What follows belongs to an exercise in optimizing a design on an open flow for small area; a production flow would make more cautious choices.
Function was checked by simulation only, so behaviour that the tests miss may differ from the original.
Some runs may be left out. An edit can pass the tests and still lose a function that they never use.
Power figures rest on the tool's default switching activity, not on a simulated workload.

Figure 1. Track usage over the die (run 1).
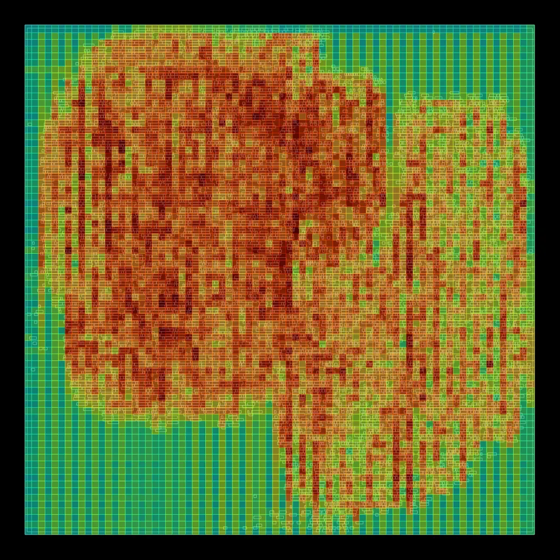
Figure 2. Signal wires on met3 (run 1).
(1 px per um) Cells faint in the background.
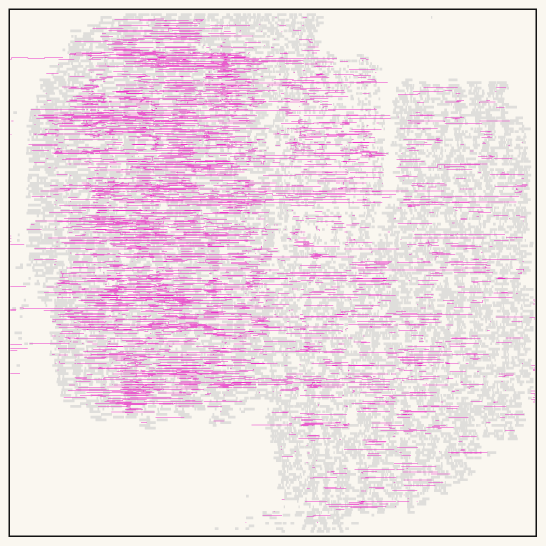
Figure 3. Register map, names as in the netlist (run 1).
(1 px per um)
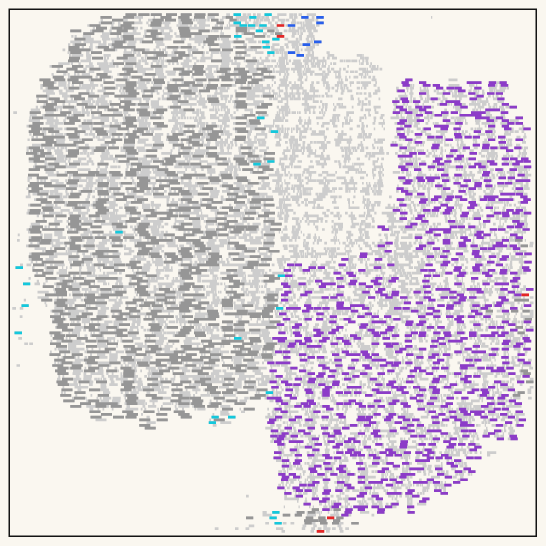
**config.mk**
```make
export PLATFORM = sky130hd
export DESIGN_NAME = MIPS_core
export DESIGN_NICKNAME = MIPS_core
export VERILOG_FILES = /design/flow/design.v
export SDC_FILE = /design/flow/constraint.sdc
export NUM_CORES = 4
export LEC_CHECK = 0
export CAP_MARGIN = 20
export CORE_MARGIN = 2
export CORE_UTILIZATION = 40
export SLEW_MARGIN = 20
```
**constraint.sdc**
```tcl
create_clock -name core_clock -period 9.5 [get_ports {clk}]
set_input_delay 1.9000 -clock core_clock [delete_from_list [all_inputs] [get_ports {clk}]]
set_output_delay 1.9000 -clock core_clock [all_outputs]
set_load 0.01 [all_outputs]
```
**design.v**
```verilog
package mips_pkg;
parameter ADDRESS_32_W = 32;
parameter DATA_32_W = ADDRESS_32_W;
parameter INSTR_32_W  = 32;
parameter REG_ADDR_W = 5;
parameter INSTR_OPCODE_W = 6;
parameter FUNCT3_W = 3;
parameter FUNCT7_W = 7;
parameter U_IMM_W = 25;
parameter PC_CNT_ADDR_WIDTH = 1024 ;
parameter PC_CNT_ADDR_SIZE = $clog2(PC_CNT_ADDR_WIDTH);
parameter GPIO_BYTE = 8;
parameter CLK_DIV_NAT = 4; 
parameter CLK_DIV = $clog2(CLK_DIV_NAT) ;  
parameter STACK_UPPER   = 32'h7fffeffc;
parameter TEXT_LOWER    = 32'h00400000;
parameter DATA_LOWER    = 32'h10010000;
parameter MMIO_LOWER    = 32'hffff0000;
typedef logic [REG_ADDR_W - 1:0] t_register_addr; 
typedef logic [ADDRESS_32_W - 1:0] t_pc_addr;
typedef struct packed {
    logic [6:0] funct7;
    logic [2:0] funct3;
    logic [6:0] opcode;
} t_current_operation;
parameter INST_OPCODE_MSB       = 6;
parameter INST_RD_LSB           = INST_OPCODE_MSB + 1;                   
parameter INST_RD_MSB           = INST_RD_LSB + REG_ADDR_W - 1;          
parameter INST_FUNCT3_LSB       = INST_RD_MSB + 1;                       
parameter INST_FUNCT3_MSB       = INST_FUNCT3_LSB + FUNCT3_W - 1;        
parameter INST_RS1_LSB          = INST_FUNCT3_MSB + 1;                   
parameter INST_RS1_MSB          = INST_RS1_LSB + REG_ADDR_W - 1;         
parameter INST_RS2_LSB          = INST_RS1_MSB + 1;                      
parameter INST_RS2_MSB          = INST_RS2_LSB + REG_ADDR_W - 1;         
parameter INST_FUNCT7_LSB       = INST_RS2_MSB + 1;                      
parameter INST_FUNCT7_MSB       = INST_FUNCT7_LSB + FUNCT7_W - 1;             
typedef enum logic [3:0] {
    ALU_ADD,     
    ALU_SUB,     
    ALU_SLL,     
    ALU_SLT,     
    ALU_ABS,     
    ALU_XOR,     
    ALU_SRL,     
    ALU_SRA,     
    ALU_OR,      
    ALU_AND      
} t_alu_opcode;
	parameter ZERO        = 6'b0;
	parameter ADD 		= 6'b100000;
	parameter AND 		= 6'b100100;
	parameter MULT        = 6'b011000;
	parameter MULTU       = 6'b011001;
	parameter OR          = 6'b100101;
	parameter SLT	        = 6'b101010;
	parameter SUB	        = 6'b100010;
	parameter XOR         = 6'b100110;
	parameter ADDI		= 6'b001000;
	parameter ADDIU		= 6'b001001;
	parameter BEQ 		= 6'b000100;
	parameter LW          = 6'b100011;
	parameter SW          = 6'b101011;
	parameter JUMP		= 6'b000010;
	parameter ABS         = 6'b100001;
typedef enum logic [INSTR_OPCODE_W-1:0] {
    NEM_ZERO        = 6'b0,
    NEM_ADD 		= 6'b100000,
    NEM_AND 		= 6'b100100,
    NEM_MULT        = 6'b011000,
    NEM_MULTU       = 6'b011001,
    NEM_OR          = 6'b100101,
    NEM_SLT	        = 6'b101010,
    NEM_SUB	        = 6'b100010,
    NEM_XOR         = 6'b100110,
    NEM_ADDI		= 6'b001000,
    NEM_ADDIU		= 6'b001001,
    NEM_BEQ 		= 6'b000100,
    NEM_LW          = 6'b100011,
    NEM_SW          = 6'b101011,
    NEM_JUMP		= 6'b000010,
    NEM_ABS         = 6'b100001
} t_instr_pnmen;
typedef enum {
    OP_ADD, 
    OP_SUB, 
    OP_XOR, 
    OP_OR, 
    OP_AND, 
    OP_SLL, 
    OP_SRL, 
    OP_SRA, 
    OP_SLT, 
    OP_SLTU,
    OP_ADDI, 
    OP_XORI, 
    OP_ORI, 
    OP_ANDI, 
    OP_SLLI, 
    OP_SRLI, 
    OP_SRAI, 
    OP_SLTI,
    OP_SLTIU, 
    OP_LB, 
    OP_LH, 
    OP_LW, 
    OP_LBU, 
    OP_LHU, 
    OP_JALR, 
    OP_ECALL, 
    OP_EBREAK,
    OP_SB, 
    OP_SH, 
    OP_SW,
    OP_BEQ, 
    OP_BNE, 
    OP_BLT, 
    OP_BGE, 
    OP_BLTU, 
    OP_BGEU,
    OP_JAL,
    OP_LUI, 
    OP_AUIPC,
    OP_NA
} t_instr_nmemonic;
typedef enum logic[REG_ADDR_W-1:0] { 
    ZZERO    = 5'd0,
    RA      = 5'd1,
    SP      = 5'd2,
    GP      = 5'd3,
    TP      = 5'd4,
    T0      = 5'd5,
    T1      = 5'd6,
    T2      = 5'd7,
    S0      = 5'd8,
    S1      = 5'd9,
    A0      = 5'd10,
    A1      = 5'd11,
    A2      = 5'd12,
    A3      = 5'd13,
    A4      = 5'd14,
    A5      = 5'd15,
    A6      = 5'd16,
    A7      = 5'd17,
    S2      = 5'd18,
    S3      = 5'd19,
    S4      = 5'd20,
    S5      = 5'd21,
    S6      = 5'd22,
    S7      = 5'd23,
    S8      = 5'd24,
    S9      = 5'd25,
    S10     = 5'd26,
    S11     = 5'd27,
    T3      = 5'd28,
    T4      = 5'd29,
    T5      = 5'd30,
    T6      = 5'd31
} t_instr_register;
parameter DATA_MAPPING_STACK_DIV = 32 / 2;
parameter MEM_MAP_STACK_UPPER_LIMIT = STACK_UPPER;                                      
parameter MEM_MAP_STACK_LOWER_LIMIT = MEM_MAP_STACK_UPPER_LIMIT - DATA_MAPPING_STACK_DIV;        
parameter MEM_MAP_DATA_LOWER_LIMIT = DATA_LOWER;
parameter MEM_MAP_DATA_UPPER_LIMIT = MEM_MAP_DATA_LOWER_LIMIT + DATA_MAPPING_STACK_DIV - 1;     
parameter MEM_MAP_TEXT_LOWER_LIMIT = TEXT_LOWER;
parameter MEM_MAP_TEXT_UPPER_LIMIT = MEM_MAP_TEXT_LOWER_LIMIT + 1024;
parameter MEM_MAP_MMIO_UPPER_LIMIT = MMIO_LOWER + 64;
parameter MEM_MAP_MMIO_LOWER_LIMIT = MMIO_LOWER;
endpackage
import mips_pkg::*;
module ALU (
    input logic [DATA_32_W - 1:0] alu_src_a,
    input logic [DATA_32_W - 1:0] alu_src_b,
    input mips_pkg::t_alu_opcode alu_ctrl,
    input logic alu_signed,
    output logic [DATA_32_W - 1:0] alu_result,
    output logic alu_zero,
    output logic alu_slt
);
always_comb begin
    case (alu_ctrl)
        ALU_ADD                     : begin
            alu_result = alu_src_a + alu_src_b;
        end
        ALU_SUB                     : begin
            alu_result = alu_src_a - alu_src_b;
        end
        ALU_SLL              : begin
            alu_result = alu_src_a << alu_src_b;
        end
        ALU_SLT           : begin          
            if (alu_signed) begin
                if ($signed(alu_src_a) < $signed(alu_src_b)) begin
                    alu_result  = 'h1;
                end
                else begin
                    alu_result  = 'h0;
                end
            end
            else begin 
                if (alu_src_a < alu_src_b) begin
                    alu_result  = 'h1;
                end
                else begin
                    alu_result  = 'h0;
                end                
            end
        end
        ALU_XOR                     : begin
            alu_result = alu_src_a ^ alu_src_b;
        end
        ALU_SRL                     : begin
            alu_result = alu_src_a  >> alu_src_b;
        end
        ALU_SRA                     : begin
            alu_result = alu_src_a  >>> alu_src_b;
        end
        ALU_OR                      : begin
            alu_result = alu_src_a | alu_src_b;
        end
        ALU_AND                     : begin
            alu_result = alu_src_a & alu_src_b;
        end 
		ALU_ABS						: begin  
			alu_result = (alu_src_a[31] == 1'b1) ?
							~alu_src_a +1 :
							alu_src_a;
		end
        default                     : begin
            alu_result = 'hDEADBEEF;
        end
    endcase
end
always_comb begin
    if (alu_signed) alu_slt = ($signed(alu_src_a) < $signed(alu_src_b)) ? 1'b1 : 1'b0;
    else            alu_slt = (alu_src_a < alu_src_b)? 1'b1 : 1'b0;
end
assign alu_zero = ~(|alu_result);
endmodule
import mips_pkg::*;
module control (
	input logic [5:0] instruction31_26,
	input logic [5:0] instruction5_0,
	output mips_pkg::t_alu_opcode alu_control,
	output logic RegDst,
	output logic Branch,
	output logic MemRead,
	output logic MemToReg,
	output logic MemWrite,
	output logic ALUSrc,
	output logic RegWrite,
	output logic Jump);
mips_pkg::t_instr_pnmen instr_pnem;
	always_comb begin
	Jump		= 0;
	RegDst		= 0;
	RegWrite	= 0;
	ALUSrc		= 0;
	alu_control	= ALU_ADD;
	MemWrite	= 0;
	MemRead		= 0;
	MemToReg	= 0;
	Branch		= 0;
	instr_pnem = NEM_ZERO;
		case(instruction31_26)
			ZERO: begin
				case(instruction5_0)
					ADD: begin
						RegDst		= 1;
						RegWrite	= 1;
						ALUSrc		= 0;
						alu_control	= ALU_ADD;
						MemWrite	= 0;
						MemRead		= 0;
						MemToReg	= 0;
						Branch		= 0;
						instr_pnem = NEM_ADD;
					end
					AND: begin
						RegDst		= 1;
						RegWrite		= 1;
						ALUSrc		= 0;
						alu_control	= ALU_AND;
						MemWrite		= 0;
						MemRead		= 0;
						MemToReg		= 0;
						Branch		= 0;
						instr_pnem = NEM_AND;
					end
					OR: begin
						RegDst		= 1;
						RegWrite		= 1;
						ALUSrc		= 0;
						alu_control	= ALU_OR;
						MemWrite		= 0;
						MemRead		= 0;
						MemToReg		= 0;
						Branch		= 0;
						instr_pnem = NEM_OR;
					end
					SLT: begin
						RegDst		= 1;
						RegWrite		= 1;
						ALUSrc		= 0;
						alu_control	= ALU_SLT;
						MemWrite		= 0;
						MemRead		= 0;
						MemToReg		= 0;
						Branch		= 0;
						instr_pnem = NEM_SLT;
					end
					SUB: begin
						RegDst		= 1;
						RegWrite		= 1;
						ALUSrc		= 0;
						alu_control	= ALU_SUB;
						MemWrite		= 0;
						MemRead		= 0;
						MemToReg		= 0;
						Branch		= 0;
						instr_pnem = NEM_SUB;
					end
					XOR: begin
						RegDst		= 1;
						RegWrite		= 1;
						ALUSrc		= 0;
						alu_control	= ALU_XOR;
						MemWrite		= 0;
						MemRead		= 0;
						MemToReg		= 0;
						Branch		= 0;
						instr_pnem = NEM_XOR;
					end
					ZERO: begin
						RegDst		= 0;
						RegWrite		= 0;
						ALUSrc		= 0;
						alu_control	= ALU_ADD;
						MemWrite		= 0;
						MemRead		= 0;
						MemToReg		= 0;
						Branch		= 0;
						instr_pnem = NEM_ZERO;
					end
				endcase
			end
			ADDI: begin
				RegDst		= 0;
				RegWrite		= 1;
				ALUSrc		= 1;
				alu_control	= ALU_ADD;
				MemWrite		= 0;
				MemRead		= 0;
				MemToReg		= 0;
				Branch		= 0;
				instr_pnem = NEM_ADDI;
			end
			ADDIU: begin
				RegDst		= 0;
				RegWrite		= 1;
				ALUSrc		= 1;
				alu_control	= ALU_ADD;
				MemWrite		= 0;
				MemRead		= 0;
				MemToReg		= 0;
				Branch		= 0;
				instr_pnem = NEM_ADDIU;
			end
			BEQ: begin
				RegDst		= 1'b0;
				RegWrite		= 0;
				ALUSrc		= 0;
				alu_control	= ALU_SUB;
				MemWrite		= 0;
				MemRead		= 0;
				MemToReg		= 1'b0;
				Branch		= 1;
				instr_pnem = NEM_BEQ;
			end
			LW: begin
				RegDst		= 0;
				RegWrite		= 1;
				ALUSrc		= 1;
				alu_control	= ALU_ADD;
				MemWrite		= 0;
				MemRead		= 1;
				MemToReg		= 1;
				Branch		= 0;
				instr_pnem = NEM_LW;
			end
			SW: begin
				RegDst		= 1'b0;
				RegWrite		= 0;
				ALUSrc		= 1;
				alu_control	= ALU_ADD;
				MemWrite		= 1;
				MemRead		= 0;
				MemToReg		= 1'b0;
				Branch		= 0;
				instr_pnem = NEM_SW;
			end
			JUMP: begin
				RegDst		= 0;
				RegWrite		= 0;
				ALUSrc		= 0;
				alu_control	= ALU_ADD;
				MemWrite		= 0;
				MemRead		= 0;
				MemToReg		= 0;
				Branch		= 0;
				Jump			= 1;
				instr_pnem = NEM_JUMP;
			end
			ABS: begin
				RegDst		= 0;
				RegWrite		= 1;
				ALUSrc		= 0;
				alu_control	= ALU_ABS;
				MemWrite		= 0;
				MemRead		= 0;
				MemToReg		= 0;
				Branch		= 0;
				instr_pnem = NEM_ABS;
			end
		endcase
	end
endmodule
module RegBank(
	input clk,
	input rst,
	input [4:0] ReadReg1,
	input [4:0] ReadReg2,
	input [4:0] WriteReg,
	input RegWrite,
	input [31:0] WriteData,
	input done,
	output logic [31:0] ReadData1,
	output logic [31:0] ReadData2);
	logic [31:0] regs [31:0];
		assign ReadData1 = regs[ReadReg1];
		assign ReadData2 = regs[ReadReg2];
	always_ff @ (posedge clk ) begin
		if (rst) begin
		 	for(int j = 0; j<32; j= j +1) begin
				regs[j] <= 0;
			end	
		end
		else if(RegWrite) begin
			regs[WriteReg] <= WriteData;
		end
	end
endmodule
import mips_pkg::*;
module DataMemory #(
    parameter DATA_MEM_DEPTH = 16
)(
    input logic clk,
    input logic rst,
    input [$clog2(DATA_MEM_DEPTH) + 1:0] Address,      
    input logic MemWrite,               
    input logic [DATA_32_W - 1:0] WriteData,
    output logic [DATA_32_W - 1:0] ReadData
);
parameter DATA_BYTES = DATA_32_W/8;
logic [DATA_MEM_DEPTH - 1:0][DATA_32_W - 1:0] data_mem;
logic [DATA_MEM_DEPTH - 1:0][DATA_32_W - 1:0] data_mem_ff;
logic [$clog2(DATA_MEM_DEPTH) - 1:0] Address_allign;
logic error_addr;
assign Address_allign = Address >> 2;
assign error_addr = |(Address_allign % 4);
genvar depth;
generate
    for (depth = 0; depth < DATA_MEM_DEPTH; depth++) begin : g_data_mem 
        assign data_mem[depth] = (MemWrite & (depth == Address_allign))? WriteData : data_mem_ff[depth];
	always_ff @(posedge clk)					
		begin																
          if (rst) data_mem_ff[depth] <= '0 ;										
			else data_mem_ff[depth] <= data_mem[depth] ;												
		end  
    end
endgenerate
assign ReadData = (Address_allign < DATA_MEM_DEPTH) ? data_mem_ff[Address_allign] : 'b0;
endmodule
module pc (
	input [9:0] pcIn,
	input rst,
	input clk,
	output logic [9:0] pcOut);
	always_ff @(posedge clk) begin
		if (rst)
			pcOut <= 0;
		else
			pcOut <= pcIn;
	end
endmodule
module incrementer (
	input [9:0] instruction,
	output logic [9:0] instructionB);
	assign instructionB = instruction + 10'h4;
endmodule
module adderInstruction (
	input [9:0] instructionB,
	input [9:0] SignExtend,
	output logic [9:0] instructionC);
	assign instructionC = instructionB + SignExtend;
endmodule
module signExtend (
	input [15:0] in16,
	output logic [31:0] out32);
	logic [15:0] tmp16;
	assign tmp16 = (in16[15]==1)? 16'hffff : 16'h0000;
	assign out32 = {tmp16,in16};
endmodule
import mips_pkg::*;
module MIPS_core (
	input clk,
	input rst,
	output logic [9:0] imem_addr,		 
	input  logic [31:0] imem_data,		 
	output logic wb_valid,				 
	output logic [4:0] wb_reg,
	output logic [31:0] wb_data,
	output logic st_valid,				 
	output logic [4:0] st_addr,
	output logic [31:0] st_data);
	logic [9:0] MuxBranch;
	logic [9:0] pcOut;
	logic [9:0] instructionB;
	logic [9:0] instructionC;
	mips_pkg::t_alu_opcode alu_control;																	 
	logic RegDst;
	logic Branch;
	logic MemRead;
	logic MemToReg;
	logic MemWrite;
	logic ALUSrc;
	logic RegWrite;
	logic zero;																				 
	logic [31:0] muxALUSrc;																	 
	logic [31:0] signExt;																	 
	logic [4:0] muxWriteReg; 																 
	logic [31:0] muxMemToReg;																
	logic [31:0] AddressData;																 
	logic [31:0] ReadDataMem;																 
	logic [31:0] ReadData1;																	 
	logic [31:0] ReadData2;
	logic [31:0] Instruction;
	logic beq_valid;
	logic Jump;
	logic [9:0] muxJump;	
	logic [9:0] instructionJump;
	logic [31:0] signExt_shift;
	assign beq_valid = (Branch & zero)? 1 : 0;					 
	assign MuxBranch = (beq_valid)? instructionC :  instructionB;  
	assign muxJump = (Jump)? instructionJump : MuxBranch;	 
	pc programCounter(
		.clk(clk), 
		.rst(rst), 
		.pcIn(muxJump), 
		.pcOut(pcOut));
	incrementer incrementer(			
		.instruction(pcOut), 
		.instructionB(instructionB));
	adderInstruction adder(
		.instructionB(instructionB),	 
		.SignExtend(signExt_shift),			 
		.instructionC(instructionC));	 
	assign imem_addr = pcOut;
	assign Instruction = imem_data;
	control control(
		.instruction31_26(Instruction[31:26]), 
		.instruction5_0(Instruction[5:0]), 
		.alu_control(alu_control), 
		.RegDst(RegDst), 
		.Branch(Branch), 
		.MemRead(MemRead), 
		.MemToReg(MemToReg), 
		.MemWrite(MemWrite), 
		.ALUSrc(ALUSrc), 
		.RegWrite(RegWrite), 
		.Jump(Jump));
	assign muxWriteReg = (RegDst)? Instruction[15:11] : Instruction[20:16];
	RegBank RegBank(
		.clk(clk), 
		.rst(rst), 
		.ReadReg1(Instruction[25:21]), 
		.ReadReg2(Instruction[20:16]), 
		.WriteReg(muxWriteReg), 
		.RegWrite(RegWrite), 
		.WriteData(muxMemToReg), 
		.ReadData1(ReadData1), 
		.ReadData2(ReadData2)
	);
	signExtend signExtend(
		.in16(Instruction[15:0]), 
		.out32(signExt)
	);
	assign signExt_shift = {signExt[29:0], 2'h0};
	assign muxALUSrc = (ALUSrc)? signExt : ReadData2;
	ALU ALU(
		.alu_src_a(ReadData1), 
		.alu_src_b(muxALUSrc), 
		.alu_ctrl(alu_control), 
		.alu_signed(1'b1), 
		.alu_result(AddressData), 
		.alu_zero(zero)
	);
	assign instructionJump = {4'h0, Instruction[26:0],2'h0};
	assign muxMemToReg = (MemToReg)? ReadDataMem : AddressData;
	DataMemory #(
    .DATA_MEM_DEPTH(32)
	) DataMemory(
		.clk(clk), 
		.rst(rst), 
		.MemWrite(MemWrite), 
		.Address(AddressData[$clog2(32) + 1:0]), 
		.WriteData(ReadData2), 
		.ReadData(ReadDataMem)
	);
	always_ff @(posedge clk) begin
		if (rst) begin
			wb_valid <= 1'b0;
			wb_reg   <= '0;
			wb_data  <= '0;
			st_valid <= 1'b0;
			st_addr  <= '0;
			st_data  <= '0;
		end
		else begin
			wb_valid <= RegWrite;
			wb_reg   <= muxWriteReg;
			wb_data  <= muxMemToReg;
			st_valid <= MemWrite;
			st_addr  <= AddressData[$clog2(32) + 1:2];
			st_data  <= ReadData2;
		end
	end
endmodule
```
**run.sh**
```bash
#!/bin/bash
# synth_recipe.tcl (not shown) runs the flow's synth.tcl, then flattens the netlist and writes it again
# the make line also repeats each setting of config.mk as NAME=value (left out here)
make -C /OpenROAD-flow-scripts/flow DESIGN_CONFIG=/design/flow/config.mk WORK_HOME=/design/flow/orfs CLKGATE_MAP_FILE= SYNTH_SCRIPT=/design/flow/synth_recipe.tcl finish
```
==> results by group, run 1 <==
Critical path
  • Crit. End Element: flip-flop
  • R2R depth: 27
  • Crit Path Max Fanout: 117
  • Worst R2R Setup Slack: around 2.6 ns
  • Worst endpoint data arrival time: roughly 9.4 ns
  • Startpoint types: input pin
  • FF-to-FF End: wb_data[20]
  • Worst reg2reg startpoint: RegBank.regs[12][1]
  • Worst path required time: a little over 10 ns

Place
  • GPL Wtd Cong: around 0.99
  • Hpwl dp: approximately 270000 um
  • Port bufs: 117

Clock network
  • Clock Pin Slew Worst Setup and Hold Paths: about 0.060 ns
  • Clk sinks: roughly 2100
  • Num CTS Buffers: ~230
  • Hold-fix buffers, CTS: 0
  • CTS tree: yes
  • Post-cts sizing count: 0
  • Skew-Pair Late Insertion Delay: around 0.96 ns
  • Post-CTS setup repair buffer count: 0
  • Deepest clock path buffer count: 4
  • H-tree depth: 4
  • Root Buffer: clkbuf_16

Synthesis
  • Mean Syn Cell Area: roughly 11 sq um
  • Ys async rst share: 0%
  • Synth Warn #: 7
  • Biggest area consumer among synthesized cells: edfxtp_1
  • Netlist Area Pre-Place: about 110000 sq um
  • Seq/Total Area, Yosys: 48.65%
  • Synthesized flop and latch total: 2132
  • Share of the synthesized area in the top cell type: roughly 28%
  • Area contributors post-synth: edfxtp_1, dfxtp_1, mux4_2
  • Top_reg_cell synth: dfxtp_1
  • EDFF count, synth: about 1000
  • Cells after Synth: slightly above 10000
  • Synth unique cells: about 110

Finish
  • Area Overhead vs Synth: 14.27%
  • Final nets: 10280
  • Commonest non-fill, non-tap cell in the layout: a211oi_1
  • Most frequent cells in the layout: a211oi_1, nor2_1, dfxtp_1, edfxtp_1, and2_1
  • Biggest regs: DataMemory.data_mem_ff: 1024 flops, RegBank.regs: 1024 flops
  • Share of cells above drive strength 1: roughly 16%

Timing
  • Worst-margin pin slew: 1.234 ns
  • Tcrit/Tclk final: 90.10%
  • Final worst path period need: 8.559 ns
  • Peak Freq: between 100 and 150 MHz
  • Final hold slack: slightly below 0.5 ns
  • Fin. Hold Viols: 0
  • Setup TNS: 0 ns
  • Final Setup Violations: 0
  • Clk_skew: 0.1345 ns
  • RSZ-0062 raised after global routing: no
  • Slew margin rel.: between 10% and 20%
  • Final Max Slew Viols: 0

Die
  • Core ar.: between 200000 and 300000 sq um
  • Rows: roughly 190
  • Die width: roughly 530 um
  • Initial core utilization: between 40% and 50%
  • Die area: 276200 sq um

Route
  • Max layer used: met5
  • Met3 wire len: ~46000 um
  • DR WL/cell: between 30 and 40 um
  • Via count: 88310
  • Wire length on met2: a little under 200000 um
  • DRC violations left: 0
  • First-pass DRT Iterations: 8
  • Vias per cell: 6.351
  • Routed Antenna Nets: 0
  • Met1 wire length: 158000 um
  • Final wirelength: between 400000 and 500000 um
  • DRT iter0 DRCs: ~12000

Global routing
  • Global Route Usage Sum: between 30% and 40%
  • Initial antenna violation count: 26
  • Largest net degree at the start of global routing: 200
  • Remaining Overflow, GRT: 0
  • Global-route wire length before repair: 613700 um
  • Vias in the first global route: roughly 85000

Power
  • Max IR drop VDD: 0.0001851 V
  • Total power: ~27000 uW
  • P_leak: between 0.04 and 0.05 uW
  • Pwr dens: about 220 nW/um^2

Job
  • # Max-Cap Violations: 0

Min path
  • Hold path cells: 2
  • Worst Hold Class: reg2reg
  • Hold Startpoint: DataMemory.data_mem_ff[960]
  • Hold Path End: DataMemory.data_mem_ff[960]

Run status
  • Status: no timing/DRC/antenna violations
Notes on Figure 1 above:
Final Util: 45.91%
Most Used Layer, Global Route: met2
GRT met2 Usage: 48.12%
met3 Usage GRT: 7.275%
GR Layer Usage met1: 37.23%

Notes on Figure 2 above:
- main direction: horizontal
- longest straight run: 251 um
- nets with wire on the layer: 1027
- wire length on this layer: 45.6 mm
- share of all routed wire: 11%

Notes on Figure 3 above:
- purple: `DataMemory.data_mem_ff` (placed flops 1024)
- cyan: `wb_data` (placed flops 32)
- blue: `programCounter.pcOut` (placed flops 8; where top middle)
- red: `st_addr` (placed flops 5)
- not colored: 1063

## run 1: worst max-delay path: stages
cell and delay [ns]:
buf_8 0.70, buf_12 0.34, mux4_2 0.54, mux4_2 0.52, mux2i_4 0.28, nand2_1 0.15, o21ai_0 0.24, ha_1 0.38
a21oi_1 0.18, nor2_1 0.09, a21oi_1 0.16, o21ai_1 0.09, a211oi_1 0.19, o311ai_1 0.22, a221oi_4 0.28, buf_12 0.20
buf_12 0.36, and2_1 0.22, a211oi_1 0.05, a31oi_1 0.28, a21oi_1 0.15, a22oi_1 0.38, a21oi_1 0.14, buf_4 0.18
a21oi_2 0.23, buf_12 0.23, nor2b_1 0.19, buf_4 0.13
## run 1: worst max-delay path by stage
stage                                         end  depth (start not counted)     startpoint
final                                 wb_data[20]                         28  imem_data[16]
after global routing      programCounter.pcOut[4]                         26  imem_data[16]
after CTS                    RegBank.regs[17][26]                         26  imem_data[16]
after detailed placement     RegBank.regs[26][26]                         26  imem_data[16]
after global placement       RegBank.regs[23][26]                         26  imem_data[16]
after floorplan           programCounter.pcOut[5]                         25  imem_data[16]
## run 1: cell type report
type | instances | area [sq um]
diodes | 14 | 35.03
fillers | 24610 | 146500
clock inverters | 115 | 1433
inverters | 129 | 484.2
clock buffers | 305 | 6416
well taps | 3570 | 4467
repair buffers | 665 | 6768
flip-flops and latches | 2132 | 52930
multi-input cells | 6974 | 51780
## run 1: cells by family (layout without fill, tap and decap cells)
family                     count (synthesis)  in the layout  synth area share, %
other                                      1             16             0.003447
buffers and inverters                   1245           1214                4.836
AOI/OAI and AO/OA                       2463           2463                16.31
DFF                                     2132           2132                48.65
xor gates and xnor gates                  40             40               0.3220
muxes                                    754            754                12.68
adders and majority gates                107            107                1.251
and+or+nand+nor                         3608           3608                15.95
## run 1: metrics by stage
stage	setup WS (ns)	instance area, sq um	cells
6_report	0.9410	124300	13900
5_1_grt	0.5978	124300	13890
4_1_cts	1.133	124200	13890
3_5_place_dp	0.1458	116400	13470
3_3_place_gp	0.01109	116400	13470
2_1_floorplan	1.083	108800	10350
## run 1: cells in the mapped netlist, drive strengths merged (8+ instances only)
cell,n
o221ai,11
nand2,665
mux2i,248
mux4,495
a211oi,1313
mux2,11
a221oi,32
clkbuf,800
and3,18
nand4,33
a21o,44
o22ai,16
nor3b,8
a31oi,144
o31ai,16
inv,125
a2111oi,12
xnor2,35
a22oi,134
o21bai,20
nand3,75
dfxtp,1108
a311oi,132
o211ai,18
ha,104
nor2b,274
a21oi,334
or2,37
nand2b,29
nor3,351
a221o,10
o21ai,117
o41ai,10
buf,316
or3,17
a211o,13
a22o,22
and2,710
nor4,39
edfxtp,1024
and4,8
nor2,1318
## run 1: per-layer routing
metal  vias to the layer above  track usage, %
met5                         -               0
met3                      1438           7.275
met2                      5366           48.12
met1                     43490           37.23
li1                      38010               -
met4                         6           18.32
## run 1: where the power goes
group	total, uW	internal, uW	switching (uW)	leakage [uW]
Sequential	9980	9840	140	0.0195
Clock	9490	5510	3970	0.00383
Combinational	7460	2400	5060	0.0180
Total	26900	17800	9170	0.0413
## Run 2: files that changed since run 1, shown whole
==> design.v <==
package mips_pkg;
parameter ADDRESS_32_W = 32;
parameter DATA_32_W = ADDRESS_32_W;
parameter INSTR_32_W  = 32;
parameter REG_ADDR_W = 5;
parameter INSTR_OPCODE_W = 6;
parameter FUNCT3_W = 3;
parameter FUNCT7_W = 7;
parameter U_IMM_W = 25;
parameter PC_CNT_ADDR_WIDTH = 1024 ;
parameter PC_CNT_ADDR_SIZE = $clog2(PC_CNT_ADDR_WIDTH);
parameter GPIO_BYTE = 8;
parameter CLK_DIV_NAT = 4; 
parameter CLK_DIV = $clog2(CLK_DIV_NAT) ;  
parameter STACK_UPPER   = 32'h7fffeffc;
parameter TEXT_LOWER    = 32'h00400000;
parameter DATA_LOWER    = 32'h10010000;
parameter MMIO_LOWER    = 32'hffff0000;
typedef logic [REG_ADDR_W - 1:0] t_register_addr; 
typedef logic [ADDRESS_32_W - 1:0] t_pc_addr;
typedef struct packed {
    logic [6:0] funct7;
    logic [2:0] funct3;
    logic [6:0] opcode;
} t_current_operation;
parameter INST_OPCODE_MSB       = 6;
parameter INST_RD_LSB           = INST_OPCODE_MSB + 1;                   
parameter INST_RD_MSB           = INST_RD_LSB + REG_ADDR_W - 1;          
parameter INST_FUNCT3_LSB       = INST_RD_MSB + 1;                       
parameter INST_FUNCT3_MSB       = INST_FUNCT3_LSB + FUNCT3_W - 1;        
parameter INST_RS1_LSB          = INST_FUNCT3_MSB + 1;                   
parameter INST_RS1_MSB          = INST_RS1_LSB + REG_ADDR_W - 1;         
parameter INST_RS2_LSB          = INST_RS1_MSB + 1;                      
parameter INST_RS2_MSB          = INST_RS2_LSB + REG_ADDR_W - 1;         
parameter INST_FUNCT7_LSB       = INST_RS2_MSB + 1;                      
parameter INST_FUNCT7_MSB       = INST_FUNCT7_LSB + FUNCT7_W - 1;             
typedef enum logic [3:0] {
    ALU_ADD,     
    ALU_SUB,     
    ALU_SLL,     
    ALU_SLT,     
    ALU_ABS,     
    ALU_XOR,     
    ALU_SRL,     
    ALU_SRA,     
    ALU_OR,      
    ALU_AND      
} t_alu_opcode;
	parameter ZERO        = 6'b0;
	parameter ADD 		= 6'b100000;
	parameter AND 		= 6'b100100;
	parameter MULT        = 6'b011000;
	parameter MULTU       = 6'b011001;
	parameter OR          = 6'b100101;
	parameter SLT	        = 6'b101010;
	parameter SUB	        = 6'b100010;
	parameter XOR         = 6'b100110;
	parameter ADDI		= 6'b001000;
	parameter ADDIU		= 6'b001001;
	parameter BEQ 		= 6'b000100;
	parameter LW          = 6'b100011;
	parameter SW          = 6'b101011;
	parameter JUMP		= 6'b000010;
	parameter ABS         = 6'b100001;
typedef enum logic [INSTR_OPCODE_W-1:0] {
    NEM_ZERO        = 6'b0,
    NEM_ADD 		= 6'b100000,
    NEM_AND 		= 6'b100100,
    NEM_MULT        = 6'b011000,
    NEM_MULTU       = 6'b011001,
    NEM_OR          = 6'b100101,
    NEM_SLT	        = 6'b101010,
    NEM_SUB	        = 6'b100010,
    NEM_XOR         = 6'b100110,
    NEM_ADDI		= 6'b001000,
    NEM_ADDIU		= 6'b001001,
    NEM_BEQ 		= 6'b000100,
    NEM_LW          = 6'b100011,
    NEM_SW          = 6'b101011,
    NEM_JUMP		= 6'b000010,
    NEM_ABS         = 6'b100001
} t_instr_pnmen;
typedef enum {
    OP_ADD, 
    OP_SUB, 
    OP_XOR, 
    OP_OR, 
    OP_AND, 
    OP_SLL, 
    OP_SRL, 
    OP_SRA, 
    OP_SLT, 
    OP_SLTU,
    OP_ADDI, 
    OP_XORI, 
    OP_ORI, 
    OP_ANDI, 
    OP_SLLI, 
    OP_SRLI, 
    OP_SRAI, 
    OP_SLTI,
    OP_SLTIU, 
    OP_LB, 
    OP_LH, 
    OP_LW, 
    OP_LBU, 
    OP_LHU, 
    OP_JALR, 
    OP_ECALL, 
    OP_EBREAK,
    OP_SB, 
    OP_SH, 
    OP_SW,
    OP_BEQ, 
    OP_BNE, 
    OP_BLT, 
    OP_BGE, 
    OP_BLTU, 
    OP_BGEU,
    OP_JAL,
    OP_LUI, 
    OP_AUIPC,
    OP_NA
} t_instr_nmemonic;
typedef enum logic[REG_ADDR_W-1:0] { 
    ZZERO    = 5'd0,
    RA      = 5'd1,
    SP      = 5'd2,
    GP      = 5'd3,
    TP      = 5'd4,
    T0      = 5'd5,
    T1      = 5'd6,
    T2      = 5'd7,
    S0      = 5'd8,
    S1      = 5'd9,
    A0      = 5'd10,
    A1      = 5'd11,
    A2      = 5'd12,
    A3      = 5'd13,
    A4      = 5'd14,
    A5      = 5'd15,
    A6      = 5'd16,
    A7      = 5'd17,
    S2      = 5'd18,
    S3      = 5'd19,
    S4      = 5'd20,
    S5      = 5'd21,
    S6      = 5'd22,
    S7      = 5'd23,
    S8      = 5'd24,
    S9      = 5'd25,
    S10     = 5'd26,
    S11     = 5'd27,
    T3      = 5'd28,
    T4      = 5'd29,
    T5      = 5'd30,
    T6      = 5'd31
} t_instr_register;
parameter DATA_MAPPING_STACK_DIV = 32 / 2;
parameter MEM_MAP_STACK_UPPER_LIMIT = STACK_UPPER;                                      
parameter MEM_MAP_STACK_LOWER_LIMIT = MEM_MAP_STACK_UPPER_LIMIT - DATA_MAPPING_STACK_DIV;        
parameter MEM_MAP_DATA_LOWER_LIMIT = DATA_LOWER;
parameter MEM_MAP_DATA_UPPER_LIMIT = MEM_MAP_DATA_LOWER_LIMIT + DATA_MAPPING_STACK_DIV - 1;     
parameter MEM_MAP_TEXT_LOWER_LIMIT = TEXT_LOWER;
parameter MEM_MAP_TEXT_UPPER_LIMIT = MEM_MAP_TEXT_LOWER_LIMIT + 1024;
parameter MEM_MAP_MMIO_UPPER_LIMIT = MMIO_LOWER + 64;
parameter MEM_MAP_MMIO_LOWER_LIMIT = MMIO_LOWER;
endpackage
module MIPS_core (
	input clk,
	input rst,
	output logic [9:0] imem_addr,
	input  logic [31:0] imem_data,
	output logic wb_valid,
	output logic [4:0] wb_reg,
	output logic [31:0] wb_data,
	output logic st_valid,
	output logic [4:0] st_addr,
	output logic [31:0] st_data);
	logic [7:0] pc;
	logic [31:0][31:0] regs;
	logic [31:0][31:0] mem;
	logic [4:0] tr_idx;
	logic [31:0] tr_data;
	wire [31:0] ins = imem_data;
	wire [5:0] op = ins[31:26];
	wire [5:0] fn = ins[5:0];
	wire [4:0] rs = ins[25:21];
	wire [4:0] rt = ins[20:16];
	wire [4:0] rd = ins[15:11];
	wire rtype  = (op == 6'h00);
	wire f_add  = rtype & (fn == 6'h20);
	wire f_sub  = rtype & (fn == 6'h22);
	wire f_and  = rtype & (fn == 6'h24);
	wire f_or   = rtype & (fn == 6'h25);
	wire f_xor  = rtype & (fn == 6'h26);
	wire f_slt  = rtype & (fn == 6'h2a);
	wire o_addi = (op[5:1] == 5'b00100);
	wire o_abs  = (op == 6'h21);
	wire o_lw   = (op == 6'h23);
	wire o_sw   = (op == 6'h2b);
	wire o_beq  = (op == 6'h04);
	wire o_j    = (op == 6'h02);
	wire r_wr   = f_add | f_sub | f_and | f_or | f_xor | f_slt;
	wire we     = r_wr | o_addi | o_abs | o_lw;
	wire [4:0] widx = rtype ? rd : rt;
	wire [31:0] dec_rs = 32'b1 << rs;
	wire [31:0] dec_rt = 32'b1 << rt;
	logic [31:0] a, b;
	always_comb begin
		a = '0;
		b = '0;
		for (int k = 0; k < 32; k++) begin
			a = a | ({32{dec_rs[k]}} & regs[k]);
			b = b | ({32{dec_rt[k]}} & regs[k]);
		end
	end
	wire [6:0] maddr_full = a[6:0] + ins[6:0];
	wire [4:0] maddr = maddr_full[6:2];
	wire [31:0] dec_m = 32'b1 << maddr;
	logic [31:0] mrd;
	always_comb begin
		mrd = '0;
		for (int k = 0; k < 32; k++)
			mrd = mrd | ({32{dec_m[k]}} & mem[k]);
	end
	wire sub = f_sub | f_slt;
	wire [31:0] se = {{16{ins[15]}}, ins[15:0]};
	wire [31:0] bop = (o_addi | o_lw | o_sw) ? se : (o_abs ? {32{a[31]}} : b);
	wire [32:0] sum_c = {a, 1'b1} + {bop ^ {32{sub}}, sub};
	wire [31:0] sum = sum_c[32:1];
	wire lt = (a[31] ^ b[31]) ? a[31] : sum[31];
	wire eq = (a == b);
	wire nr = ~rst;
	wire s_sum  = nr & (f_add | f_sub | o_addi | (o_abs & ~a[31]));
	wire s_nsum = nr & o_abs & a[31];
	wire s_y    = nr & (f_and | f_or);
	wire s_x    = nr & (f_xor | f_or);
	wire s_slt  = nr & f_slt;
	wire s_lw   = nr & o_lw;
	wire s_sw   = nr & o_sw;
	wire [31:0] wbus = ({32{s_sum}} & sum) | ({32{s_nsum}} & ~sum)
	                 | ({32{s_y}} & (a & b)) | ({32{s_x}} & (a ^ b))
	                 | {31'b0, s_slt & lt}
	                 | ({32{s_lw}} & mrd) | ({32{s_sw}} & b);
	wire [31:0] dec_w = 32'b1 << widx;
	genvar k;
	generate
		for (k = 0; k < 32; k++) begin : g_words
			always_ff @(posedge clk)
				if (rst | (we & dec_w[k])) regs[k] <= wbus;
			always_ff @(posedge clk)
				if (rst | (o_sw & dec_m[k])) mem[k] <= wbus;
		end
	endgenerate
	wire [7:0] pc1 = pc + 8'd1;
	wire [7:0] pcb = pc1 + ins[7:0];
	always_ff @(posedge clk)
		if (rst) pc <= '0;
		else if (o_j) pc <= ins[7:0];
		else if (o_beq & eq) pc <= pcb;
		else pc <= pc1;
	assign imem_addr = {pc, 2'b00};
	always_ff @(posedge clk) begin
		wb_valid <= nr & we;
		st_valid <= nr & o_sw;
		tr_idx   <= rst ? 5'd0 : (o_sw ? maddr : widx);
		tr_data  <= wbus;
	end
	assign wb_reg  = tr_idx;
	assign st_addr = tr_idx;
	assign wb_data = tr_data;
	assign st_data = tr_data;
endmodule
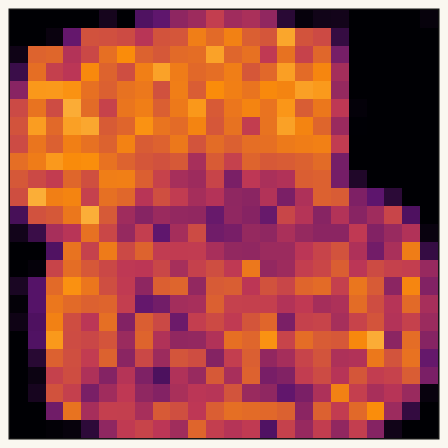
Figure 4: run 2, placement density heat map.
24 x 24 tiles, from black (low) to pale yellow (high), 0 to 100% covered.
- densest ninth of the die: top middle
- tiles over 75% full: 4.5%
- emptiest ninth of the die: top right
- mean over tiles: 45%

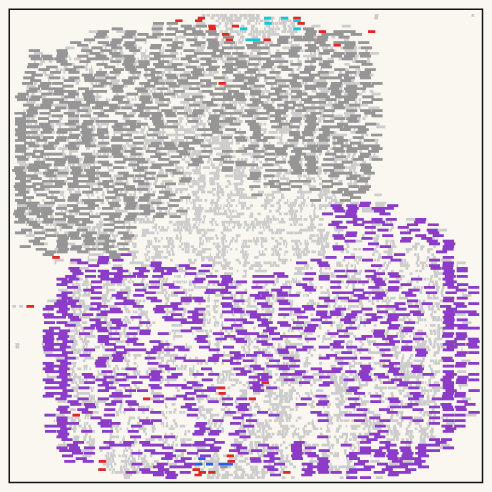
Figure 5: run 2, register map, names as in the netlist.
(1 px per um)
- blue: `tr_idx` (placed flops 5; where bottom middle)
- cyan: `pc` (placed flops 8; where top middle)
- red: `tr_data` (placed flops 32)
- purple: `regs` (placed flops 1024)
- not colored: 1026

==> run 2 against run 1 <==
Cell count decreased by 32%. Hold slack better by 0.26 ns. Clock power down 9.9%. Clock skew rose by 0.0023 ns. Register-to-register slack worse by 0.13 ns. Critical path type unchanged. Critical endpoint is now regs[504]. Largest cell class unchanged.
==> results by group, run 2 <==
Synthesis
  • Synthesized flop and latch total: around 2100
  • Synth unique cells: around 110
  • Mean Syn Cell Area: around 15 sq um
  • Cells after Synth: approximately 6000
  • Area contributors post-synth: edfxtp_1, a22oi_1, nand2_1
  • Seq/Total Area, Yosys: a little under three quarters
  • Share of the synthesized area in the top cell type: about 70%
  • Most frequent cell after synthesis: edfxtp_1
  • Top_reg_cell synth: edfxtp_1
  • EDFF count, synth: 2048
  • Ys async rst share: 0%
  • Netlist Area Pre-Place: between 80000 and 90000 sq um
  • Synth top cells by count: edfxtp_1, a22oi_1, nand2_1
  • Biggest area consumer among synthesized cells: edfxtp_1
  • Synth Warn #: 1

Die
  • Ports: 120
  • Rows: approximately 170
  • Die area: approximately 220000 sq um
  • Core ar.: 217400 sq um
  • Die width: between 400 and 500 um
  • Initial core utilization: between 40% and 50%
  • Die H: roughly 470 um

Place
  • GPL Wtd Cong: about 1
  • Hpwl dp: between 200000 and 300000 um
  • Placed cell count: 9100
  • Placed Area: between 90000 and 100000 sq um
  • Port bufs: between 100 and 150

Timing
  • RSZ-0062 raised after global routing: no
  • Final Setup Violations: 0
  • Worst-margin pin slew: about 1.2 ns
  • Setup TNS: 0 ns
  • Fin. Hold Viols: 0
  • Slew margin rel.: about 17%
  • Tcrit/Tclk final: between 90% and 100%
  • Final worst path period need: slightly above 9 ns
  • Final hold slack: approximately 0.75 ns
  • Clk_skew: about 0.14 ns
  • Final Max Slew Viols: 0
  • Peak Freq: 107.8 MHz

Clock network
  • Num CTS Buffers: about 210
  • Post-CTS setup repair buffer count: 0
  • Hold-fix buffers, CTS: 0
  • Clk sinks: 2095
  • Post-cts sizing count: 0
  • Deepest clock path buffer count: 3
  • H-tree depth: 4
  • CTS tree: yes
  • Clock Pin Slew Worst Setup and Hold Paths: 0.06 ns
  • Skew-Pair Late Insertion Delay: 0.95 ns
  • Root Buffer: clkbuf_16

Finish
  • Share of cells above drive strength 1: 17.26%
  • Commonest non-fill, non-tap cell in the layout: edfxtp_1
  • Most frequent cells in the layout: edfxtp_1, a22oi_1, buf_4, nand2_1, clkbuf_16
  • Area Overhead vs Synth: 18.88%
  • Final nets: between 6000 and 7000
  • Final Non-Filler Cells: 9507
  • Fillers: 18580
  • Biggest regs: mem: 1024 flops, regs: 1024 flops, tr_data: 32 flops
  • Fin area: approximately 100000 sq um

Route
  • DRC violations left: 0
  • DRT iter0 DRCs: 15460
  • Vias per cell: around 7.2
  • DR WL/cell: 44.50 um
  • First-pass DRT Iterations: 7
  • Routed Antenna Nets: 0
  • Final wirelength: around 420000 um
  • Via count: 68830

Critical path
  • Worst endpoint data arrival time: approximately 10 ns
  • Startpoint types: input pin
  • Critical Path Max Stage Delay: 0.97 ns
  • Crit Path Max Fanout: 32
  • CP cell instances: clkdlybuf4s50_1, buf_4, or3b_2, nor2_4, a221oi_1, nand4_1, or4_1, ha_1, nand2_1, nor2_1, a21boi_2, o21a_1, nor2_4, buf_4, buf_4, mux2_2, a222oi_1, o21ai_0, nor4_1, o211ai_1, buf_4
  • Slowest-stage cell, CP: nor4_1
  • Worst path required time: 10.09 ns
  • Worst path most repeated cell: buf_4
  • Crit. End Element: flip-flop
  • Crit Path Category: in2reg

Global routing
  • Global-route wire length before repair: 561900 um
  • Global Route Usage Sum: a little under two fifths
  • Vias in the first global route: 63840
  • Initial antenna violation count: 18
  • Remaining Overflow, GRT: 0
  • Largest net degree at the start of global routing: 66

Min path
  • Worst Hold Class: reg2reg

Power
  • Max IR drop VDD: ~0.0002 V
  • P_leak: around 0.037 uW
  • Pwr dens: 253.0 nW/um^2

Job
  • # Max-Cap Violations: 0

Run status
  • Status: no timing/DRC/antenna violations
-- run 2: path summary, 6_finish.rpt --
check	startpoint	end	slack (ns)	cells past startpoint
max reg2reg	regs[641]	regs[504]	2.46	18
max	imem_data[21]	regs[504]	0.23	21
min reg2reg	pc[0]	pc[0]	0.75	3
min	pc[0]	pc[0]	0.75	3
-- run 2: cells by family after synthesis --
logic type / after synthesis / share of synthesized area [%]
fa+ha+maj: 77 / 1.109
mux: 62 / 0.7261
compound gates: 1851 / 16.19
other cells: 1 / 0.004284
buf+inv: 474 / 2.398
simple gates: 1338 / 7.443
xor+xnor: 79 / 0.7990
flops: 2095 / 71.33
-- run 2: final cells by class --
class                      instances  area (sq um)  share of cell area [%]
sequential                      2095         62440                   60.00
multi-input combinational       3409         24090                   23.15
timing repair buffer             709          6699                   6.438
clock buffer                     264          5603                   5.384
tap                             2854          3571                   3.432
clock inverter                   137          1514                   1.455
inverter                          33         125.1                  0.1202
antenna                            6         15.01                 0.01443
-- run 2: report_power, final --
part / internal (uW) / switching (uW)
sequential: 11900 / 592
clock: 4770 / 3790
combinational: 1540 / 3740
total: 18200 / 8110
-- run 2: stage by stage --
stage / total power, uW / setup WS [ns] / util (%)
final: 26320 / 0.2256 / 47.87
after floorplan: 14860 / 0.4326 / -
after CTS: 26110 / 0.5766 / 47.86
after detailed placement: 17680 / -0.3358 / 44.59
after global routing: 26910 / 0.1746 / 47.86
after global placement: 17660 / -0.2327 / 44.59
-- run 2: metal layers --
metal / share of wire [%] / global-route usage, %
met1: 37 / 50.85
met4: 7.2 / 21.23
met3: 15 / 11.61
met2: 41 / 51.41
met5: 0.031 / 0
-- run 2: worst max-delay path, delay by kind of cell --
family                   cells  cell delay (ns)
adder cells (fa/ha/maj)      1             0.40
AO/OA/AOI/OAI                6             1.51
multiplexers                 1             0.38
buffers and inverters        5             1.94
AND/OR/NAND/NOR              8             3.68
--- run 3 (diff from run 2) ---
--- a/design.v
+++ b/design.v
@@ -206,13 +206,12 @@
 	wire [4:0] widx = rtype ? rd : rt;
+	wire [31:0] dec_tr = 32'b1 << tr_idx;
+	wire [31:0] pend_r = {32{wb_valid}} & dec_tr;
+	wire [31:0] pend_m = {32{st_valid}} & dec_tr;
 	wire [31:0] dec_rs = 32'b1 << rs;
 	wire [31:0] dec_rt = 32'b1 << rt;
+	wire byp_a = wb_valid & (tr_idx == rs);
+	wire byp_b = wb_valid & (tr_idx == rt);
 	logic [31:0] a, b;
-	always_comb begin
-		a = '0;
-		b = '0;
-		for (int k = 0; k < 32; k++) begin
-			a = a | ({32{dec_rs[k]}} & regs[k]);
-			b = b | ({32{dec_rt[k]}} & regs[k]);
-		end
-	end
+	rd_port rd_a (.sel({byp_a, dec_rs & ~pend_r}), .words({tr_data, regs}), .y(a));
+	rd_port rd_b (.sel({byp_b, dec_rt & ~pend_r}), .words({tr_data, regs}), .y(b));
 	wire [6:0] maddr_full = a[6:0] + ins[6:0];
@@ -220,8 +219,5 @@
 	wire [31:0] dec_m = 32'b1 << maddr;
+	wire byp_m = st_valid & (tr_idx == maddr);
 	logic [31:0] mrd;
-	always_comb begin
-		mrd = '0;
-		for (int k = 0; k < 32; k++)
-			mrd = mrd | ({32{dec_m[k]}} & mem[k]);
-	end
+	rd_port rd_m (.sel({byp_m, dec_m & ~pend_m}), .words({tr_data, mem}), .y(mrd));
 	wire sub = f_sub | f_slt;
@@ -241,7 +237,7 @@
 	wire s_sw   = nr & o_sw;
-	wire [31:0] wbus = ({32{s_sum}} & sum) | ({32{s_nsum}} & ~sum)
-	                 | ({32{s_y}} & (a & b)) | ({32{s_x}} & (a ^ b))
-	                 | {31'b0, s_slt & lt}
-	                 | ({32{s_lw}} & mrd) | ({32{s_sw}} & b);
-	wire [31:0] dec_w = 32'b1 << widx;
+	wire [31:0] res = ({32{s_sum}} & sum) | ({32{s_nsum}} & ~sum)
+	                | ({32{s_y}} & (a & b)) | ({32{s_x}} & (a ^ b))
+	                | {31'b0, s_slt & lt}
+	                | ({32{s_lw}} & mrd) | ({32{s_sw}} & b);
+	wire [31:0] wd = {32{nr}} & tr_data;
 	genvar k;
@@ -250,5 +246,5 @@
 			always_ff @(posedge clk)
-				if (rst | (we & dec_w[k])) regs[k] <= wbus;
+				if (rst | pend_r[k]) regs[k] <= wd;
 			always_ff @(posedge clk)
-				if (rst | (o_sw & dec_m[k])) mem[k] <= wbus;
+				if (rst | pend_m[k]) mem[k] <= wd;
 		end
@@ -267,3 +263,3 @@
 		tr_idx   <= rst ? 5'd0 : (o_sw ? maddr : widx);
-		tr_data  <= wbus;
+		tr_data  <= res;
 	end
@@ -274 +270,35 @@
 endmodule
+module rd_port (
+	input  logic [32:0] sel,
+	input  logic [32:0][31:0] words,
+	output logic [31:0] y);
+	genvar i, j;
+	generate
+		for (i = 0; i < 32; i++) begin : g_bit
+			logic [32:0] d;
+			for (j = 0; j < 33; j++) begin : g_d
+				assign d[j] = words[j][i];
+			end
+			rd_bit u (.s(sel), .d(d), .y(y[i]));
+		end
+	endgenerate
+endmodule
+module rd_bit (
+	input  logic [32:0] s,
+	input  logic [32:0] d,
+	output logic y);
+	logic [10:0] n;
+	genvar i;
+	generate
+		for (i = 0; i < 11; i++) begin : g_aoi
+			aoi222 u (.a0(d[3*i]), .b0(s[3*i]), .a1(d[3*i+1]), .b1(s[3*i+1]),
+			          .a2(d[3*i+2]), .b2(s[3*i+2]), .y(n[i]));
+		end
+	endgenerate
+	assign y = ~(&n[3:0]) | ~(&n[7:4]) | ~(&n[10:8]);
+endmodule
+module aoi222 (
+	input  logic a0, b0, a1, b1, a2, b2,
+	output logic y);
+	assign y = ~((a0 & b0) | (a1 & b1) | (a2 & b2));
+endmodule
--- a/config.mk
+++ b/config.mk
@@ -10,2 +10,7 @@
 export CORE_UTILIZATION = 40
+export CTS_BUF_LIST = sky130_fd_sc_hd__clkbuf_16
+export CTS_CLUSTER_DIAMETER = 80
+export CTS_CLUSTER_SIZE = 30
 export SLEW_MARGIN = 20
+export SYNTH_HIERARCHICAL = 1
+export SYNTH_MINIMUM_KEEP_SIZE = 0
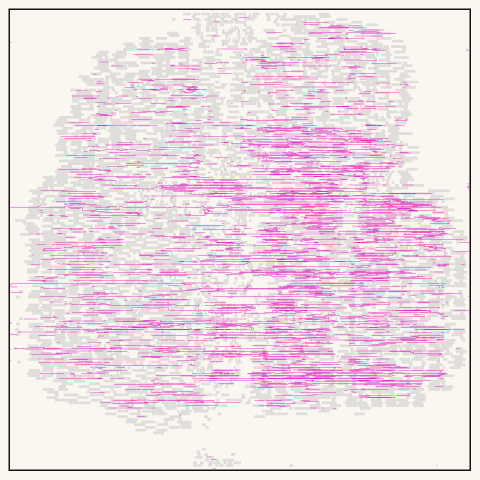
Figure 6: run 3, signal wires on met3.
(1 px per um) Cells faint in the background.
- share of all routed wire: 12%
- longest straight run: 207 um
- nets with wire on the layer: 1060
- main direction: horizontal

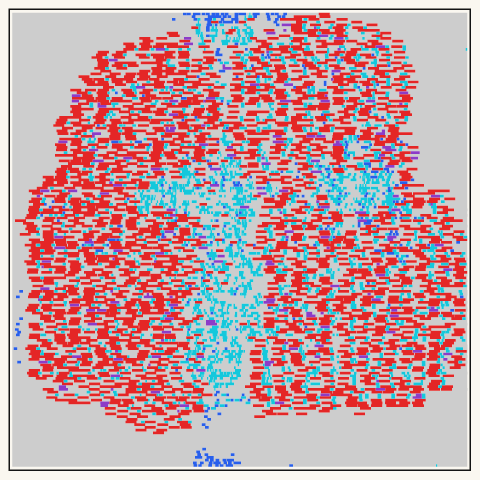
Figure 7: run 3, cell classes on the final placement.
(1 px per um) Fill, decap, tap and diode cells in gray.
- cyan: all other logic (cells 2563)
- purple: clock drivers and dummy loads (cells 186)
- blue: other buffers and delay cells (cells 356)
- red: flip-flops (cells 2095)

==> run 3 against run 2 <==
Critical path type is now reg2reg. Hold slack better by 0.026 ns. Synthesized cell count down 20%. Cell area down 10%. Die area down 5.1%. Critical endpoint is now tr_data[30]. Non-clock buffer count down 353. Count of clock-buffer cells in the layout down 157.
==> results by group, run 3 <==
Run status
  • Status: no timing/DRC/antenna violations

Global routing
  • Largest net degree at the start of global routing: 93
  • Initial antenna violation count: between 40 and 50
  • Vias in the first global route: ~53000
  • Remaining Overflow, GRT: 0

Clock network
  • Deepest clock path buffer count: 3
  • Skew-Pair Late Insertion Delay: a little over 0.8 ns
  • Post-cts sizing count: 0
  • Post-CTS setup repair buffer count: 0
  • Clk sinks: 2095
  • CTS tree: yes
  • Hold-fix buffers, CTS: 0

Die
  • Ports: 120
  • Die H: around 460 um

Critical path
  • Worst reg2reg startpoint: tr_idx[3]
  • Worst path required time: around 10 ns
  • Crit Path Category: reg2reg
  • Crit. End Element: flip-flop
  • Startpoint types: flip-flop
  • Worst R2R Setup Slack: 0.88 ns
  • Crit Path Max Fanout: 12
  • Worst endpoint data arrival time: 9.31 ns

Route
  • Vias per cell: roughly 7.1
  • DRC violations left: 0
  • DR WL/cell: roughly 38 um
  • Final wirelength: 304400 um
  • Routed Antenna Nets: 0

Synthesis
  • Synth Area in XOR/XNOR: less than 1%
  • Synth unique cells: between 70 and 80
  • Ys async rst share: 0%
  • Mux contribution to synthesized area: 0.1959%
  • Mean Syn Cell Area: roughly 17 sq um
  • EDFF count, synth: approximately 2000
  • Adder-cell share of the synthesized area: ~1.2%
  • Largest family of logic cells by synthesized area: compound AO/OA/AOI/OAI gates
  • Most frequent cell after synthesis: edfxtp_1
  • Top_reg_cell synth: edfxtp_1
  • Synth Warn #: 7
  • Netlist Area Pre-Place: just over 80000 sq um
  • Simple-gate share of the synthesized area: roughly 6.7%
  • Area contributors post-synth: edfxtp_1, a222oi_1, nand4_1
  • Synth top cells by count: edfxtp_1, a222oi_1, nand4_1
  • Compound-Gate Fraction of Synth Area: about 15%
  • Share of the synthesized area in the top cell type: ~74%

Power
  • Max IR drop VDD: roughly 0.00015 V
  • P_leak: 0.03139 uW

Timing
  • Tcrit/Tclk final: around 90%
  • Worst-margin pin slew: between 1 and 1.5 ns
  • Slew margin rel.: approximately a fifth
  • Final worst path period need: roughly 8.6 ns
  • Final Max Slew Viols: 0
  • Clk_skew: approximately 0.05 ns
  • Setup TNS: 0 ns
  • Fin. Hold Viols: 0

Finish
  • Final Non-Filler Cells: 7961
  • Most frequent cells in the layout: edfxtp_1, a222oi_1, buf_4, nand4_1, nand3_1
  • Area Overhead vs Synth: 12.68%
  • Fillers: between 15000 and 20000
  • Share of cells above drive strength 1: 12.19%

Min path
  • Hold path cells: 3
  • Worst Hold Class: reg2reg
  • Hold Path End: pc[6]

Place
  • Placed Area: 89650 sq um
  • Hpwl dp: about 190000 um
run 3: cell count changes after synthesis, moves of 53 or more:
cell,delta
or3_1,+80
a222oi_1,+940
nand2_1,-412
a22o_1,-53
nor2_1,-76
clkbuf_1,-195
buf_2,-55
nand3_1,+61
a221oi_1,-100
or2_2,+65
a22oi_1,-1035
run 3: logic make-up (layout without fill, tap and decap cells):
family / count (synthesis) / count (layout)
multiplexers: 16 / 16
flip-flops: 2095 / 2095
other: 1 / 59
adder cells (fa/ha/maj): 79 / 79
AO/OA/AOI/OAI: 1328 / 1328
XOR/XNOR: 85 / 85
buffers and inverters: 142 / 562
AND/OR/NAND/NOR: 1033 / 1033
run 3: final cells by class:
cell class                 instances  area (sq um)  share of cell area, %
sequential                      2095         62440                  66.74
multi-input combinational       2543         20690                  22.12
tap                             2704          3383                  3.616
timing repair buffer             356          3092                  3.305
clock buffer                     107          2678                  2.862
clock inverter                    79          1050                  1.122
antenna                           57         142.6                 0.1525
inverter                          20         75.07                0.08024
run 3: how the worst max path moves through the flow:
stage	endpoint	slack (ns)
after detailed placement	tr_data[31]	0.51
after floorplan	tr_data[31]	0.0007
after global placement	tr_data[30]	0.48
final	tr_data[30]	0.88
after CTS	tr_data[30]	1.33
after global routing	tr_data[31]	0.72
run 3: per-module statistics from Yosys, one instance, submodules excluded, a selection:
module | times used | area, sq um | flops+latches | cells
aoi222 | 1056 | 10.01 | 0 | 1
rd_bit | 96 | 23.77 | 0 | 4
MIPS_core | 1 | 70170 | 2095 | 3339
run 3: power breakdown:
group	switching (uW)	leakage (uW)	internal, uW	total, uW
Clock	3270	0.00178	2320	5580
Combinational	1960	0.00811	738	2700
Sequential	295	0.0215	10800	11100
Total	5520	0.0314	13900	19400
run 3: per-layer routing:
| metal | vias up | GRT usage (%) | part of all wire, % |
|---|---|---|---|
| met4 | 14 | 15.56 | 6.3 |
| met2 | 4290 | 42.97 | 46 |
| met1 | 29240 | 36.88 | 36 |
| met5 | - | 0 | 0.028 |
| met3 | 528 | 5.530 | 12 |
| li1 | 22810 | - | - |
run 3: critical path, stage by stage (launching register included):
cell and delay (ns):
dfxtp_1 1.05, nor2b_1 0.36, nand3_1 0.47, nor2_1 0.47, nor3_2 0.15, a222oi_1 0.46, nand4_1 0.24, or3_1 0.56
ha_1 0.35, a31oi_1 0.29, nor2b_1 0.10, o21a_1 0.23, o21a_1 0.20, nor3_1 0.25, nor2_1 0.17, and2_1 0.20
nand2_1 0.23, nor3_2 0.18, buf_4 0.23, a222oi_1 0.43, nand4_1 0.42, or3_1 0.52, a222oi_1 0.49, nand4_1 0.16
a21oi_1 0.20, nor2_1 0.06
run 3: metrics by stage:
stage          total power (uW)  setup slack (ns)  util (%)  hold slack (ns)
2_1_floorplan             12480         0.0006679         -           0.6522
3_3_place_gp              13870            0.4783     43.37           0.7400
3_5_place_dp              13910            0.5129     43.38           0.7626
4_1_cts                   19320             1.332     45.19           0.7800
5_1_grt                   19830            0.7172     45.26           0.8405
6_report                  19370            0.8750     45.27           0.7782
--- run 4 (diff from run 3) ---
==> flow/run.sh (new file) <==
#!/bin/bash
# Layout flow: the standard ORFS flow (standard.sh, with the standard
# synthesis) with two changes:
#  - every input and output port is buffered with buf_1 instead of the
#    default delay buffer;
#  - clock tree synthesis without dummy loads (30-sink clusters of at most
#    80 um, clkbuf_16 only, as in config.mk).
# make's full output goes to flow.log; ORFS writes each step's log under
# orfs/logs/.
set -euo pipefail
bash standard.sh \
  "BUFFER_PORTS_ARGS=-buffer_cell sky130_fd_sc_hd__buf_1" \
  "CTS_ARGS=-sink_clustering_enable -repair_clock_nets -sink_clustering_size 30 -sink_clustering_max_diameter 80 -buf_list sky130_fd_sc_hd__clkbuf_16 -dont_use_dummy_load" \
  finish > flow.log 2>&1
==> standard.sh (new file) <==
#!/bin/bash
# synth_recipe.tcl (not shown) runs the flow's synth.tcl, then flattens the netlist and writes it again
# the make line also repeats each setting of config.mk as NAME=value (left out here)
make -C /OpenROAD-flow-scripts/flow DESIGN_CONFIG=/design/flow/config.mk WORK_HOME=/design/flow/orfs CLKGATE_MAP_FILE= SYNTH_SCRIPT=/design/flow/synth_recipe.tcl "${@:-finish}"
removed: run.sh
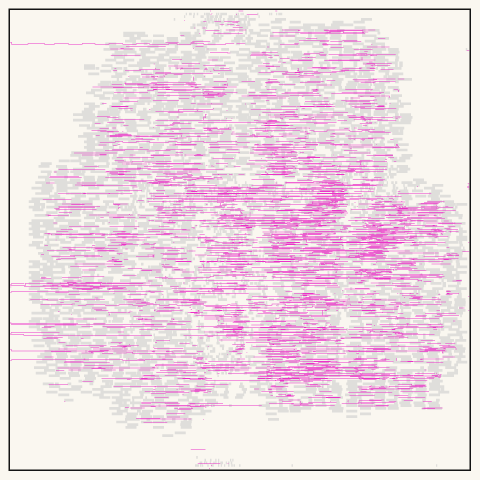
Figure 8: run 4, signal wires on met3.
(1 px per um) Cells faint in the background.
- main direction: horizontal
- longest straight run: 188 um
- nets with wire on the layer: 1053
- wire length on this layer: 39.0 mm
- share of all routed wire: 13%
final wirelength: 303600 um
via count: 56460
met3 Usage GRT: 6.289%

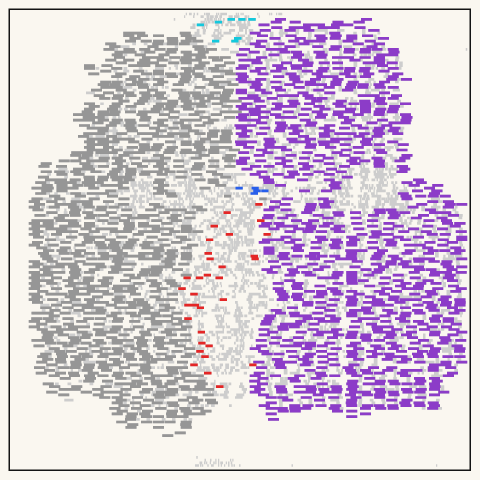
Figure 9: run 4, register map, names as in the netlist.
(1 px per um)
- red: `tr_data` (placed flops 32)
- blue: `tr_idx` (placed flops 5; where middle)
- purple: `regs` (placed flops 1024)
- cyan: `pc` (placed flops 8; where top middle)
- not colored: 1026
fraction of area in registers: 68.39%
Final Util: 44.18%
flip-flop and latch power: 11100 uW
sequential cell area: 62440 sq um

==> run 4 against run 3 <==
Clock skew grew 0.099 ns. Cell count decreased by 1.7%. Non-clock buffer count down 29. Still clean. Via count fell by 0.73%. Synthesized area stayed put. Clock power down 16%. Critical endpoint is now tr_data[31]. Highest routed layer unchanged. Combinational power hardly changed. Register-to-register slack gained 0.08 ns.
==> results by group, run 4 <==
Place
  • Hpwl dp: roughly 190000 um
  • Port bufs: 117
  • GPL Wtd Cong: around 0.99

Clock network
  • Clk sinks: roughly 2100
  • Post-cts sizing count: 0
  • H-tree depth: 3
  • Deepest clock path buffer count: 3
  • CTS tree: yes
  • Hold-fix buffers, CTS: 0
  • Post-CTS setup repair buffer count: 0
  • Root Buffer: clkbuf_16
  • Clock Pin Slew Worst Setup and Hold Paths: about 0.08 ns
  • Skew-Pair Late Insertion Delay: 0.82 ns

Synthesis
  • Area contributors post-synth: edfxtp_1, a222oi_1, nand4_1
  • Cells after Synth: between 4000 and 5000
  • EDFF count, synth: a little over 2000
  • Biggest area consumer among synthesized cells: edfxtp_1
  • Mean Syn Cell Area: between 15 and 20 sq um
  • Synth Warn #: 7
  • Synthesized flop and latch total: ~2100
  • Ys async rst share: 0%
  • Synth top cells by count: edfxtp_1, a222oi_1, nand4_1
  • Share of the synthesized area in the top cell type: between 70% and 80%

Critical path
  • Crit. End Element: flip-flop
  • Crit Path Max Fanout: 32
  • Worst R2R Setup Slack: between 0.9 and 1 ns
  • Worst setup path endpoint: tr_data[31]
  • Setup crit start: tr_idx[3]
  • Startpoint types: flip-flop
  • Worst path required time: a little over 10 ns
  • Worst endpoint data arrival time: roughly 9.2 ns
  • R2R depth: 24
  • Worst reg2reg startpoint: tr_idx[3]
  • FF-to-FF End: tr_data[31]

Run status
  • Status: no timing/DRC/antenna violations

Timing
  • RSZ-0062 raised after global routing: no
  • Final hold slack: about 0.8 ns
  • Final Max Slew Viols: 0
  • Peak Freq: ~120 MHz
  • Setup TNS: 0 ns
  • Slew margin rel.: roughly 22%
  • Fin. Hold Viols: 0

Route
  • Routed Antenna Nets: 0
  • DRC violations left: 0
  • DRT iter0 DRCs: 14210

Power
  • P_leak: ~0.03 uW
  • Total power: roughly 18000 uW
  • Max IR drop VDD: approximately 0.00015 V

Global routing
  • Vias in the first global route: 52340
  • Largest net degree at the start of global routing: between 60 and 70
  • Remaining Overflow, GRT: 0
  • Global-route wire length before repair: just over 400000 um
  • Initial antenna violation count: just under 50

Finish
  • Final nets: roughly 5200
  • Most frequent cells in the layout: edfxtp_1, a222oi_1, nand4_1, buf_4, nand3_1
  • Biggest regs: mem: 1024 flops, regs: 1024 flops, tr_data: 32 flops

Die
  • Rows: 167
  • Die width: ~460 um
  • Ports: between 100 and 150
  • Initial core utilization: about two fifths
==> run 4: cell counts after synthesis <==
No cell type changed its count.
==> run 4: worst min-delay path by stage <==
stage	end	slack, ns
floorplan	tr_data[17]	0.65
global placement	tr_data[7]	0.71
detailed placement	tr_data[7]	0.73
CTS	pc[0]	0.77
global route	pc[6]	0.82
finish	tr_data[7]	0.78
==> run 4: critical path, stage by stage, from the launching register on <==
cell	delay (ns)
dfxtp_1	1.07
nor2b_1	0.37
nand3_1	0.40
nor2_1	0.50
nor3_2	0.26
buf_4	0.28
a222oi_1	0.42
nand4_1	0.41
or3_1	0.67
ha_1	0.38
o21a_1	0.13
o21a_1	0.20
nor2_1	0.21
xor2_1	0.21
nand2_1	0.33
nor3_2	0.08
buf_4	0.28
a222oi_1	0.51
nand4_1	0.23
or3_1	0.42
a22o_1	0.20
a221oi_1	0.41
nor3b_1	0.24
mux2_1	0.15
nor2_1	0.04
==> run 4: kinds of logic (layout without fill, tap and decap cells) <==
logic type      count (synthesis)  after routing  synth area share, %
flops                        2095           2095                75.21
compound gates               1328           1328                14.97
simple gates                 1033           1033                6.709
buf+inv                       142            449               0.8213
xor+xnor                       85             85               0.8967
fa+ha+maj                      79             79                1.200
mux                            16             16               0.1959
other cells                     1             38             0.004517
==> run 4: layout make-up <==
type / count / area, sq um
Multi-Input combinational cell: 2543 / 20680
Fill cell: 17860 / 115400
Tap cell: 2704 / 3383
Clock buffer: 102 / 2552
Antenna cell: 36 / 90.09
Sequential cell: 2095 / 62440
Timing Repair Buffer: 327 / 2069
Inverter: 20 / 75.07
==> run 4: metrics by stage <==
| step | util [%] | instance area (sq um) | worst slack [ns] |
|---|---|---|---|
| floorplan | - | 83040 | 0.0006679 |
| global placement | 42.89 | 88630 | 0.8891 |
| detailed placement | 42.89 | 88640 | 0.8370 |
| CTS | 44.13 | 91190 | 1.364 |
| global route | 44.17 | 91270 | 0.6855 |
| finish | 44.18 | 91300 | 0.9575 |
==> run 4: Yosys stat by module, one instance, submodules excluded, excerpt <==
module	area (sq um)	flops+latches	times used	cells
aoi222	10.01	0	1056	1
rd_bit	23.77	0	96	4
MIPS_core	70170	2095	1	3339
==> run 4: report_power, final <==
| part | leakage [uW] | internal, uW | total [uW] | switching (uW) |
|---|---|---|---|---|
| sequential | 0.0215 | 10800 | 11100 | 273 |
| combinational | 0.00766 | 681 | 2680 | 2000 |
| clock | 0.00126 | 1910 | 4670 | 2760 |
| total | 0.0304 | 13400 | 18400 | 5030 |
==> run 4: layer usage <==
metal,wire (um),vias to the layer above,global-route usage (%)
li1,-,22630,-
met1,109500,28820,37.13
met2,135700,4442,41.88
met3,39000,559,6.289
met4,19310,14,15.63
met5,103,-,0
--- run 5 (diff from run 4) ---
--- a/design.v
+++ b/design.v
@@ -225,4 +225,4 @@
 	wire [31:0] bop = (o_addi | o_lw | o_sw) ? se : (o_abs ? {32{a[31]}} : b);
-	wire [32:0] sum_c = {a, 1'b1} + {bop ^ {32{sub}}, sub};
-	wire [31:0] sum = sum_c[32:1];
+	wire [31:0] sum;
+	add32 u_add (.a(a), .b(bop ^ {32{sub}}), .ci(sub), .s(sum));
 	wire lt = (a[31] ^ b[31]) ? a[31] : sum[31];
@@ -304 +304,27 @@
 endmodule
+module add32 (
+	input  logic [31:0] a,
+	input  logic [31:0] b,
+	input  logic ci,
+	output logic [31:0] s);
+	wire [31:0] p = a ^ b;
+	wire [31:0] g = a & b;
+	wire [8:0] bc;
+	wire [31:0] c;
+	assign bc[0] = ci;
+	genvar k;
+	generate
+		for (k = 0; k < 8; k++) begin : g_blk
+			wire [3:0] pp = p[4*k+3:4*k];
+			wire [3:0] gg = g[4*k+3:4*k];
+			wire bg = gg[3] | (pp[3] & (gg[2] | (pp[2] & (gg[1] | (pp[1] & gg[0])))));
+			wire bp = &pp;
+			assign bc[k+1] = bg | (bp & bc[k]);
+			assign c[4*k]   = bc[k];
+			assign c[4*k+1] = gg[0] | (pp[0] & bc[k]);
+			assign c[4*k+2] = gg[1] | (pp[1] & c[4*k+1]);
+			assign c[4*k+3] = gg[2] | (pp[2] & c[4*k+2]);
+		end
+	endgenerate
+	assign s = p ^ c;
+endmodule
--- a/config.mk
+++ b/config.mk
@@ -9,3 +9,3 @@
 export CORE_MARGIN = 2
-export CORE_UTILIZATION = 40
+export CORE_UTILIZATION = 55
 export CTS_BUF_LIST = sky130_fd_sc_hd__clkbuf_16
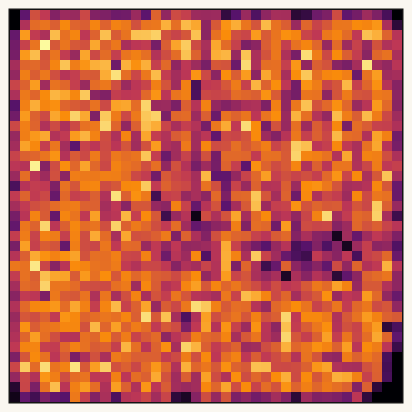
Figure 10: run 5, placement density heat map.
(1 px per um) 39 x 39 tiles, from black (low) to pale yellow (high), 0 to 100% covered.
- mean over tiles: 57%
- tiles over 75% full: 14%
- nearly empty tiles: 0.70%
- fullest tile: 99%
Final Util: 60.50%
Core ar.: 149600 sq um
initial core utilization: 55.35%

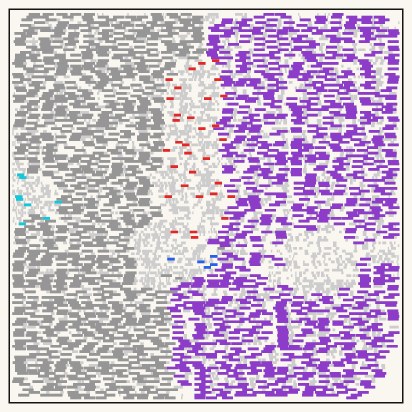
Figure 11: run 5, register map, names as in the netlist.
(1 px per um)
- blue: `tr_idx` (placed flops 5)
- red: `tr_data` (placed flops 32)
- purple: `regs` (placed flops 1024)
- cyan: `pc` (placed flops 8; where left middle)
- not colored: 1026

==> run 5 against run 4 <==
Die area decreased by 27%. Utilization increased by 16 points. Global-route usage increased by 12 points. Count of clock-buffer cells in the layout decreased by 1. Hold slack improved by 0.015 ns. Combinational power decreased by about 10%. Sequential cell count unchanged. Synthesized area decreased by 0.27%. Critical endpoint is now tr_data[0]. Largest power group unchanged.
==> results by group, run 5 <==
Timing
  • Clk_skew: 0.1051 ns
  • Final worst slack: about 0.83 ns
  • Tcrit/Tclk final: 91.31%
  • Final worst path period need: around 8.7 ns
  • Setup TNS: 0 ns
  • RSZ-0062 raised after global routing: no
  • Slew margin rel.: between 20% and 30%
  • Final Setup Violations: 0
  • Peak Freq: roughly 120 MHz
  • Worst-margin pin slew: ~1.2 ns
  • Final Max Slew Viols: 0
  • Fin. Hold Viols: 0

Clock network
  • Skew-Pair Late Insertion Delay: between 0.7 and 0.8 ns
  • CTS tree: yes
  • Clk sinks: between 2000 and 2500
  • Post-cts sizing count: 0
  • Num CTS Buffers: between 100 and 150
  • Hold-fix buffers, CTS: 0
  • Clock Pin Slew Worst Setup and Hold Paths: approximately 0.08 ns
  • Root Buffer: clkbuf_16
  • Post-CTS setup repair buffer count: 0
  • H-tree depth: 3
  • Deepest clock path buffer count: 3

Synthesis
  • Cells after Synth: about 4600
  • Area contributors post-synth: edfxtp_1, a222oi_1, nand4_1
  • Synth Area in XOR/XNOR: less than 1%
  • Compound-Gate Fraction of Synth Area: 14.85%
  • Simple-gate share of the synthesized area: 5.946%
  • EDFF count, synth: a little over 2000
  • Biggest area consumer among synthesized cells: edfxtp_1
  • Share of the synthesized area in the top cell type: roughly 74%
  • Mean Syn Cell Area: 17.93 sq um
  • Top_reg_cell synth: edfxtp_1
  • Mux contribution to synthesized area: less than 1%
  • Synth top cells by count: edfxtp_1, a222oi_1, nand4_1
  • Synthesized flop and latch total: approximately 2100
  • Adder-cell share of the synthesized area: about 1.7%
  • Largest family of logic cells by synthesized area: compound AO/OA/AOI/OAI gates
  • Synth unique cells: 71
  • Most frequent cell after synthesis: edfxtp_1
  • Seq/Total Area, Yosys: 75.41%
  • Netlist Area Pre-Place: about 83000 sq um
  • Synth Warn #: 7
  • Ys async rst share: 0%

Critical path
  • R2R depth: 26
  • Worst endpoint data arrival time: roughly 9.3 ns
  • Worst path required time: between 10 and 15 ns
  • Worst R2R Setup Slack: 0.83 ns
  • Buf/Inv on CP: 1
  • FF-to-FF End: tr_data[0]
  • Critical Path Max Stage Delay: 0.89 ns
  • Crit Path Max Fanout: 32
  • Crit Path Category: reg2reg
  • Startpoint types: flip-flop
  • Top Family by Delay on Critical Path: simple AND/OR/NAND/NOR gates
  • Slowest-stage cell, CP: dfxtp_1
  • Worst reg2reg startpoint: tr_idx[2]
  • Crit. End Element: flip-flop

Power
  • P_leak: about 0.031 uW
  • Total power: 17770 uW
  • Max IR drop VDD: approximately 0.00015 V
  • Pwr dens: just under 200 nW/um^2

Route
  • DR WL/cell: between 40 and 50 um
  • Routed Antenna Nets: 0
  • Via count: 56300
  • Final wirelength: 309200 um
  • First-pass DRT Iterations: 15
  • DRC violations left: 0
  • Vias per cell: 8.001
  • DRT iter0 DRCs: about 14000

Finish
  • Final nets: about 5000
  • Fillers: 11250
  • Share of cells above drive strength 1: between 10% and 20%
  • Biggest regs: mem: 1024 flops, regs: 1024 flops, tr_data: 32 flops
  • Commonest non-fill, non-tap cell in the layout: edfxtp_1
  • Most frequent cells in the layout: edfxtp_1, a222oi_1, buf_4, nand4_1, nor2_1
  • Fin area: 90510 sq um
  • Final Non-Filler Cells: roughly 7000
  • Area Overhead vs Synth: 9.313%

Global routing
  • Remaining Overflow, GRT: 0
  • Global-route wire length before repair: approximately 420000 um
  • Global Route Usage Sum: about two fifths
  • Vias in the first global route: 52770
  • Largest net degree at the start of global routing: 73
  • Initial antenna violation count: 50

Place
  • Port bufs: between 100 and 150
  • GPL Wtd Cong: 0.9949
  • Placed Area: a little under 90000 sq um
  • Post-place setup slack: slightly above 0.5 ns
  • Placed cell count: 6862
  • Hpwl dp: ~190000 um

Die
  • Ports: 120
  • Rows: around 140
  • Die width: 392.0 um
  • Die H: between 300 and 400 um
  • Die area: ~150000 sq um

Min path
  • Hold Path End: pc[6]
  • Hold Startpoint: pc[5]
  • Hold path cells: 4
  • Worst Hold Class: reg2reg

Job
  • # Max-Cap Violations: 0

Run status
  • Status: no timing/DRC/antenna violations
==> run 5: cell count changes in the layout (fill, tap and decap cells not counted), sizes merged, moves of 10 or more <==
cell	previous run	this run
nand2	140	44
a21oi	84	34
diode	36	70
a211o	1	33
inv	20	49
nand3	149	121
a22o	6	32
fa	1	25
buf	326	349
nor3	114	93
nor4	12	33
xnor2	62	48
nor2b	47	37
==> run 5: modules after synthesis, one instance, submodules excluded, excerpt <==
| module | copies in the design | cell area, sq um | flip-flops and latches |
|---|---|---|---|
| MIPS_core | 1 | 68710 | 2095 |
| rd_bit | 96 | 23.77 | 0 |
| add32 | 1 | 1236 | 0 |
| aoi222 | 1056 | 10.01 | 0 |
==> run 5: cells by family (layout without fill, tap and decap cells) <==
group / Yosys count / after routing
muxes: 12 / 12
adders and majority gates: 98 / 98
buffers and inverters: 169 / 500
and+or+nand+nor: 885 / 885
xor gates and xnor gates: 79 / 79
other: 1 / 72
DFF: 2095 / 2095
AOI/OAI and AO/OA: 1279 / 1279
==> run 5: worst max path at each step <==
stage,end,cells past startpoint,slack [ns],startpoint
3_5_place_dp,tr_data[0],24,0.52,imem_data[19]
6_report,tr_data[0],26,0.83,tr_idx[2]
2_1_floorplan,tr_data[0],18,0.09,imem_data[24]
4_1_cts,tr_data[11],21,1.16,tr_idx[2]
3_3_place_gp,tr_data[0],25,0.53,imem_data[20]
5_1_grt,tr_data[0],26,0.60,tr_idx[2]
==> run 5: per-layer routing <==
metal	global-route usage (%)	part of all wire, %	vias to the layer above	routed length (um)
li1	-	-	22160	-
met1	53.57	36	28670	109800
met2	57.61	43	4813	134000
met3	11.76	15	637	45170
met4	22.04	6.4	22	19880
met5	0	0.088	-	273
==> run 5: through the flow <==
| step | utilization, % | hold WS, ns |
|---|---|---|
| after global placement | 58.62 | 0.7776 |
| after floorplan | - | 0.6806 |
| after detailed placement | 58.64 | 0.7777 |
| final | 60.50 | 0.7951 |
| after global routing | 60.47 | 0.8360 |
| after CTS | 60.33 | 0.7853 |
==> run 5: worst register-to-register path, cell delays in order (launching register included) <==
cell	delay, ns
dfxtp_1	0.89
nor2b_1	0.57
nand3_1	0.26
nor2_1	0.50
nor3_2	0.12
buf_4	0.32
a222oi_1	0.47
nand4_1	0.29
or3_1	0.60
a21oi_1	0.20
o21ai_0	0.12
xnor2_1	0.29
ha_1	0.32
a211o_1	0.32
a21oi_1	0.21
a211oi_2	0.17
nor4_4	0.41
o21ai_1	0.14
fa_1	0.39
fa_1	0.39
fa_1	0.42
xnor2_1	0.30
mux2_2	0.21
a31oi_1	0.07
or2_2	0.29
a21oi_1	0.17
a221o_1	0.14
==> run 5: layout make-up <==
cell class / count / area (sq um) / share of cell area (%)
diodes: 70 / 175.2 / 0.1935
clock buffers: 101 / 2527 / 2.792
inverters: 49 / 183.9 / 0.2032
multi-input cells: 2355 / 20310 / 22.44
flip-flops and latches: 2095 / 62440 / 68.99
well taps: 2016 / 2522 / 2.787
repair buffers: 350 / 2350 / 2.596
==> run 5: power breakdown <==
group / leakage, uW / internal [uW] / switching [uW]
logic: 0.00791 / 597 / 1800
registers: 0.0215 / 10500 / 192
clock network: 0.00124 / 1890 / 2750
total: 0.0307 / 13000 / 4740
--- run 6 (diff from run 5) ---
--- a/design.v
+++ b/design.v
@@ -225,6 +225,6 @@
 	wire [31:0] bop = (o_addi | o_lw | o_sw) ? se : (o_abs ? {32{a[31]}} : b);
-	wire [31:0] sum;
-	add32 u_add (.a(a), .b(bop ^ {32{sub}}), .ci(sub), .s(sum));
+	wire [31:0] sum, ap, ag;
+	add32 u_add (.a(a), .b(bop ^ {32{sub}}), .ci(sub), .s(sum), .p(ap), .g(ag));
 	wire lt = (a[31] ^ b[31]) ? a[31] : sum[31];
-	wire eq = (a == b);
+	wire eq = ~|ap;
 	wire nr = ~rst;
@@ -238,3 +238,3 @@
 	wire [31:0] res = ({32{s_sum}} & sum) | ({32{s_nsum}} & ~sum)
-	                | ({32{s_y}} & (a & b)) | ({32{s_x}} & (a ^ b))
+	                | ({32{s_y}} & ag) | ({32{s_x}} & ap)
 	                | {31'b0, s_slt & lt}
@@ -308,5 +308,7 @@
 	input  logic ci,
-	output logic [31:0] s);
-	wire [31:0] p = a ^ b;
-	wire [31:0] g = a & b;
+	output logic [31:0] s,
+	output logic [31:0] p,
+	output logic [31:0] g);
+	assign p = a ^ b;
+	assign g = a & b;
 	wire [8:0] bc;
==> flow/run.sh (replaced) <==
#!/bin/bash
# Layout flow: the standard ORFS flow (standard.sh, with the standard
# synthesis) with two changes:
#  - every input and output port is buffered with buf_1 instead of the
#    default delay buffer;
#  - clock tree synthesis without dummy loads, clkbuf_8 at the root and
#    inner tree levels (30-sink clusters of at most
#    80 um, clkbuf_16 only, as in config.mk).
# make's full output goes to flow.log; ORFS writes each step's log under
# orfs/logs/.
set -euo pipefail
bash standard.sh \
  "BUFFER_PORTS_ARGS=-buffer_cell sky130_fd_sc_hd__buf_1" \
  "CTS_ARGS=-sink_clustering_enable -repair_clock_nets -sink_clustering_size 30 -sink_clustering_max_diameter 80 -buf_list sky130_fd_sc_hd__clkbuf_16 -root_buf sky130_fd_sc_hd__clkbuf_8 -tree_buf sky130_fd_sc_hd__clkbuf_8 -dont_use_dummy_load" \
  finish > flow.log 2>&1
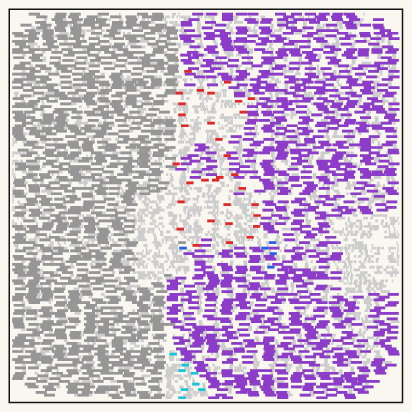
Figure 12: run 6, register map, names as in the netlist.
(1 px per um)
- purple: `regs` (placed flops 1024)
- blue: `tr_idx` (placed flops 5)
- cyan: `pc` (placed flops 8; where bottom middle)
- red: `tr_data` (placed flops 32)
Final Util: 60.49%
flip-flop and latch power: 10700 uW
fraction of area in registers: 69.00%

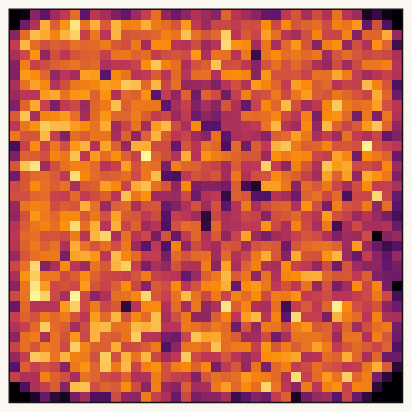
Figure 13: run 6, placement density heat map.
(1 px per um) 39 x 39 tiles, from black (low) to pale yellow (high), 0 to 100% covered.
- fullest tile: 98%
- mean over tiles: 57%
- tiles over 75% full: 14%
- nearly empty tiles: 0.90%

==> run 6 against run 5 <==
Cell area is essentially flat. Register-to-register slack worse by 0.44 ns. Non-clock buffer count increased by 22. Sequential power is essentially flat. Synthesized area about the same. Clock power is 1% lower. Critical path type unchanged. Largest cell class unchanged. Highest routed layer unchanged.
==> results by group, run 6 <==
Run status
  • Status: no timing/DRC/antenna violations

Critical path
  • Worst path required time: 10.35 ns
  • FF-to-FF End: tr_data[13]
  • Worst R2R Setup Slack: around 0.39 ns
  • Worst endpoint data arrival time: 9.96 ns
  • Startpoint types: flip-flop
  • Setup crit start: tr_idx[4]
  • R2R depth: 21
  • Worst reg2reg startpoint: tr_idx[4]
  • Crit Path Max Fanout: 23
  • Crit. End Element: flip-flop
  • Crit Path Category: reg2reg

Min path
  • Hold Path End: pc[6]
  • Hold path cells: 3
  • Hold Startpoint: pc[6]
  • Worst Hold Class: reg2reg

Die
  • Die H: 391.8 um
  • Initial core utilization: between 50% and 60%
  • Ports: 120
  • Core ar.: about 150000 sq um
  • Rows: 142
  • Die area: approximately 150000 sq um
  • Die width: around 390 um

Route
  • Max layer used: met5
  • DRC violations left: 0
  • Via count: 56150
  • DR WL/cell: 44.23 um
  • First-pass DRT Iterations: 17
  • DRT iter0 DRCs: about 14000
  • Final wirelength: slightly above 300000 um
  • Wire length on met2: 135700 um
  • Met1 wire length: approximately 110000 um
  • Vias per cell: 8.007
  • Met3 wire len: 45560 um
  • Routed Antenna Nets: 0

Place
  • Placed Area: 87850 sq um
  • Port bufs: 117
  • GPL Wtd Cong: 1.054
  • Hpwl dp: roughly 190000 um
  • Placed cell count: between 6000 and 7000

Synthesis
  • Synth unique cells: 76
  • Synth Warn #: 7
  • Synthesized flop and latch total: 2095
  • Ys async rst share: 0%
  • Most frequent cell after synthesis: edfxtp_1
  • Mean Syn Cell Area: between 15 and 20 sq um
  • Seq/Total Area, Yosys: around three quarters
  • Top_reg_cell synth: edfxtp_1
  • Biggest area consumer among synthesized cells: edfxtp_1
  • Area contributors post-synth: edfxtp_1, a222oi_1, nand4_1
  • Share of the synthesized area in the top cell type: approximately three quarters
  • Synth top cells by count: edfxtp_1, a222oi_1, nand4_1
  • Netlist Area Pre-Place: 82720 sq um
  • Cells after Synth: 4612
  • EDFF count, synth: 2048

Clock network
  • Clock Pin Slew Worst Setup and Hold Paths: 0.09 ns
  • Clk sinks: between 2000 and 2500
  • Skew-Pair Late Insertion Delay: 0.99 ns
  • Deepest clock path buffer count: 3
  • Num CTS Buffers: ~110
  • Post-cts sizing count: 0
  • CTS tree: yes
  • Root Buffer: clkbuf_8
  • Hold-fix buffers, CTS: 0
  • H-tree depth: 3
  • Post-CTS setup repair buffer count: 0

Timing
  • Slew margin rel.: between 10% and 20%
  • Fin. Hold Viols: 0
  • Final Setup Violations: 0
  • Clk_skew: ~0.11 ns
  • Final Max Slew Viols: 0
  • RSZ-0062 raised after global routing: no
  • Final worst path period need: between 9 and 10 ns
  • Peak Freq: about 110 MHz
  • Tcrit/Tclk final: 95.92%
  • Setup TNS: 0 ns
  • Worst-margin pin slew: approximately 1.2 ns

Global routing
  • Remaining Overflow, GRT: 0
  • Global-route wire length before repair: ~420000 um
  • Initial antenna violation count: 45
  • Largest net degree at the start of global routing: about 80
  • Vias in the first global route: about 53000
  • Global Route Usage Sum: 39.92%

Power
  • Sw frac: about a quarter
  • Gate power share: between 10% and 20%
  • P_leak: just over 0.03 uW
  • Total power: roughly 18000 uW
  • Switching power: ~4700 uW
  • Clk pwr share: around a quarter
  • Int Pwr: roughly 13000 uW
  • Pwr dens: slightly below 200 nW/um^2
  • Sequential Power Share: about 61%
  • Max IR drop VDD: 0.0002221 V

Job
  • # Max-Cap Violations: 0

Finish
  • Share of cells above drive strength 1: approximately 12%
  • Most frequent cells in the layout: edfxtp_1, a222oi_1, buf_4, nand4_1, nand3_1
  • Biggest regs: mem: 1024 flops, regs: 1024 flops, tr_data: 32 flops
  • Area Overhead vs Synth: 9.394%
  • Fin area: 90490 sq um
  • Final nets: approximately 5000
  • Commonest non-fill, non-tap cell in the layout: edfxtp_1
  • Final Non-Filler Cells: between 7000 and 8000
==> run 6: worst max-delay path by stage <==
stage	endpoint	slack, ns	cells after the start
floorplan	tr_data[0]	0.14	18
global placement	tr_data[0]	0.51	26
detailed placement	tr_data[0]	0.59	27
CTS	tr_data[0]	0.95	28
global route	tr_data[0]	0.42	28
finish	tr_data[13]	0.39	21
==> run 6: area by class of cell <==
| class | count | area, sq um |
|---|---|---|
| Antenna cell | 25 | 62.56 |
| Clock buffer | 105 | 2526 |
| Fill cell | 11210 | 59110 |
| Inverter | 51 | 196.4 |
| Multi-Input combinational cell | 2348 | 20210 |
| Sequential cell | 2095 | 62440 |
| Tap cell | 2016 | 2522 |
| Timing Repair Buffer | 372 | 2540 |
==> run 6: worst max-delay path, stage by stage (launching register included) <==
cell and delay, ns:
dfxtp_1 0.95, nor2b_1 0.79, nand3_1 0.40, nor2_1 0.52, nor3_2 0.21, buf_4 0.31
a222oi_1 0.29, nand4_1 0.42, or3_1 0.74, ha_1 0.49, nor2_1 0.09, a211oi_2 0.38
xor2_1 0.31, nand2b_1 0.37, nor4_2 1.08, buf_4 0.54, a222oi_1 0.19, nand3_1 0.13
or3_1 0.37, a22oi_1 0.16, o22a_1 0.23, o2111ai_2 0.08
==> run 6: stage by stage <==
| step | hold WS, ns | setup WS [ns] |
|---|---|---|
| 2_1_floorplan | 0.6806 | 0.1430 |
| 3_3_place_gp | 0.7082 | 0.5082 |
| 3_5_place_dp | 0.7068 | 0.5858 |
| 4_1_cts | 0.7394 | 0.9520 |
| 5_1_grt | 0.8121 | 0.4219 |
| 6_report | 0.7463 | 0.3880 |
==> run 6: power by group through the flow <==
stage	registers (uW)	clock network (uW)	logic (uW)
6_report	10700	4590	2410
5_1_grt	10800	4890	2450
4_1_cts	10700	4610	2320
3_5_place_dp	10900	0	2310
3_3_place_gp	10900	0	2300
2_1_floorplan	10900	0	1120
==> run 6: modules after synthesis, one instance, submodules excluded, a selection <==
module / flops+latches / copies in the design / area [sq um]
rd_bit: 0 / 96 / 23.77
aoi222: 0 / 1056 / 10.01
MIPS_core: 2095 / 1 / 68600
add32: 0 / 1 / 1265
==> run 6: metal layers <==
metal	vias up	GRT usage, %
met4	26	22.80
met5	-	0
met3	744	12.72
li1	22090	-
met1	28660	52.52
met2	4628	58.84
==> run 6: cell families (layout without fill, tap and decap cells) <==
logic type	count (synthesis)	in the layout	synth area share, %
xor gates and xnor gates	77	77	0.8833
DFF	2095	2095	75.48
AOI/OAI and AO/OA	1257	1257	14.84
muxes	22	22	0.2692
adders and majority gates	71	71	1.298
buffers and inverters	170	528	1.045
other	1	27	0.004533
and+or+nand+nor	919	919	6.179

==> layout pictures side by side <==
Cell classes on the final placement.
image #1
(1.5 px per um) Fill, decap, tap and diode cells in gray.
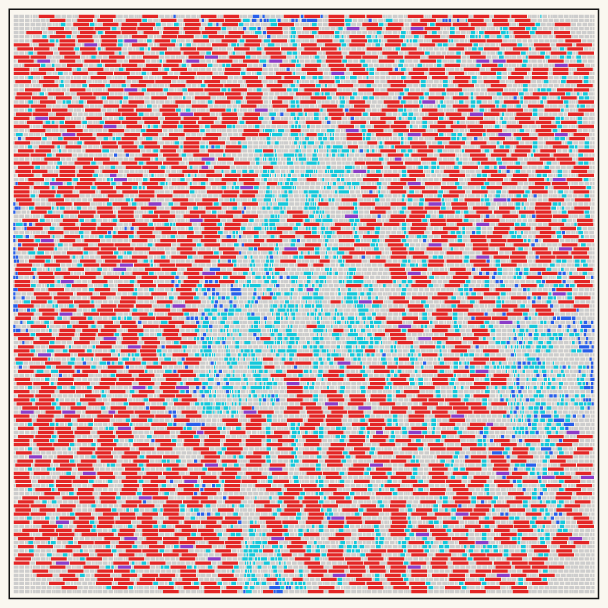
image #2
(1 px per um) Fill, decap, tap and diode cells in gray.
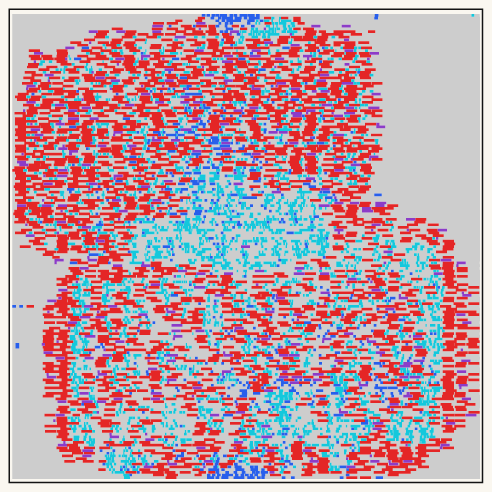
image #3
(1 px per um) Fill, decap, tap and diode cells in gray.
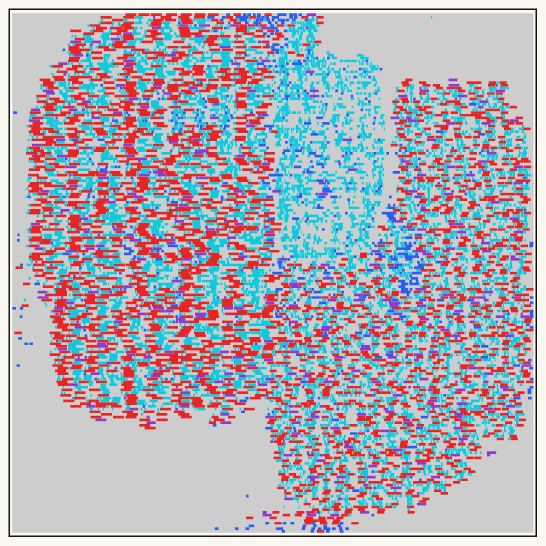
image #4
(1 px per um) Fill, decap, tap and diode cells in gray.
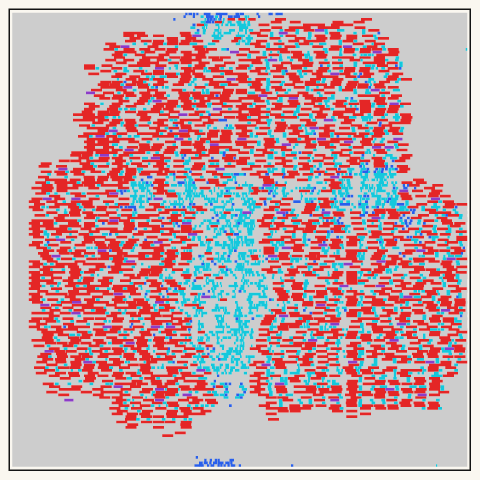
| from | picture |
|---|---|
| run 1 | image #3 |
| run 2 | image #2 |
| run 6 | image #1 |
| run 4 | image #4 |
The one with the highest utilization is image #1.


## Gallery

Signal wires on met3.
(1 px per um) Cells faint in the background.
picture 1
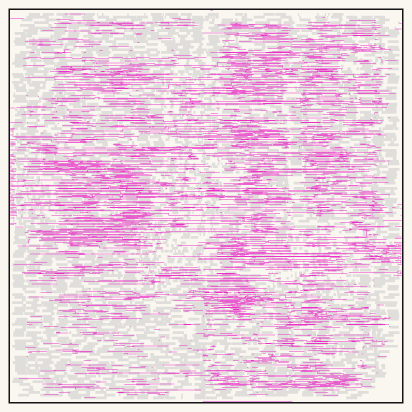
picture 2
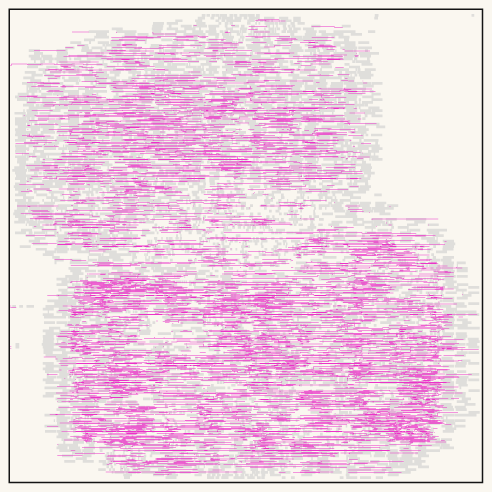
picture 3
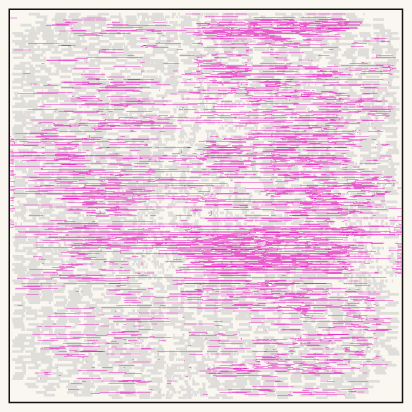
- run 2 = picture 2
- run 6 = picture 3
- run 5 = picture 1

[separate check: timing with driven ports]
In the flow no input, the clock included, has a driving cell. The finished layouts below were timed again as built, in two steps. Step 1 sets driving cells, clkbuf_16 on the clock port and buf_2 on the other inputs (assumed; they add their load-dependent delay and slew). Step 2 times the ports against the registers' clock, not the clock port: input delays grow and output delays shrink by t, the midpoint of the rising clock arrivals with the driver on. a / b / c = ideal / step 1 / step 2; a / b = the first two.
| run | t, ns | slack for setup (ns) | worst setup path at the end | slew at the worst register clock pin (ns) | worst slew at a driven data input, ns |
|---|---|---|---|---|---|
| run 1 | 0.996 | 0.941 / 1.002 / 0.006 | input to register | 0.08 / 0.08 | 0.09 |
| run 2 | 0.977 | 0.226 / 0.301 / -0.676 | input to register | 0.07 / 0.07 | 0.07 |
| run 3 | 0.873 | 0.875 / 0.875 / 0.144 | input to register | 0.12 / 0.12 | 0.10 |
| run 4 | 0.842 | 0.957 / 0.957 / 0.488 | input to register | 0.12 / 0.12 | 0.17 |
| run 5 | 0.829 | 0.826 / 0.826 / 0.159 | input to register | 0.12 / 0.12 | 0.16 |
| run 6 | 1.014 | 0.388 / 0.388 / 0.200 | input to register | 0.12 / 0.12 | 0.18 |
Met with ideal ports but missed after step 2: setup timing in run 2. For run 1, which loses most, drivers alone change the setup slack by +0.061 ns; drivers and shift together by -0.935 ns.
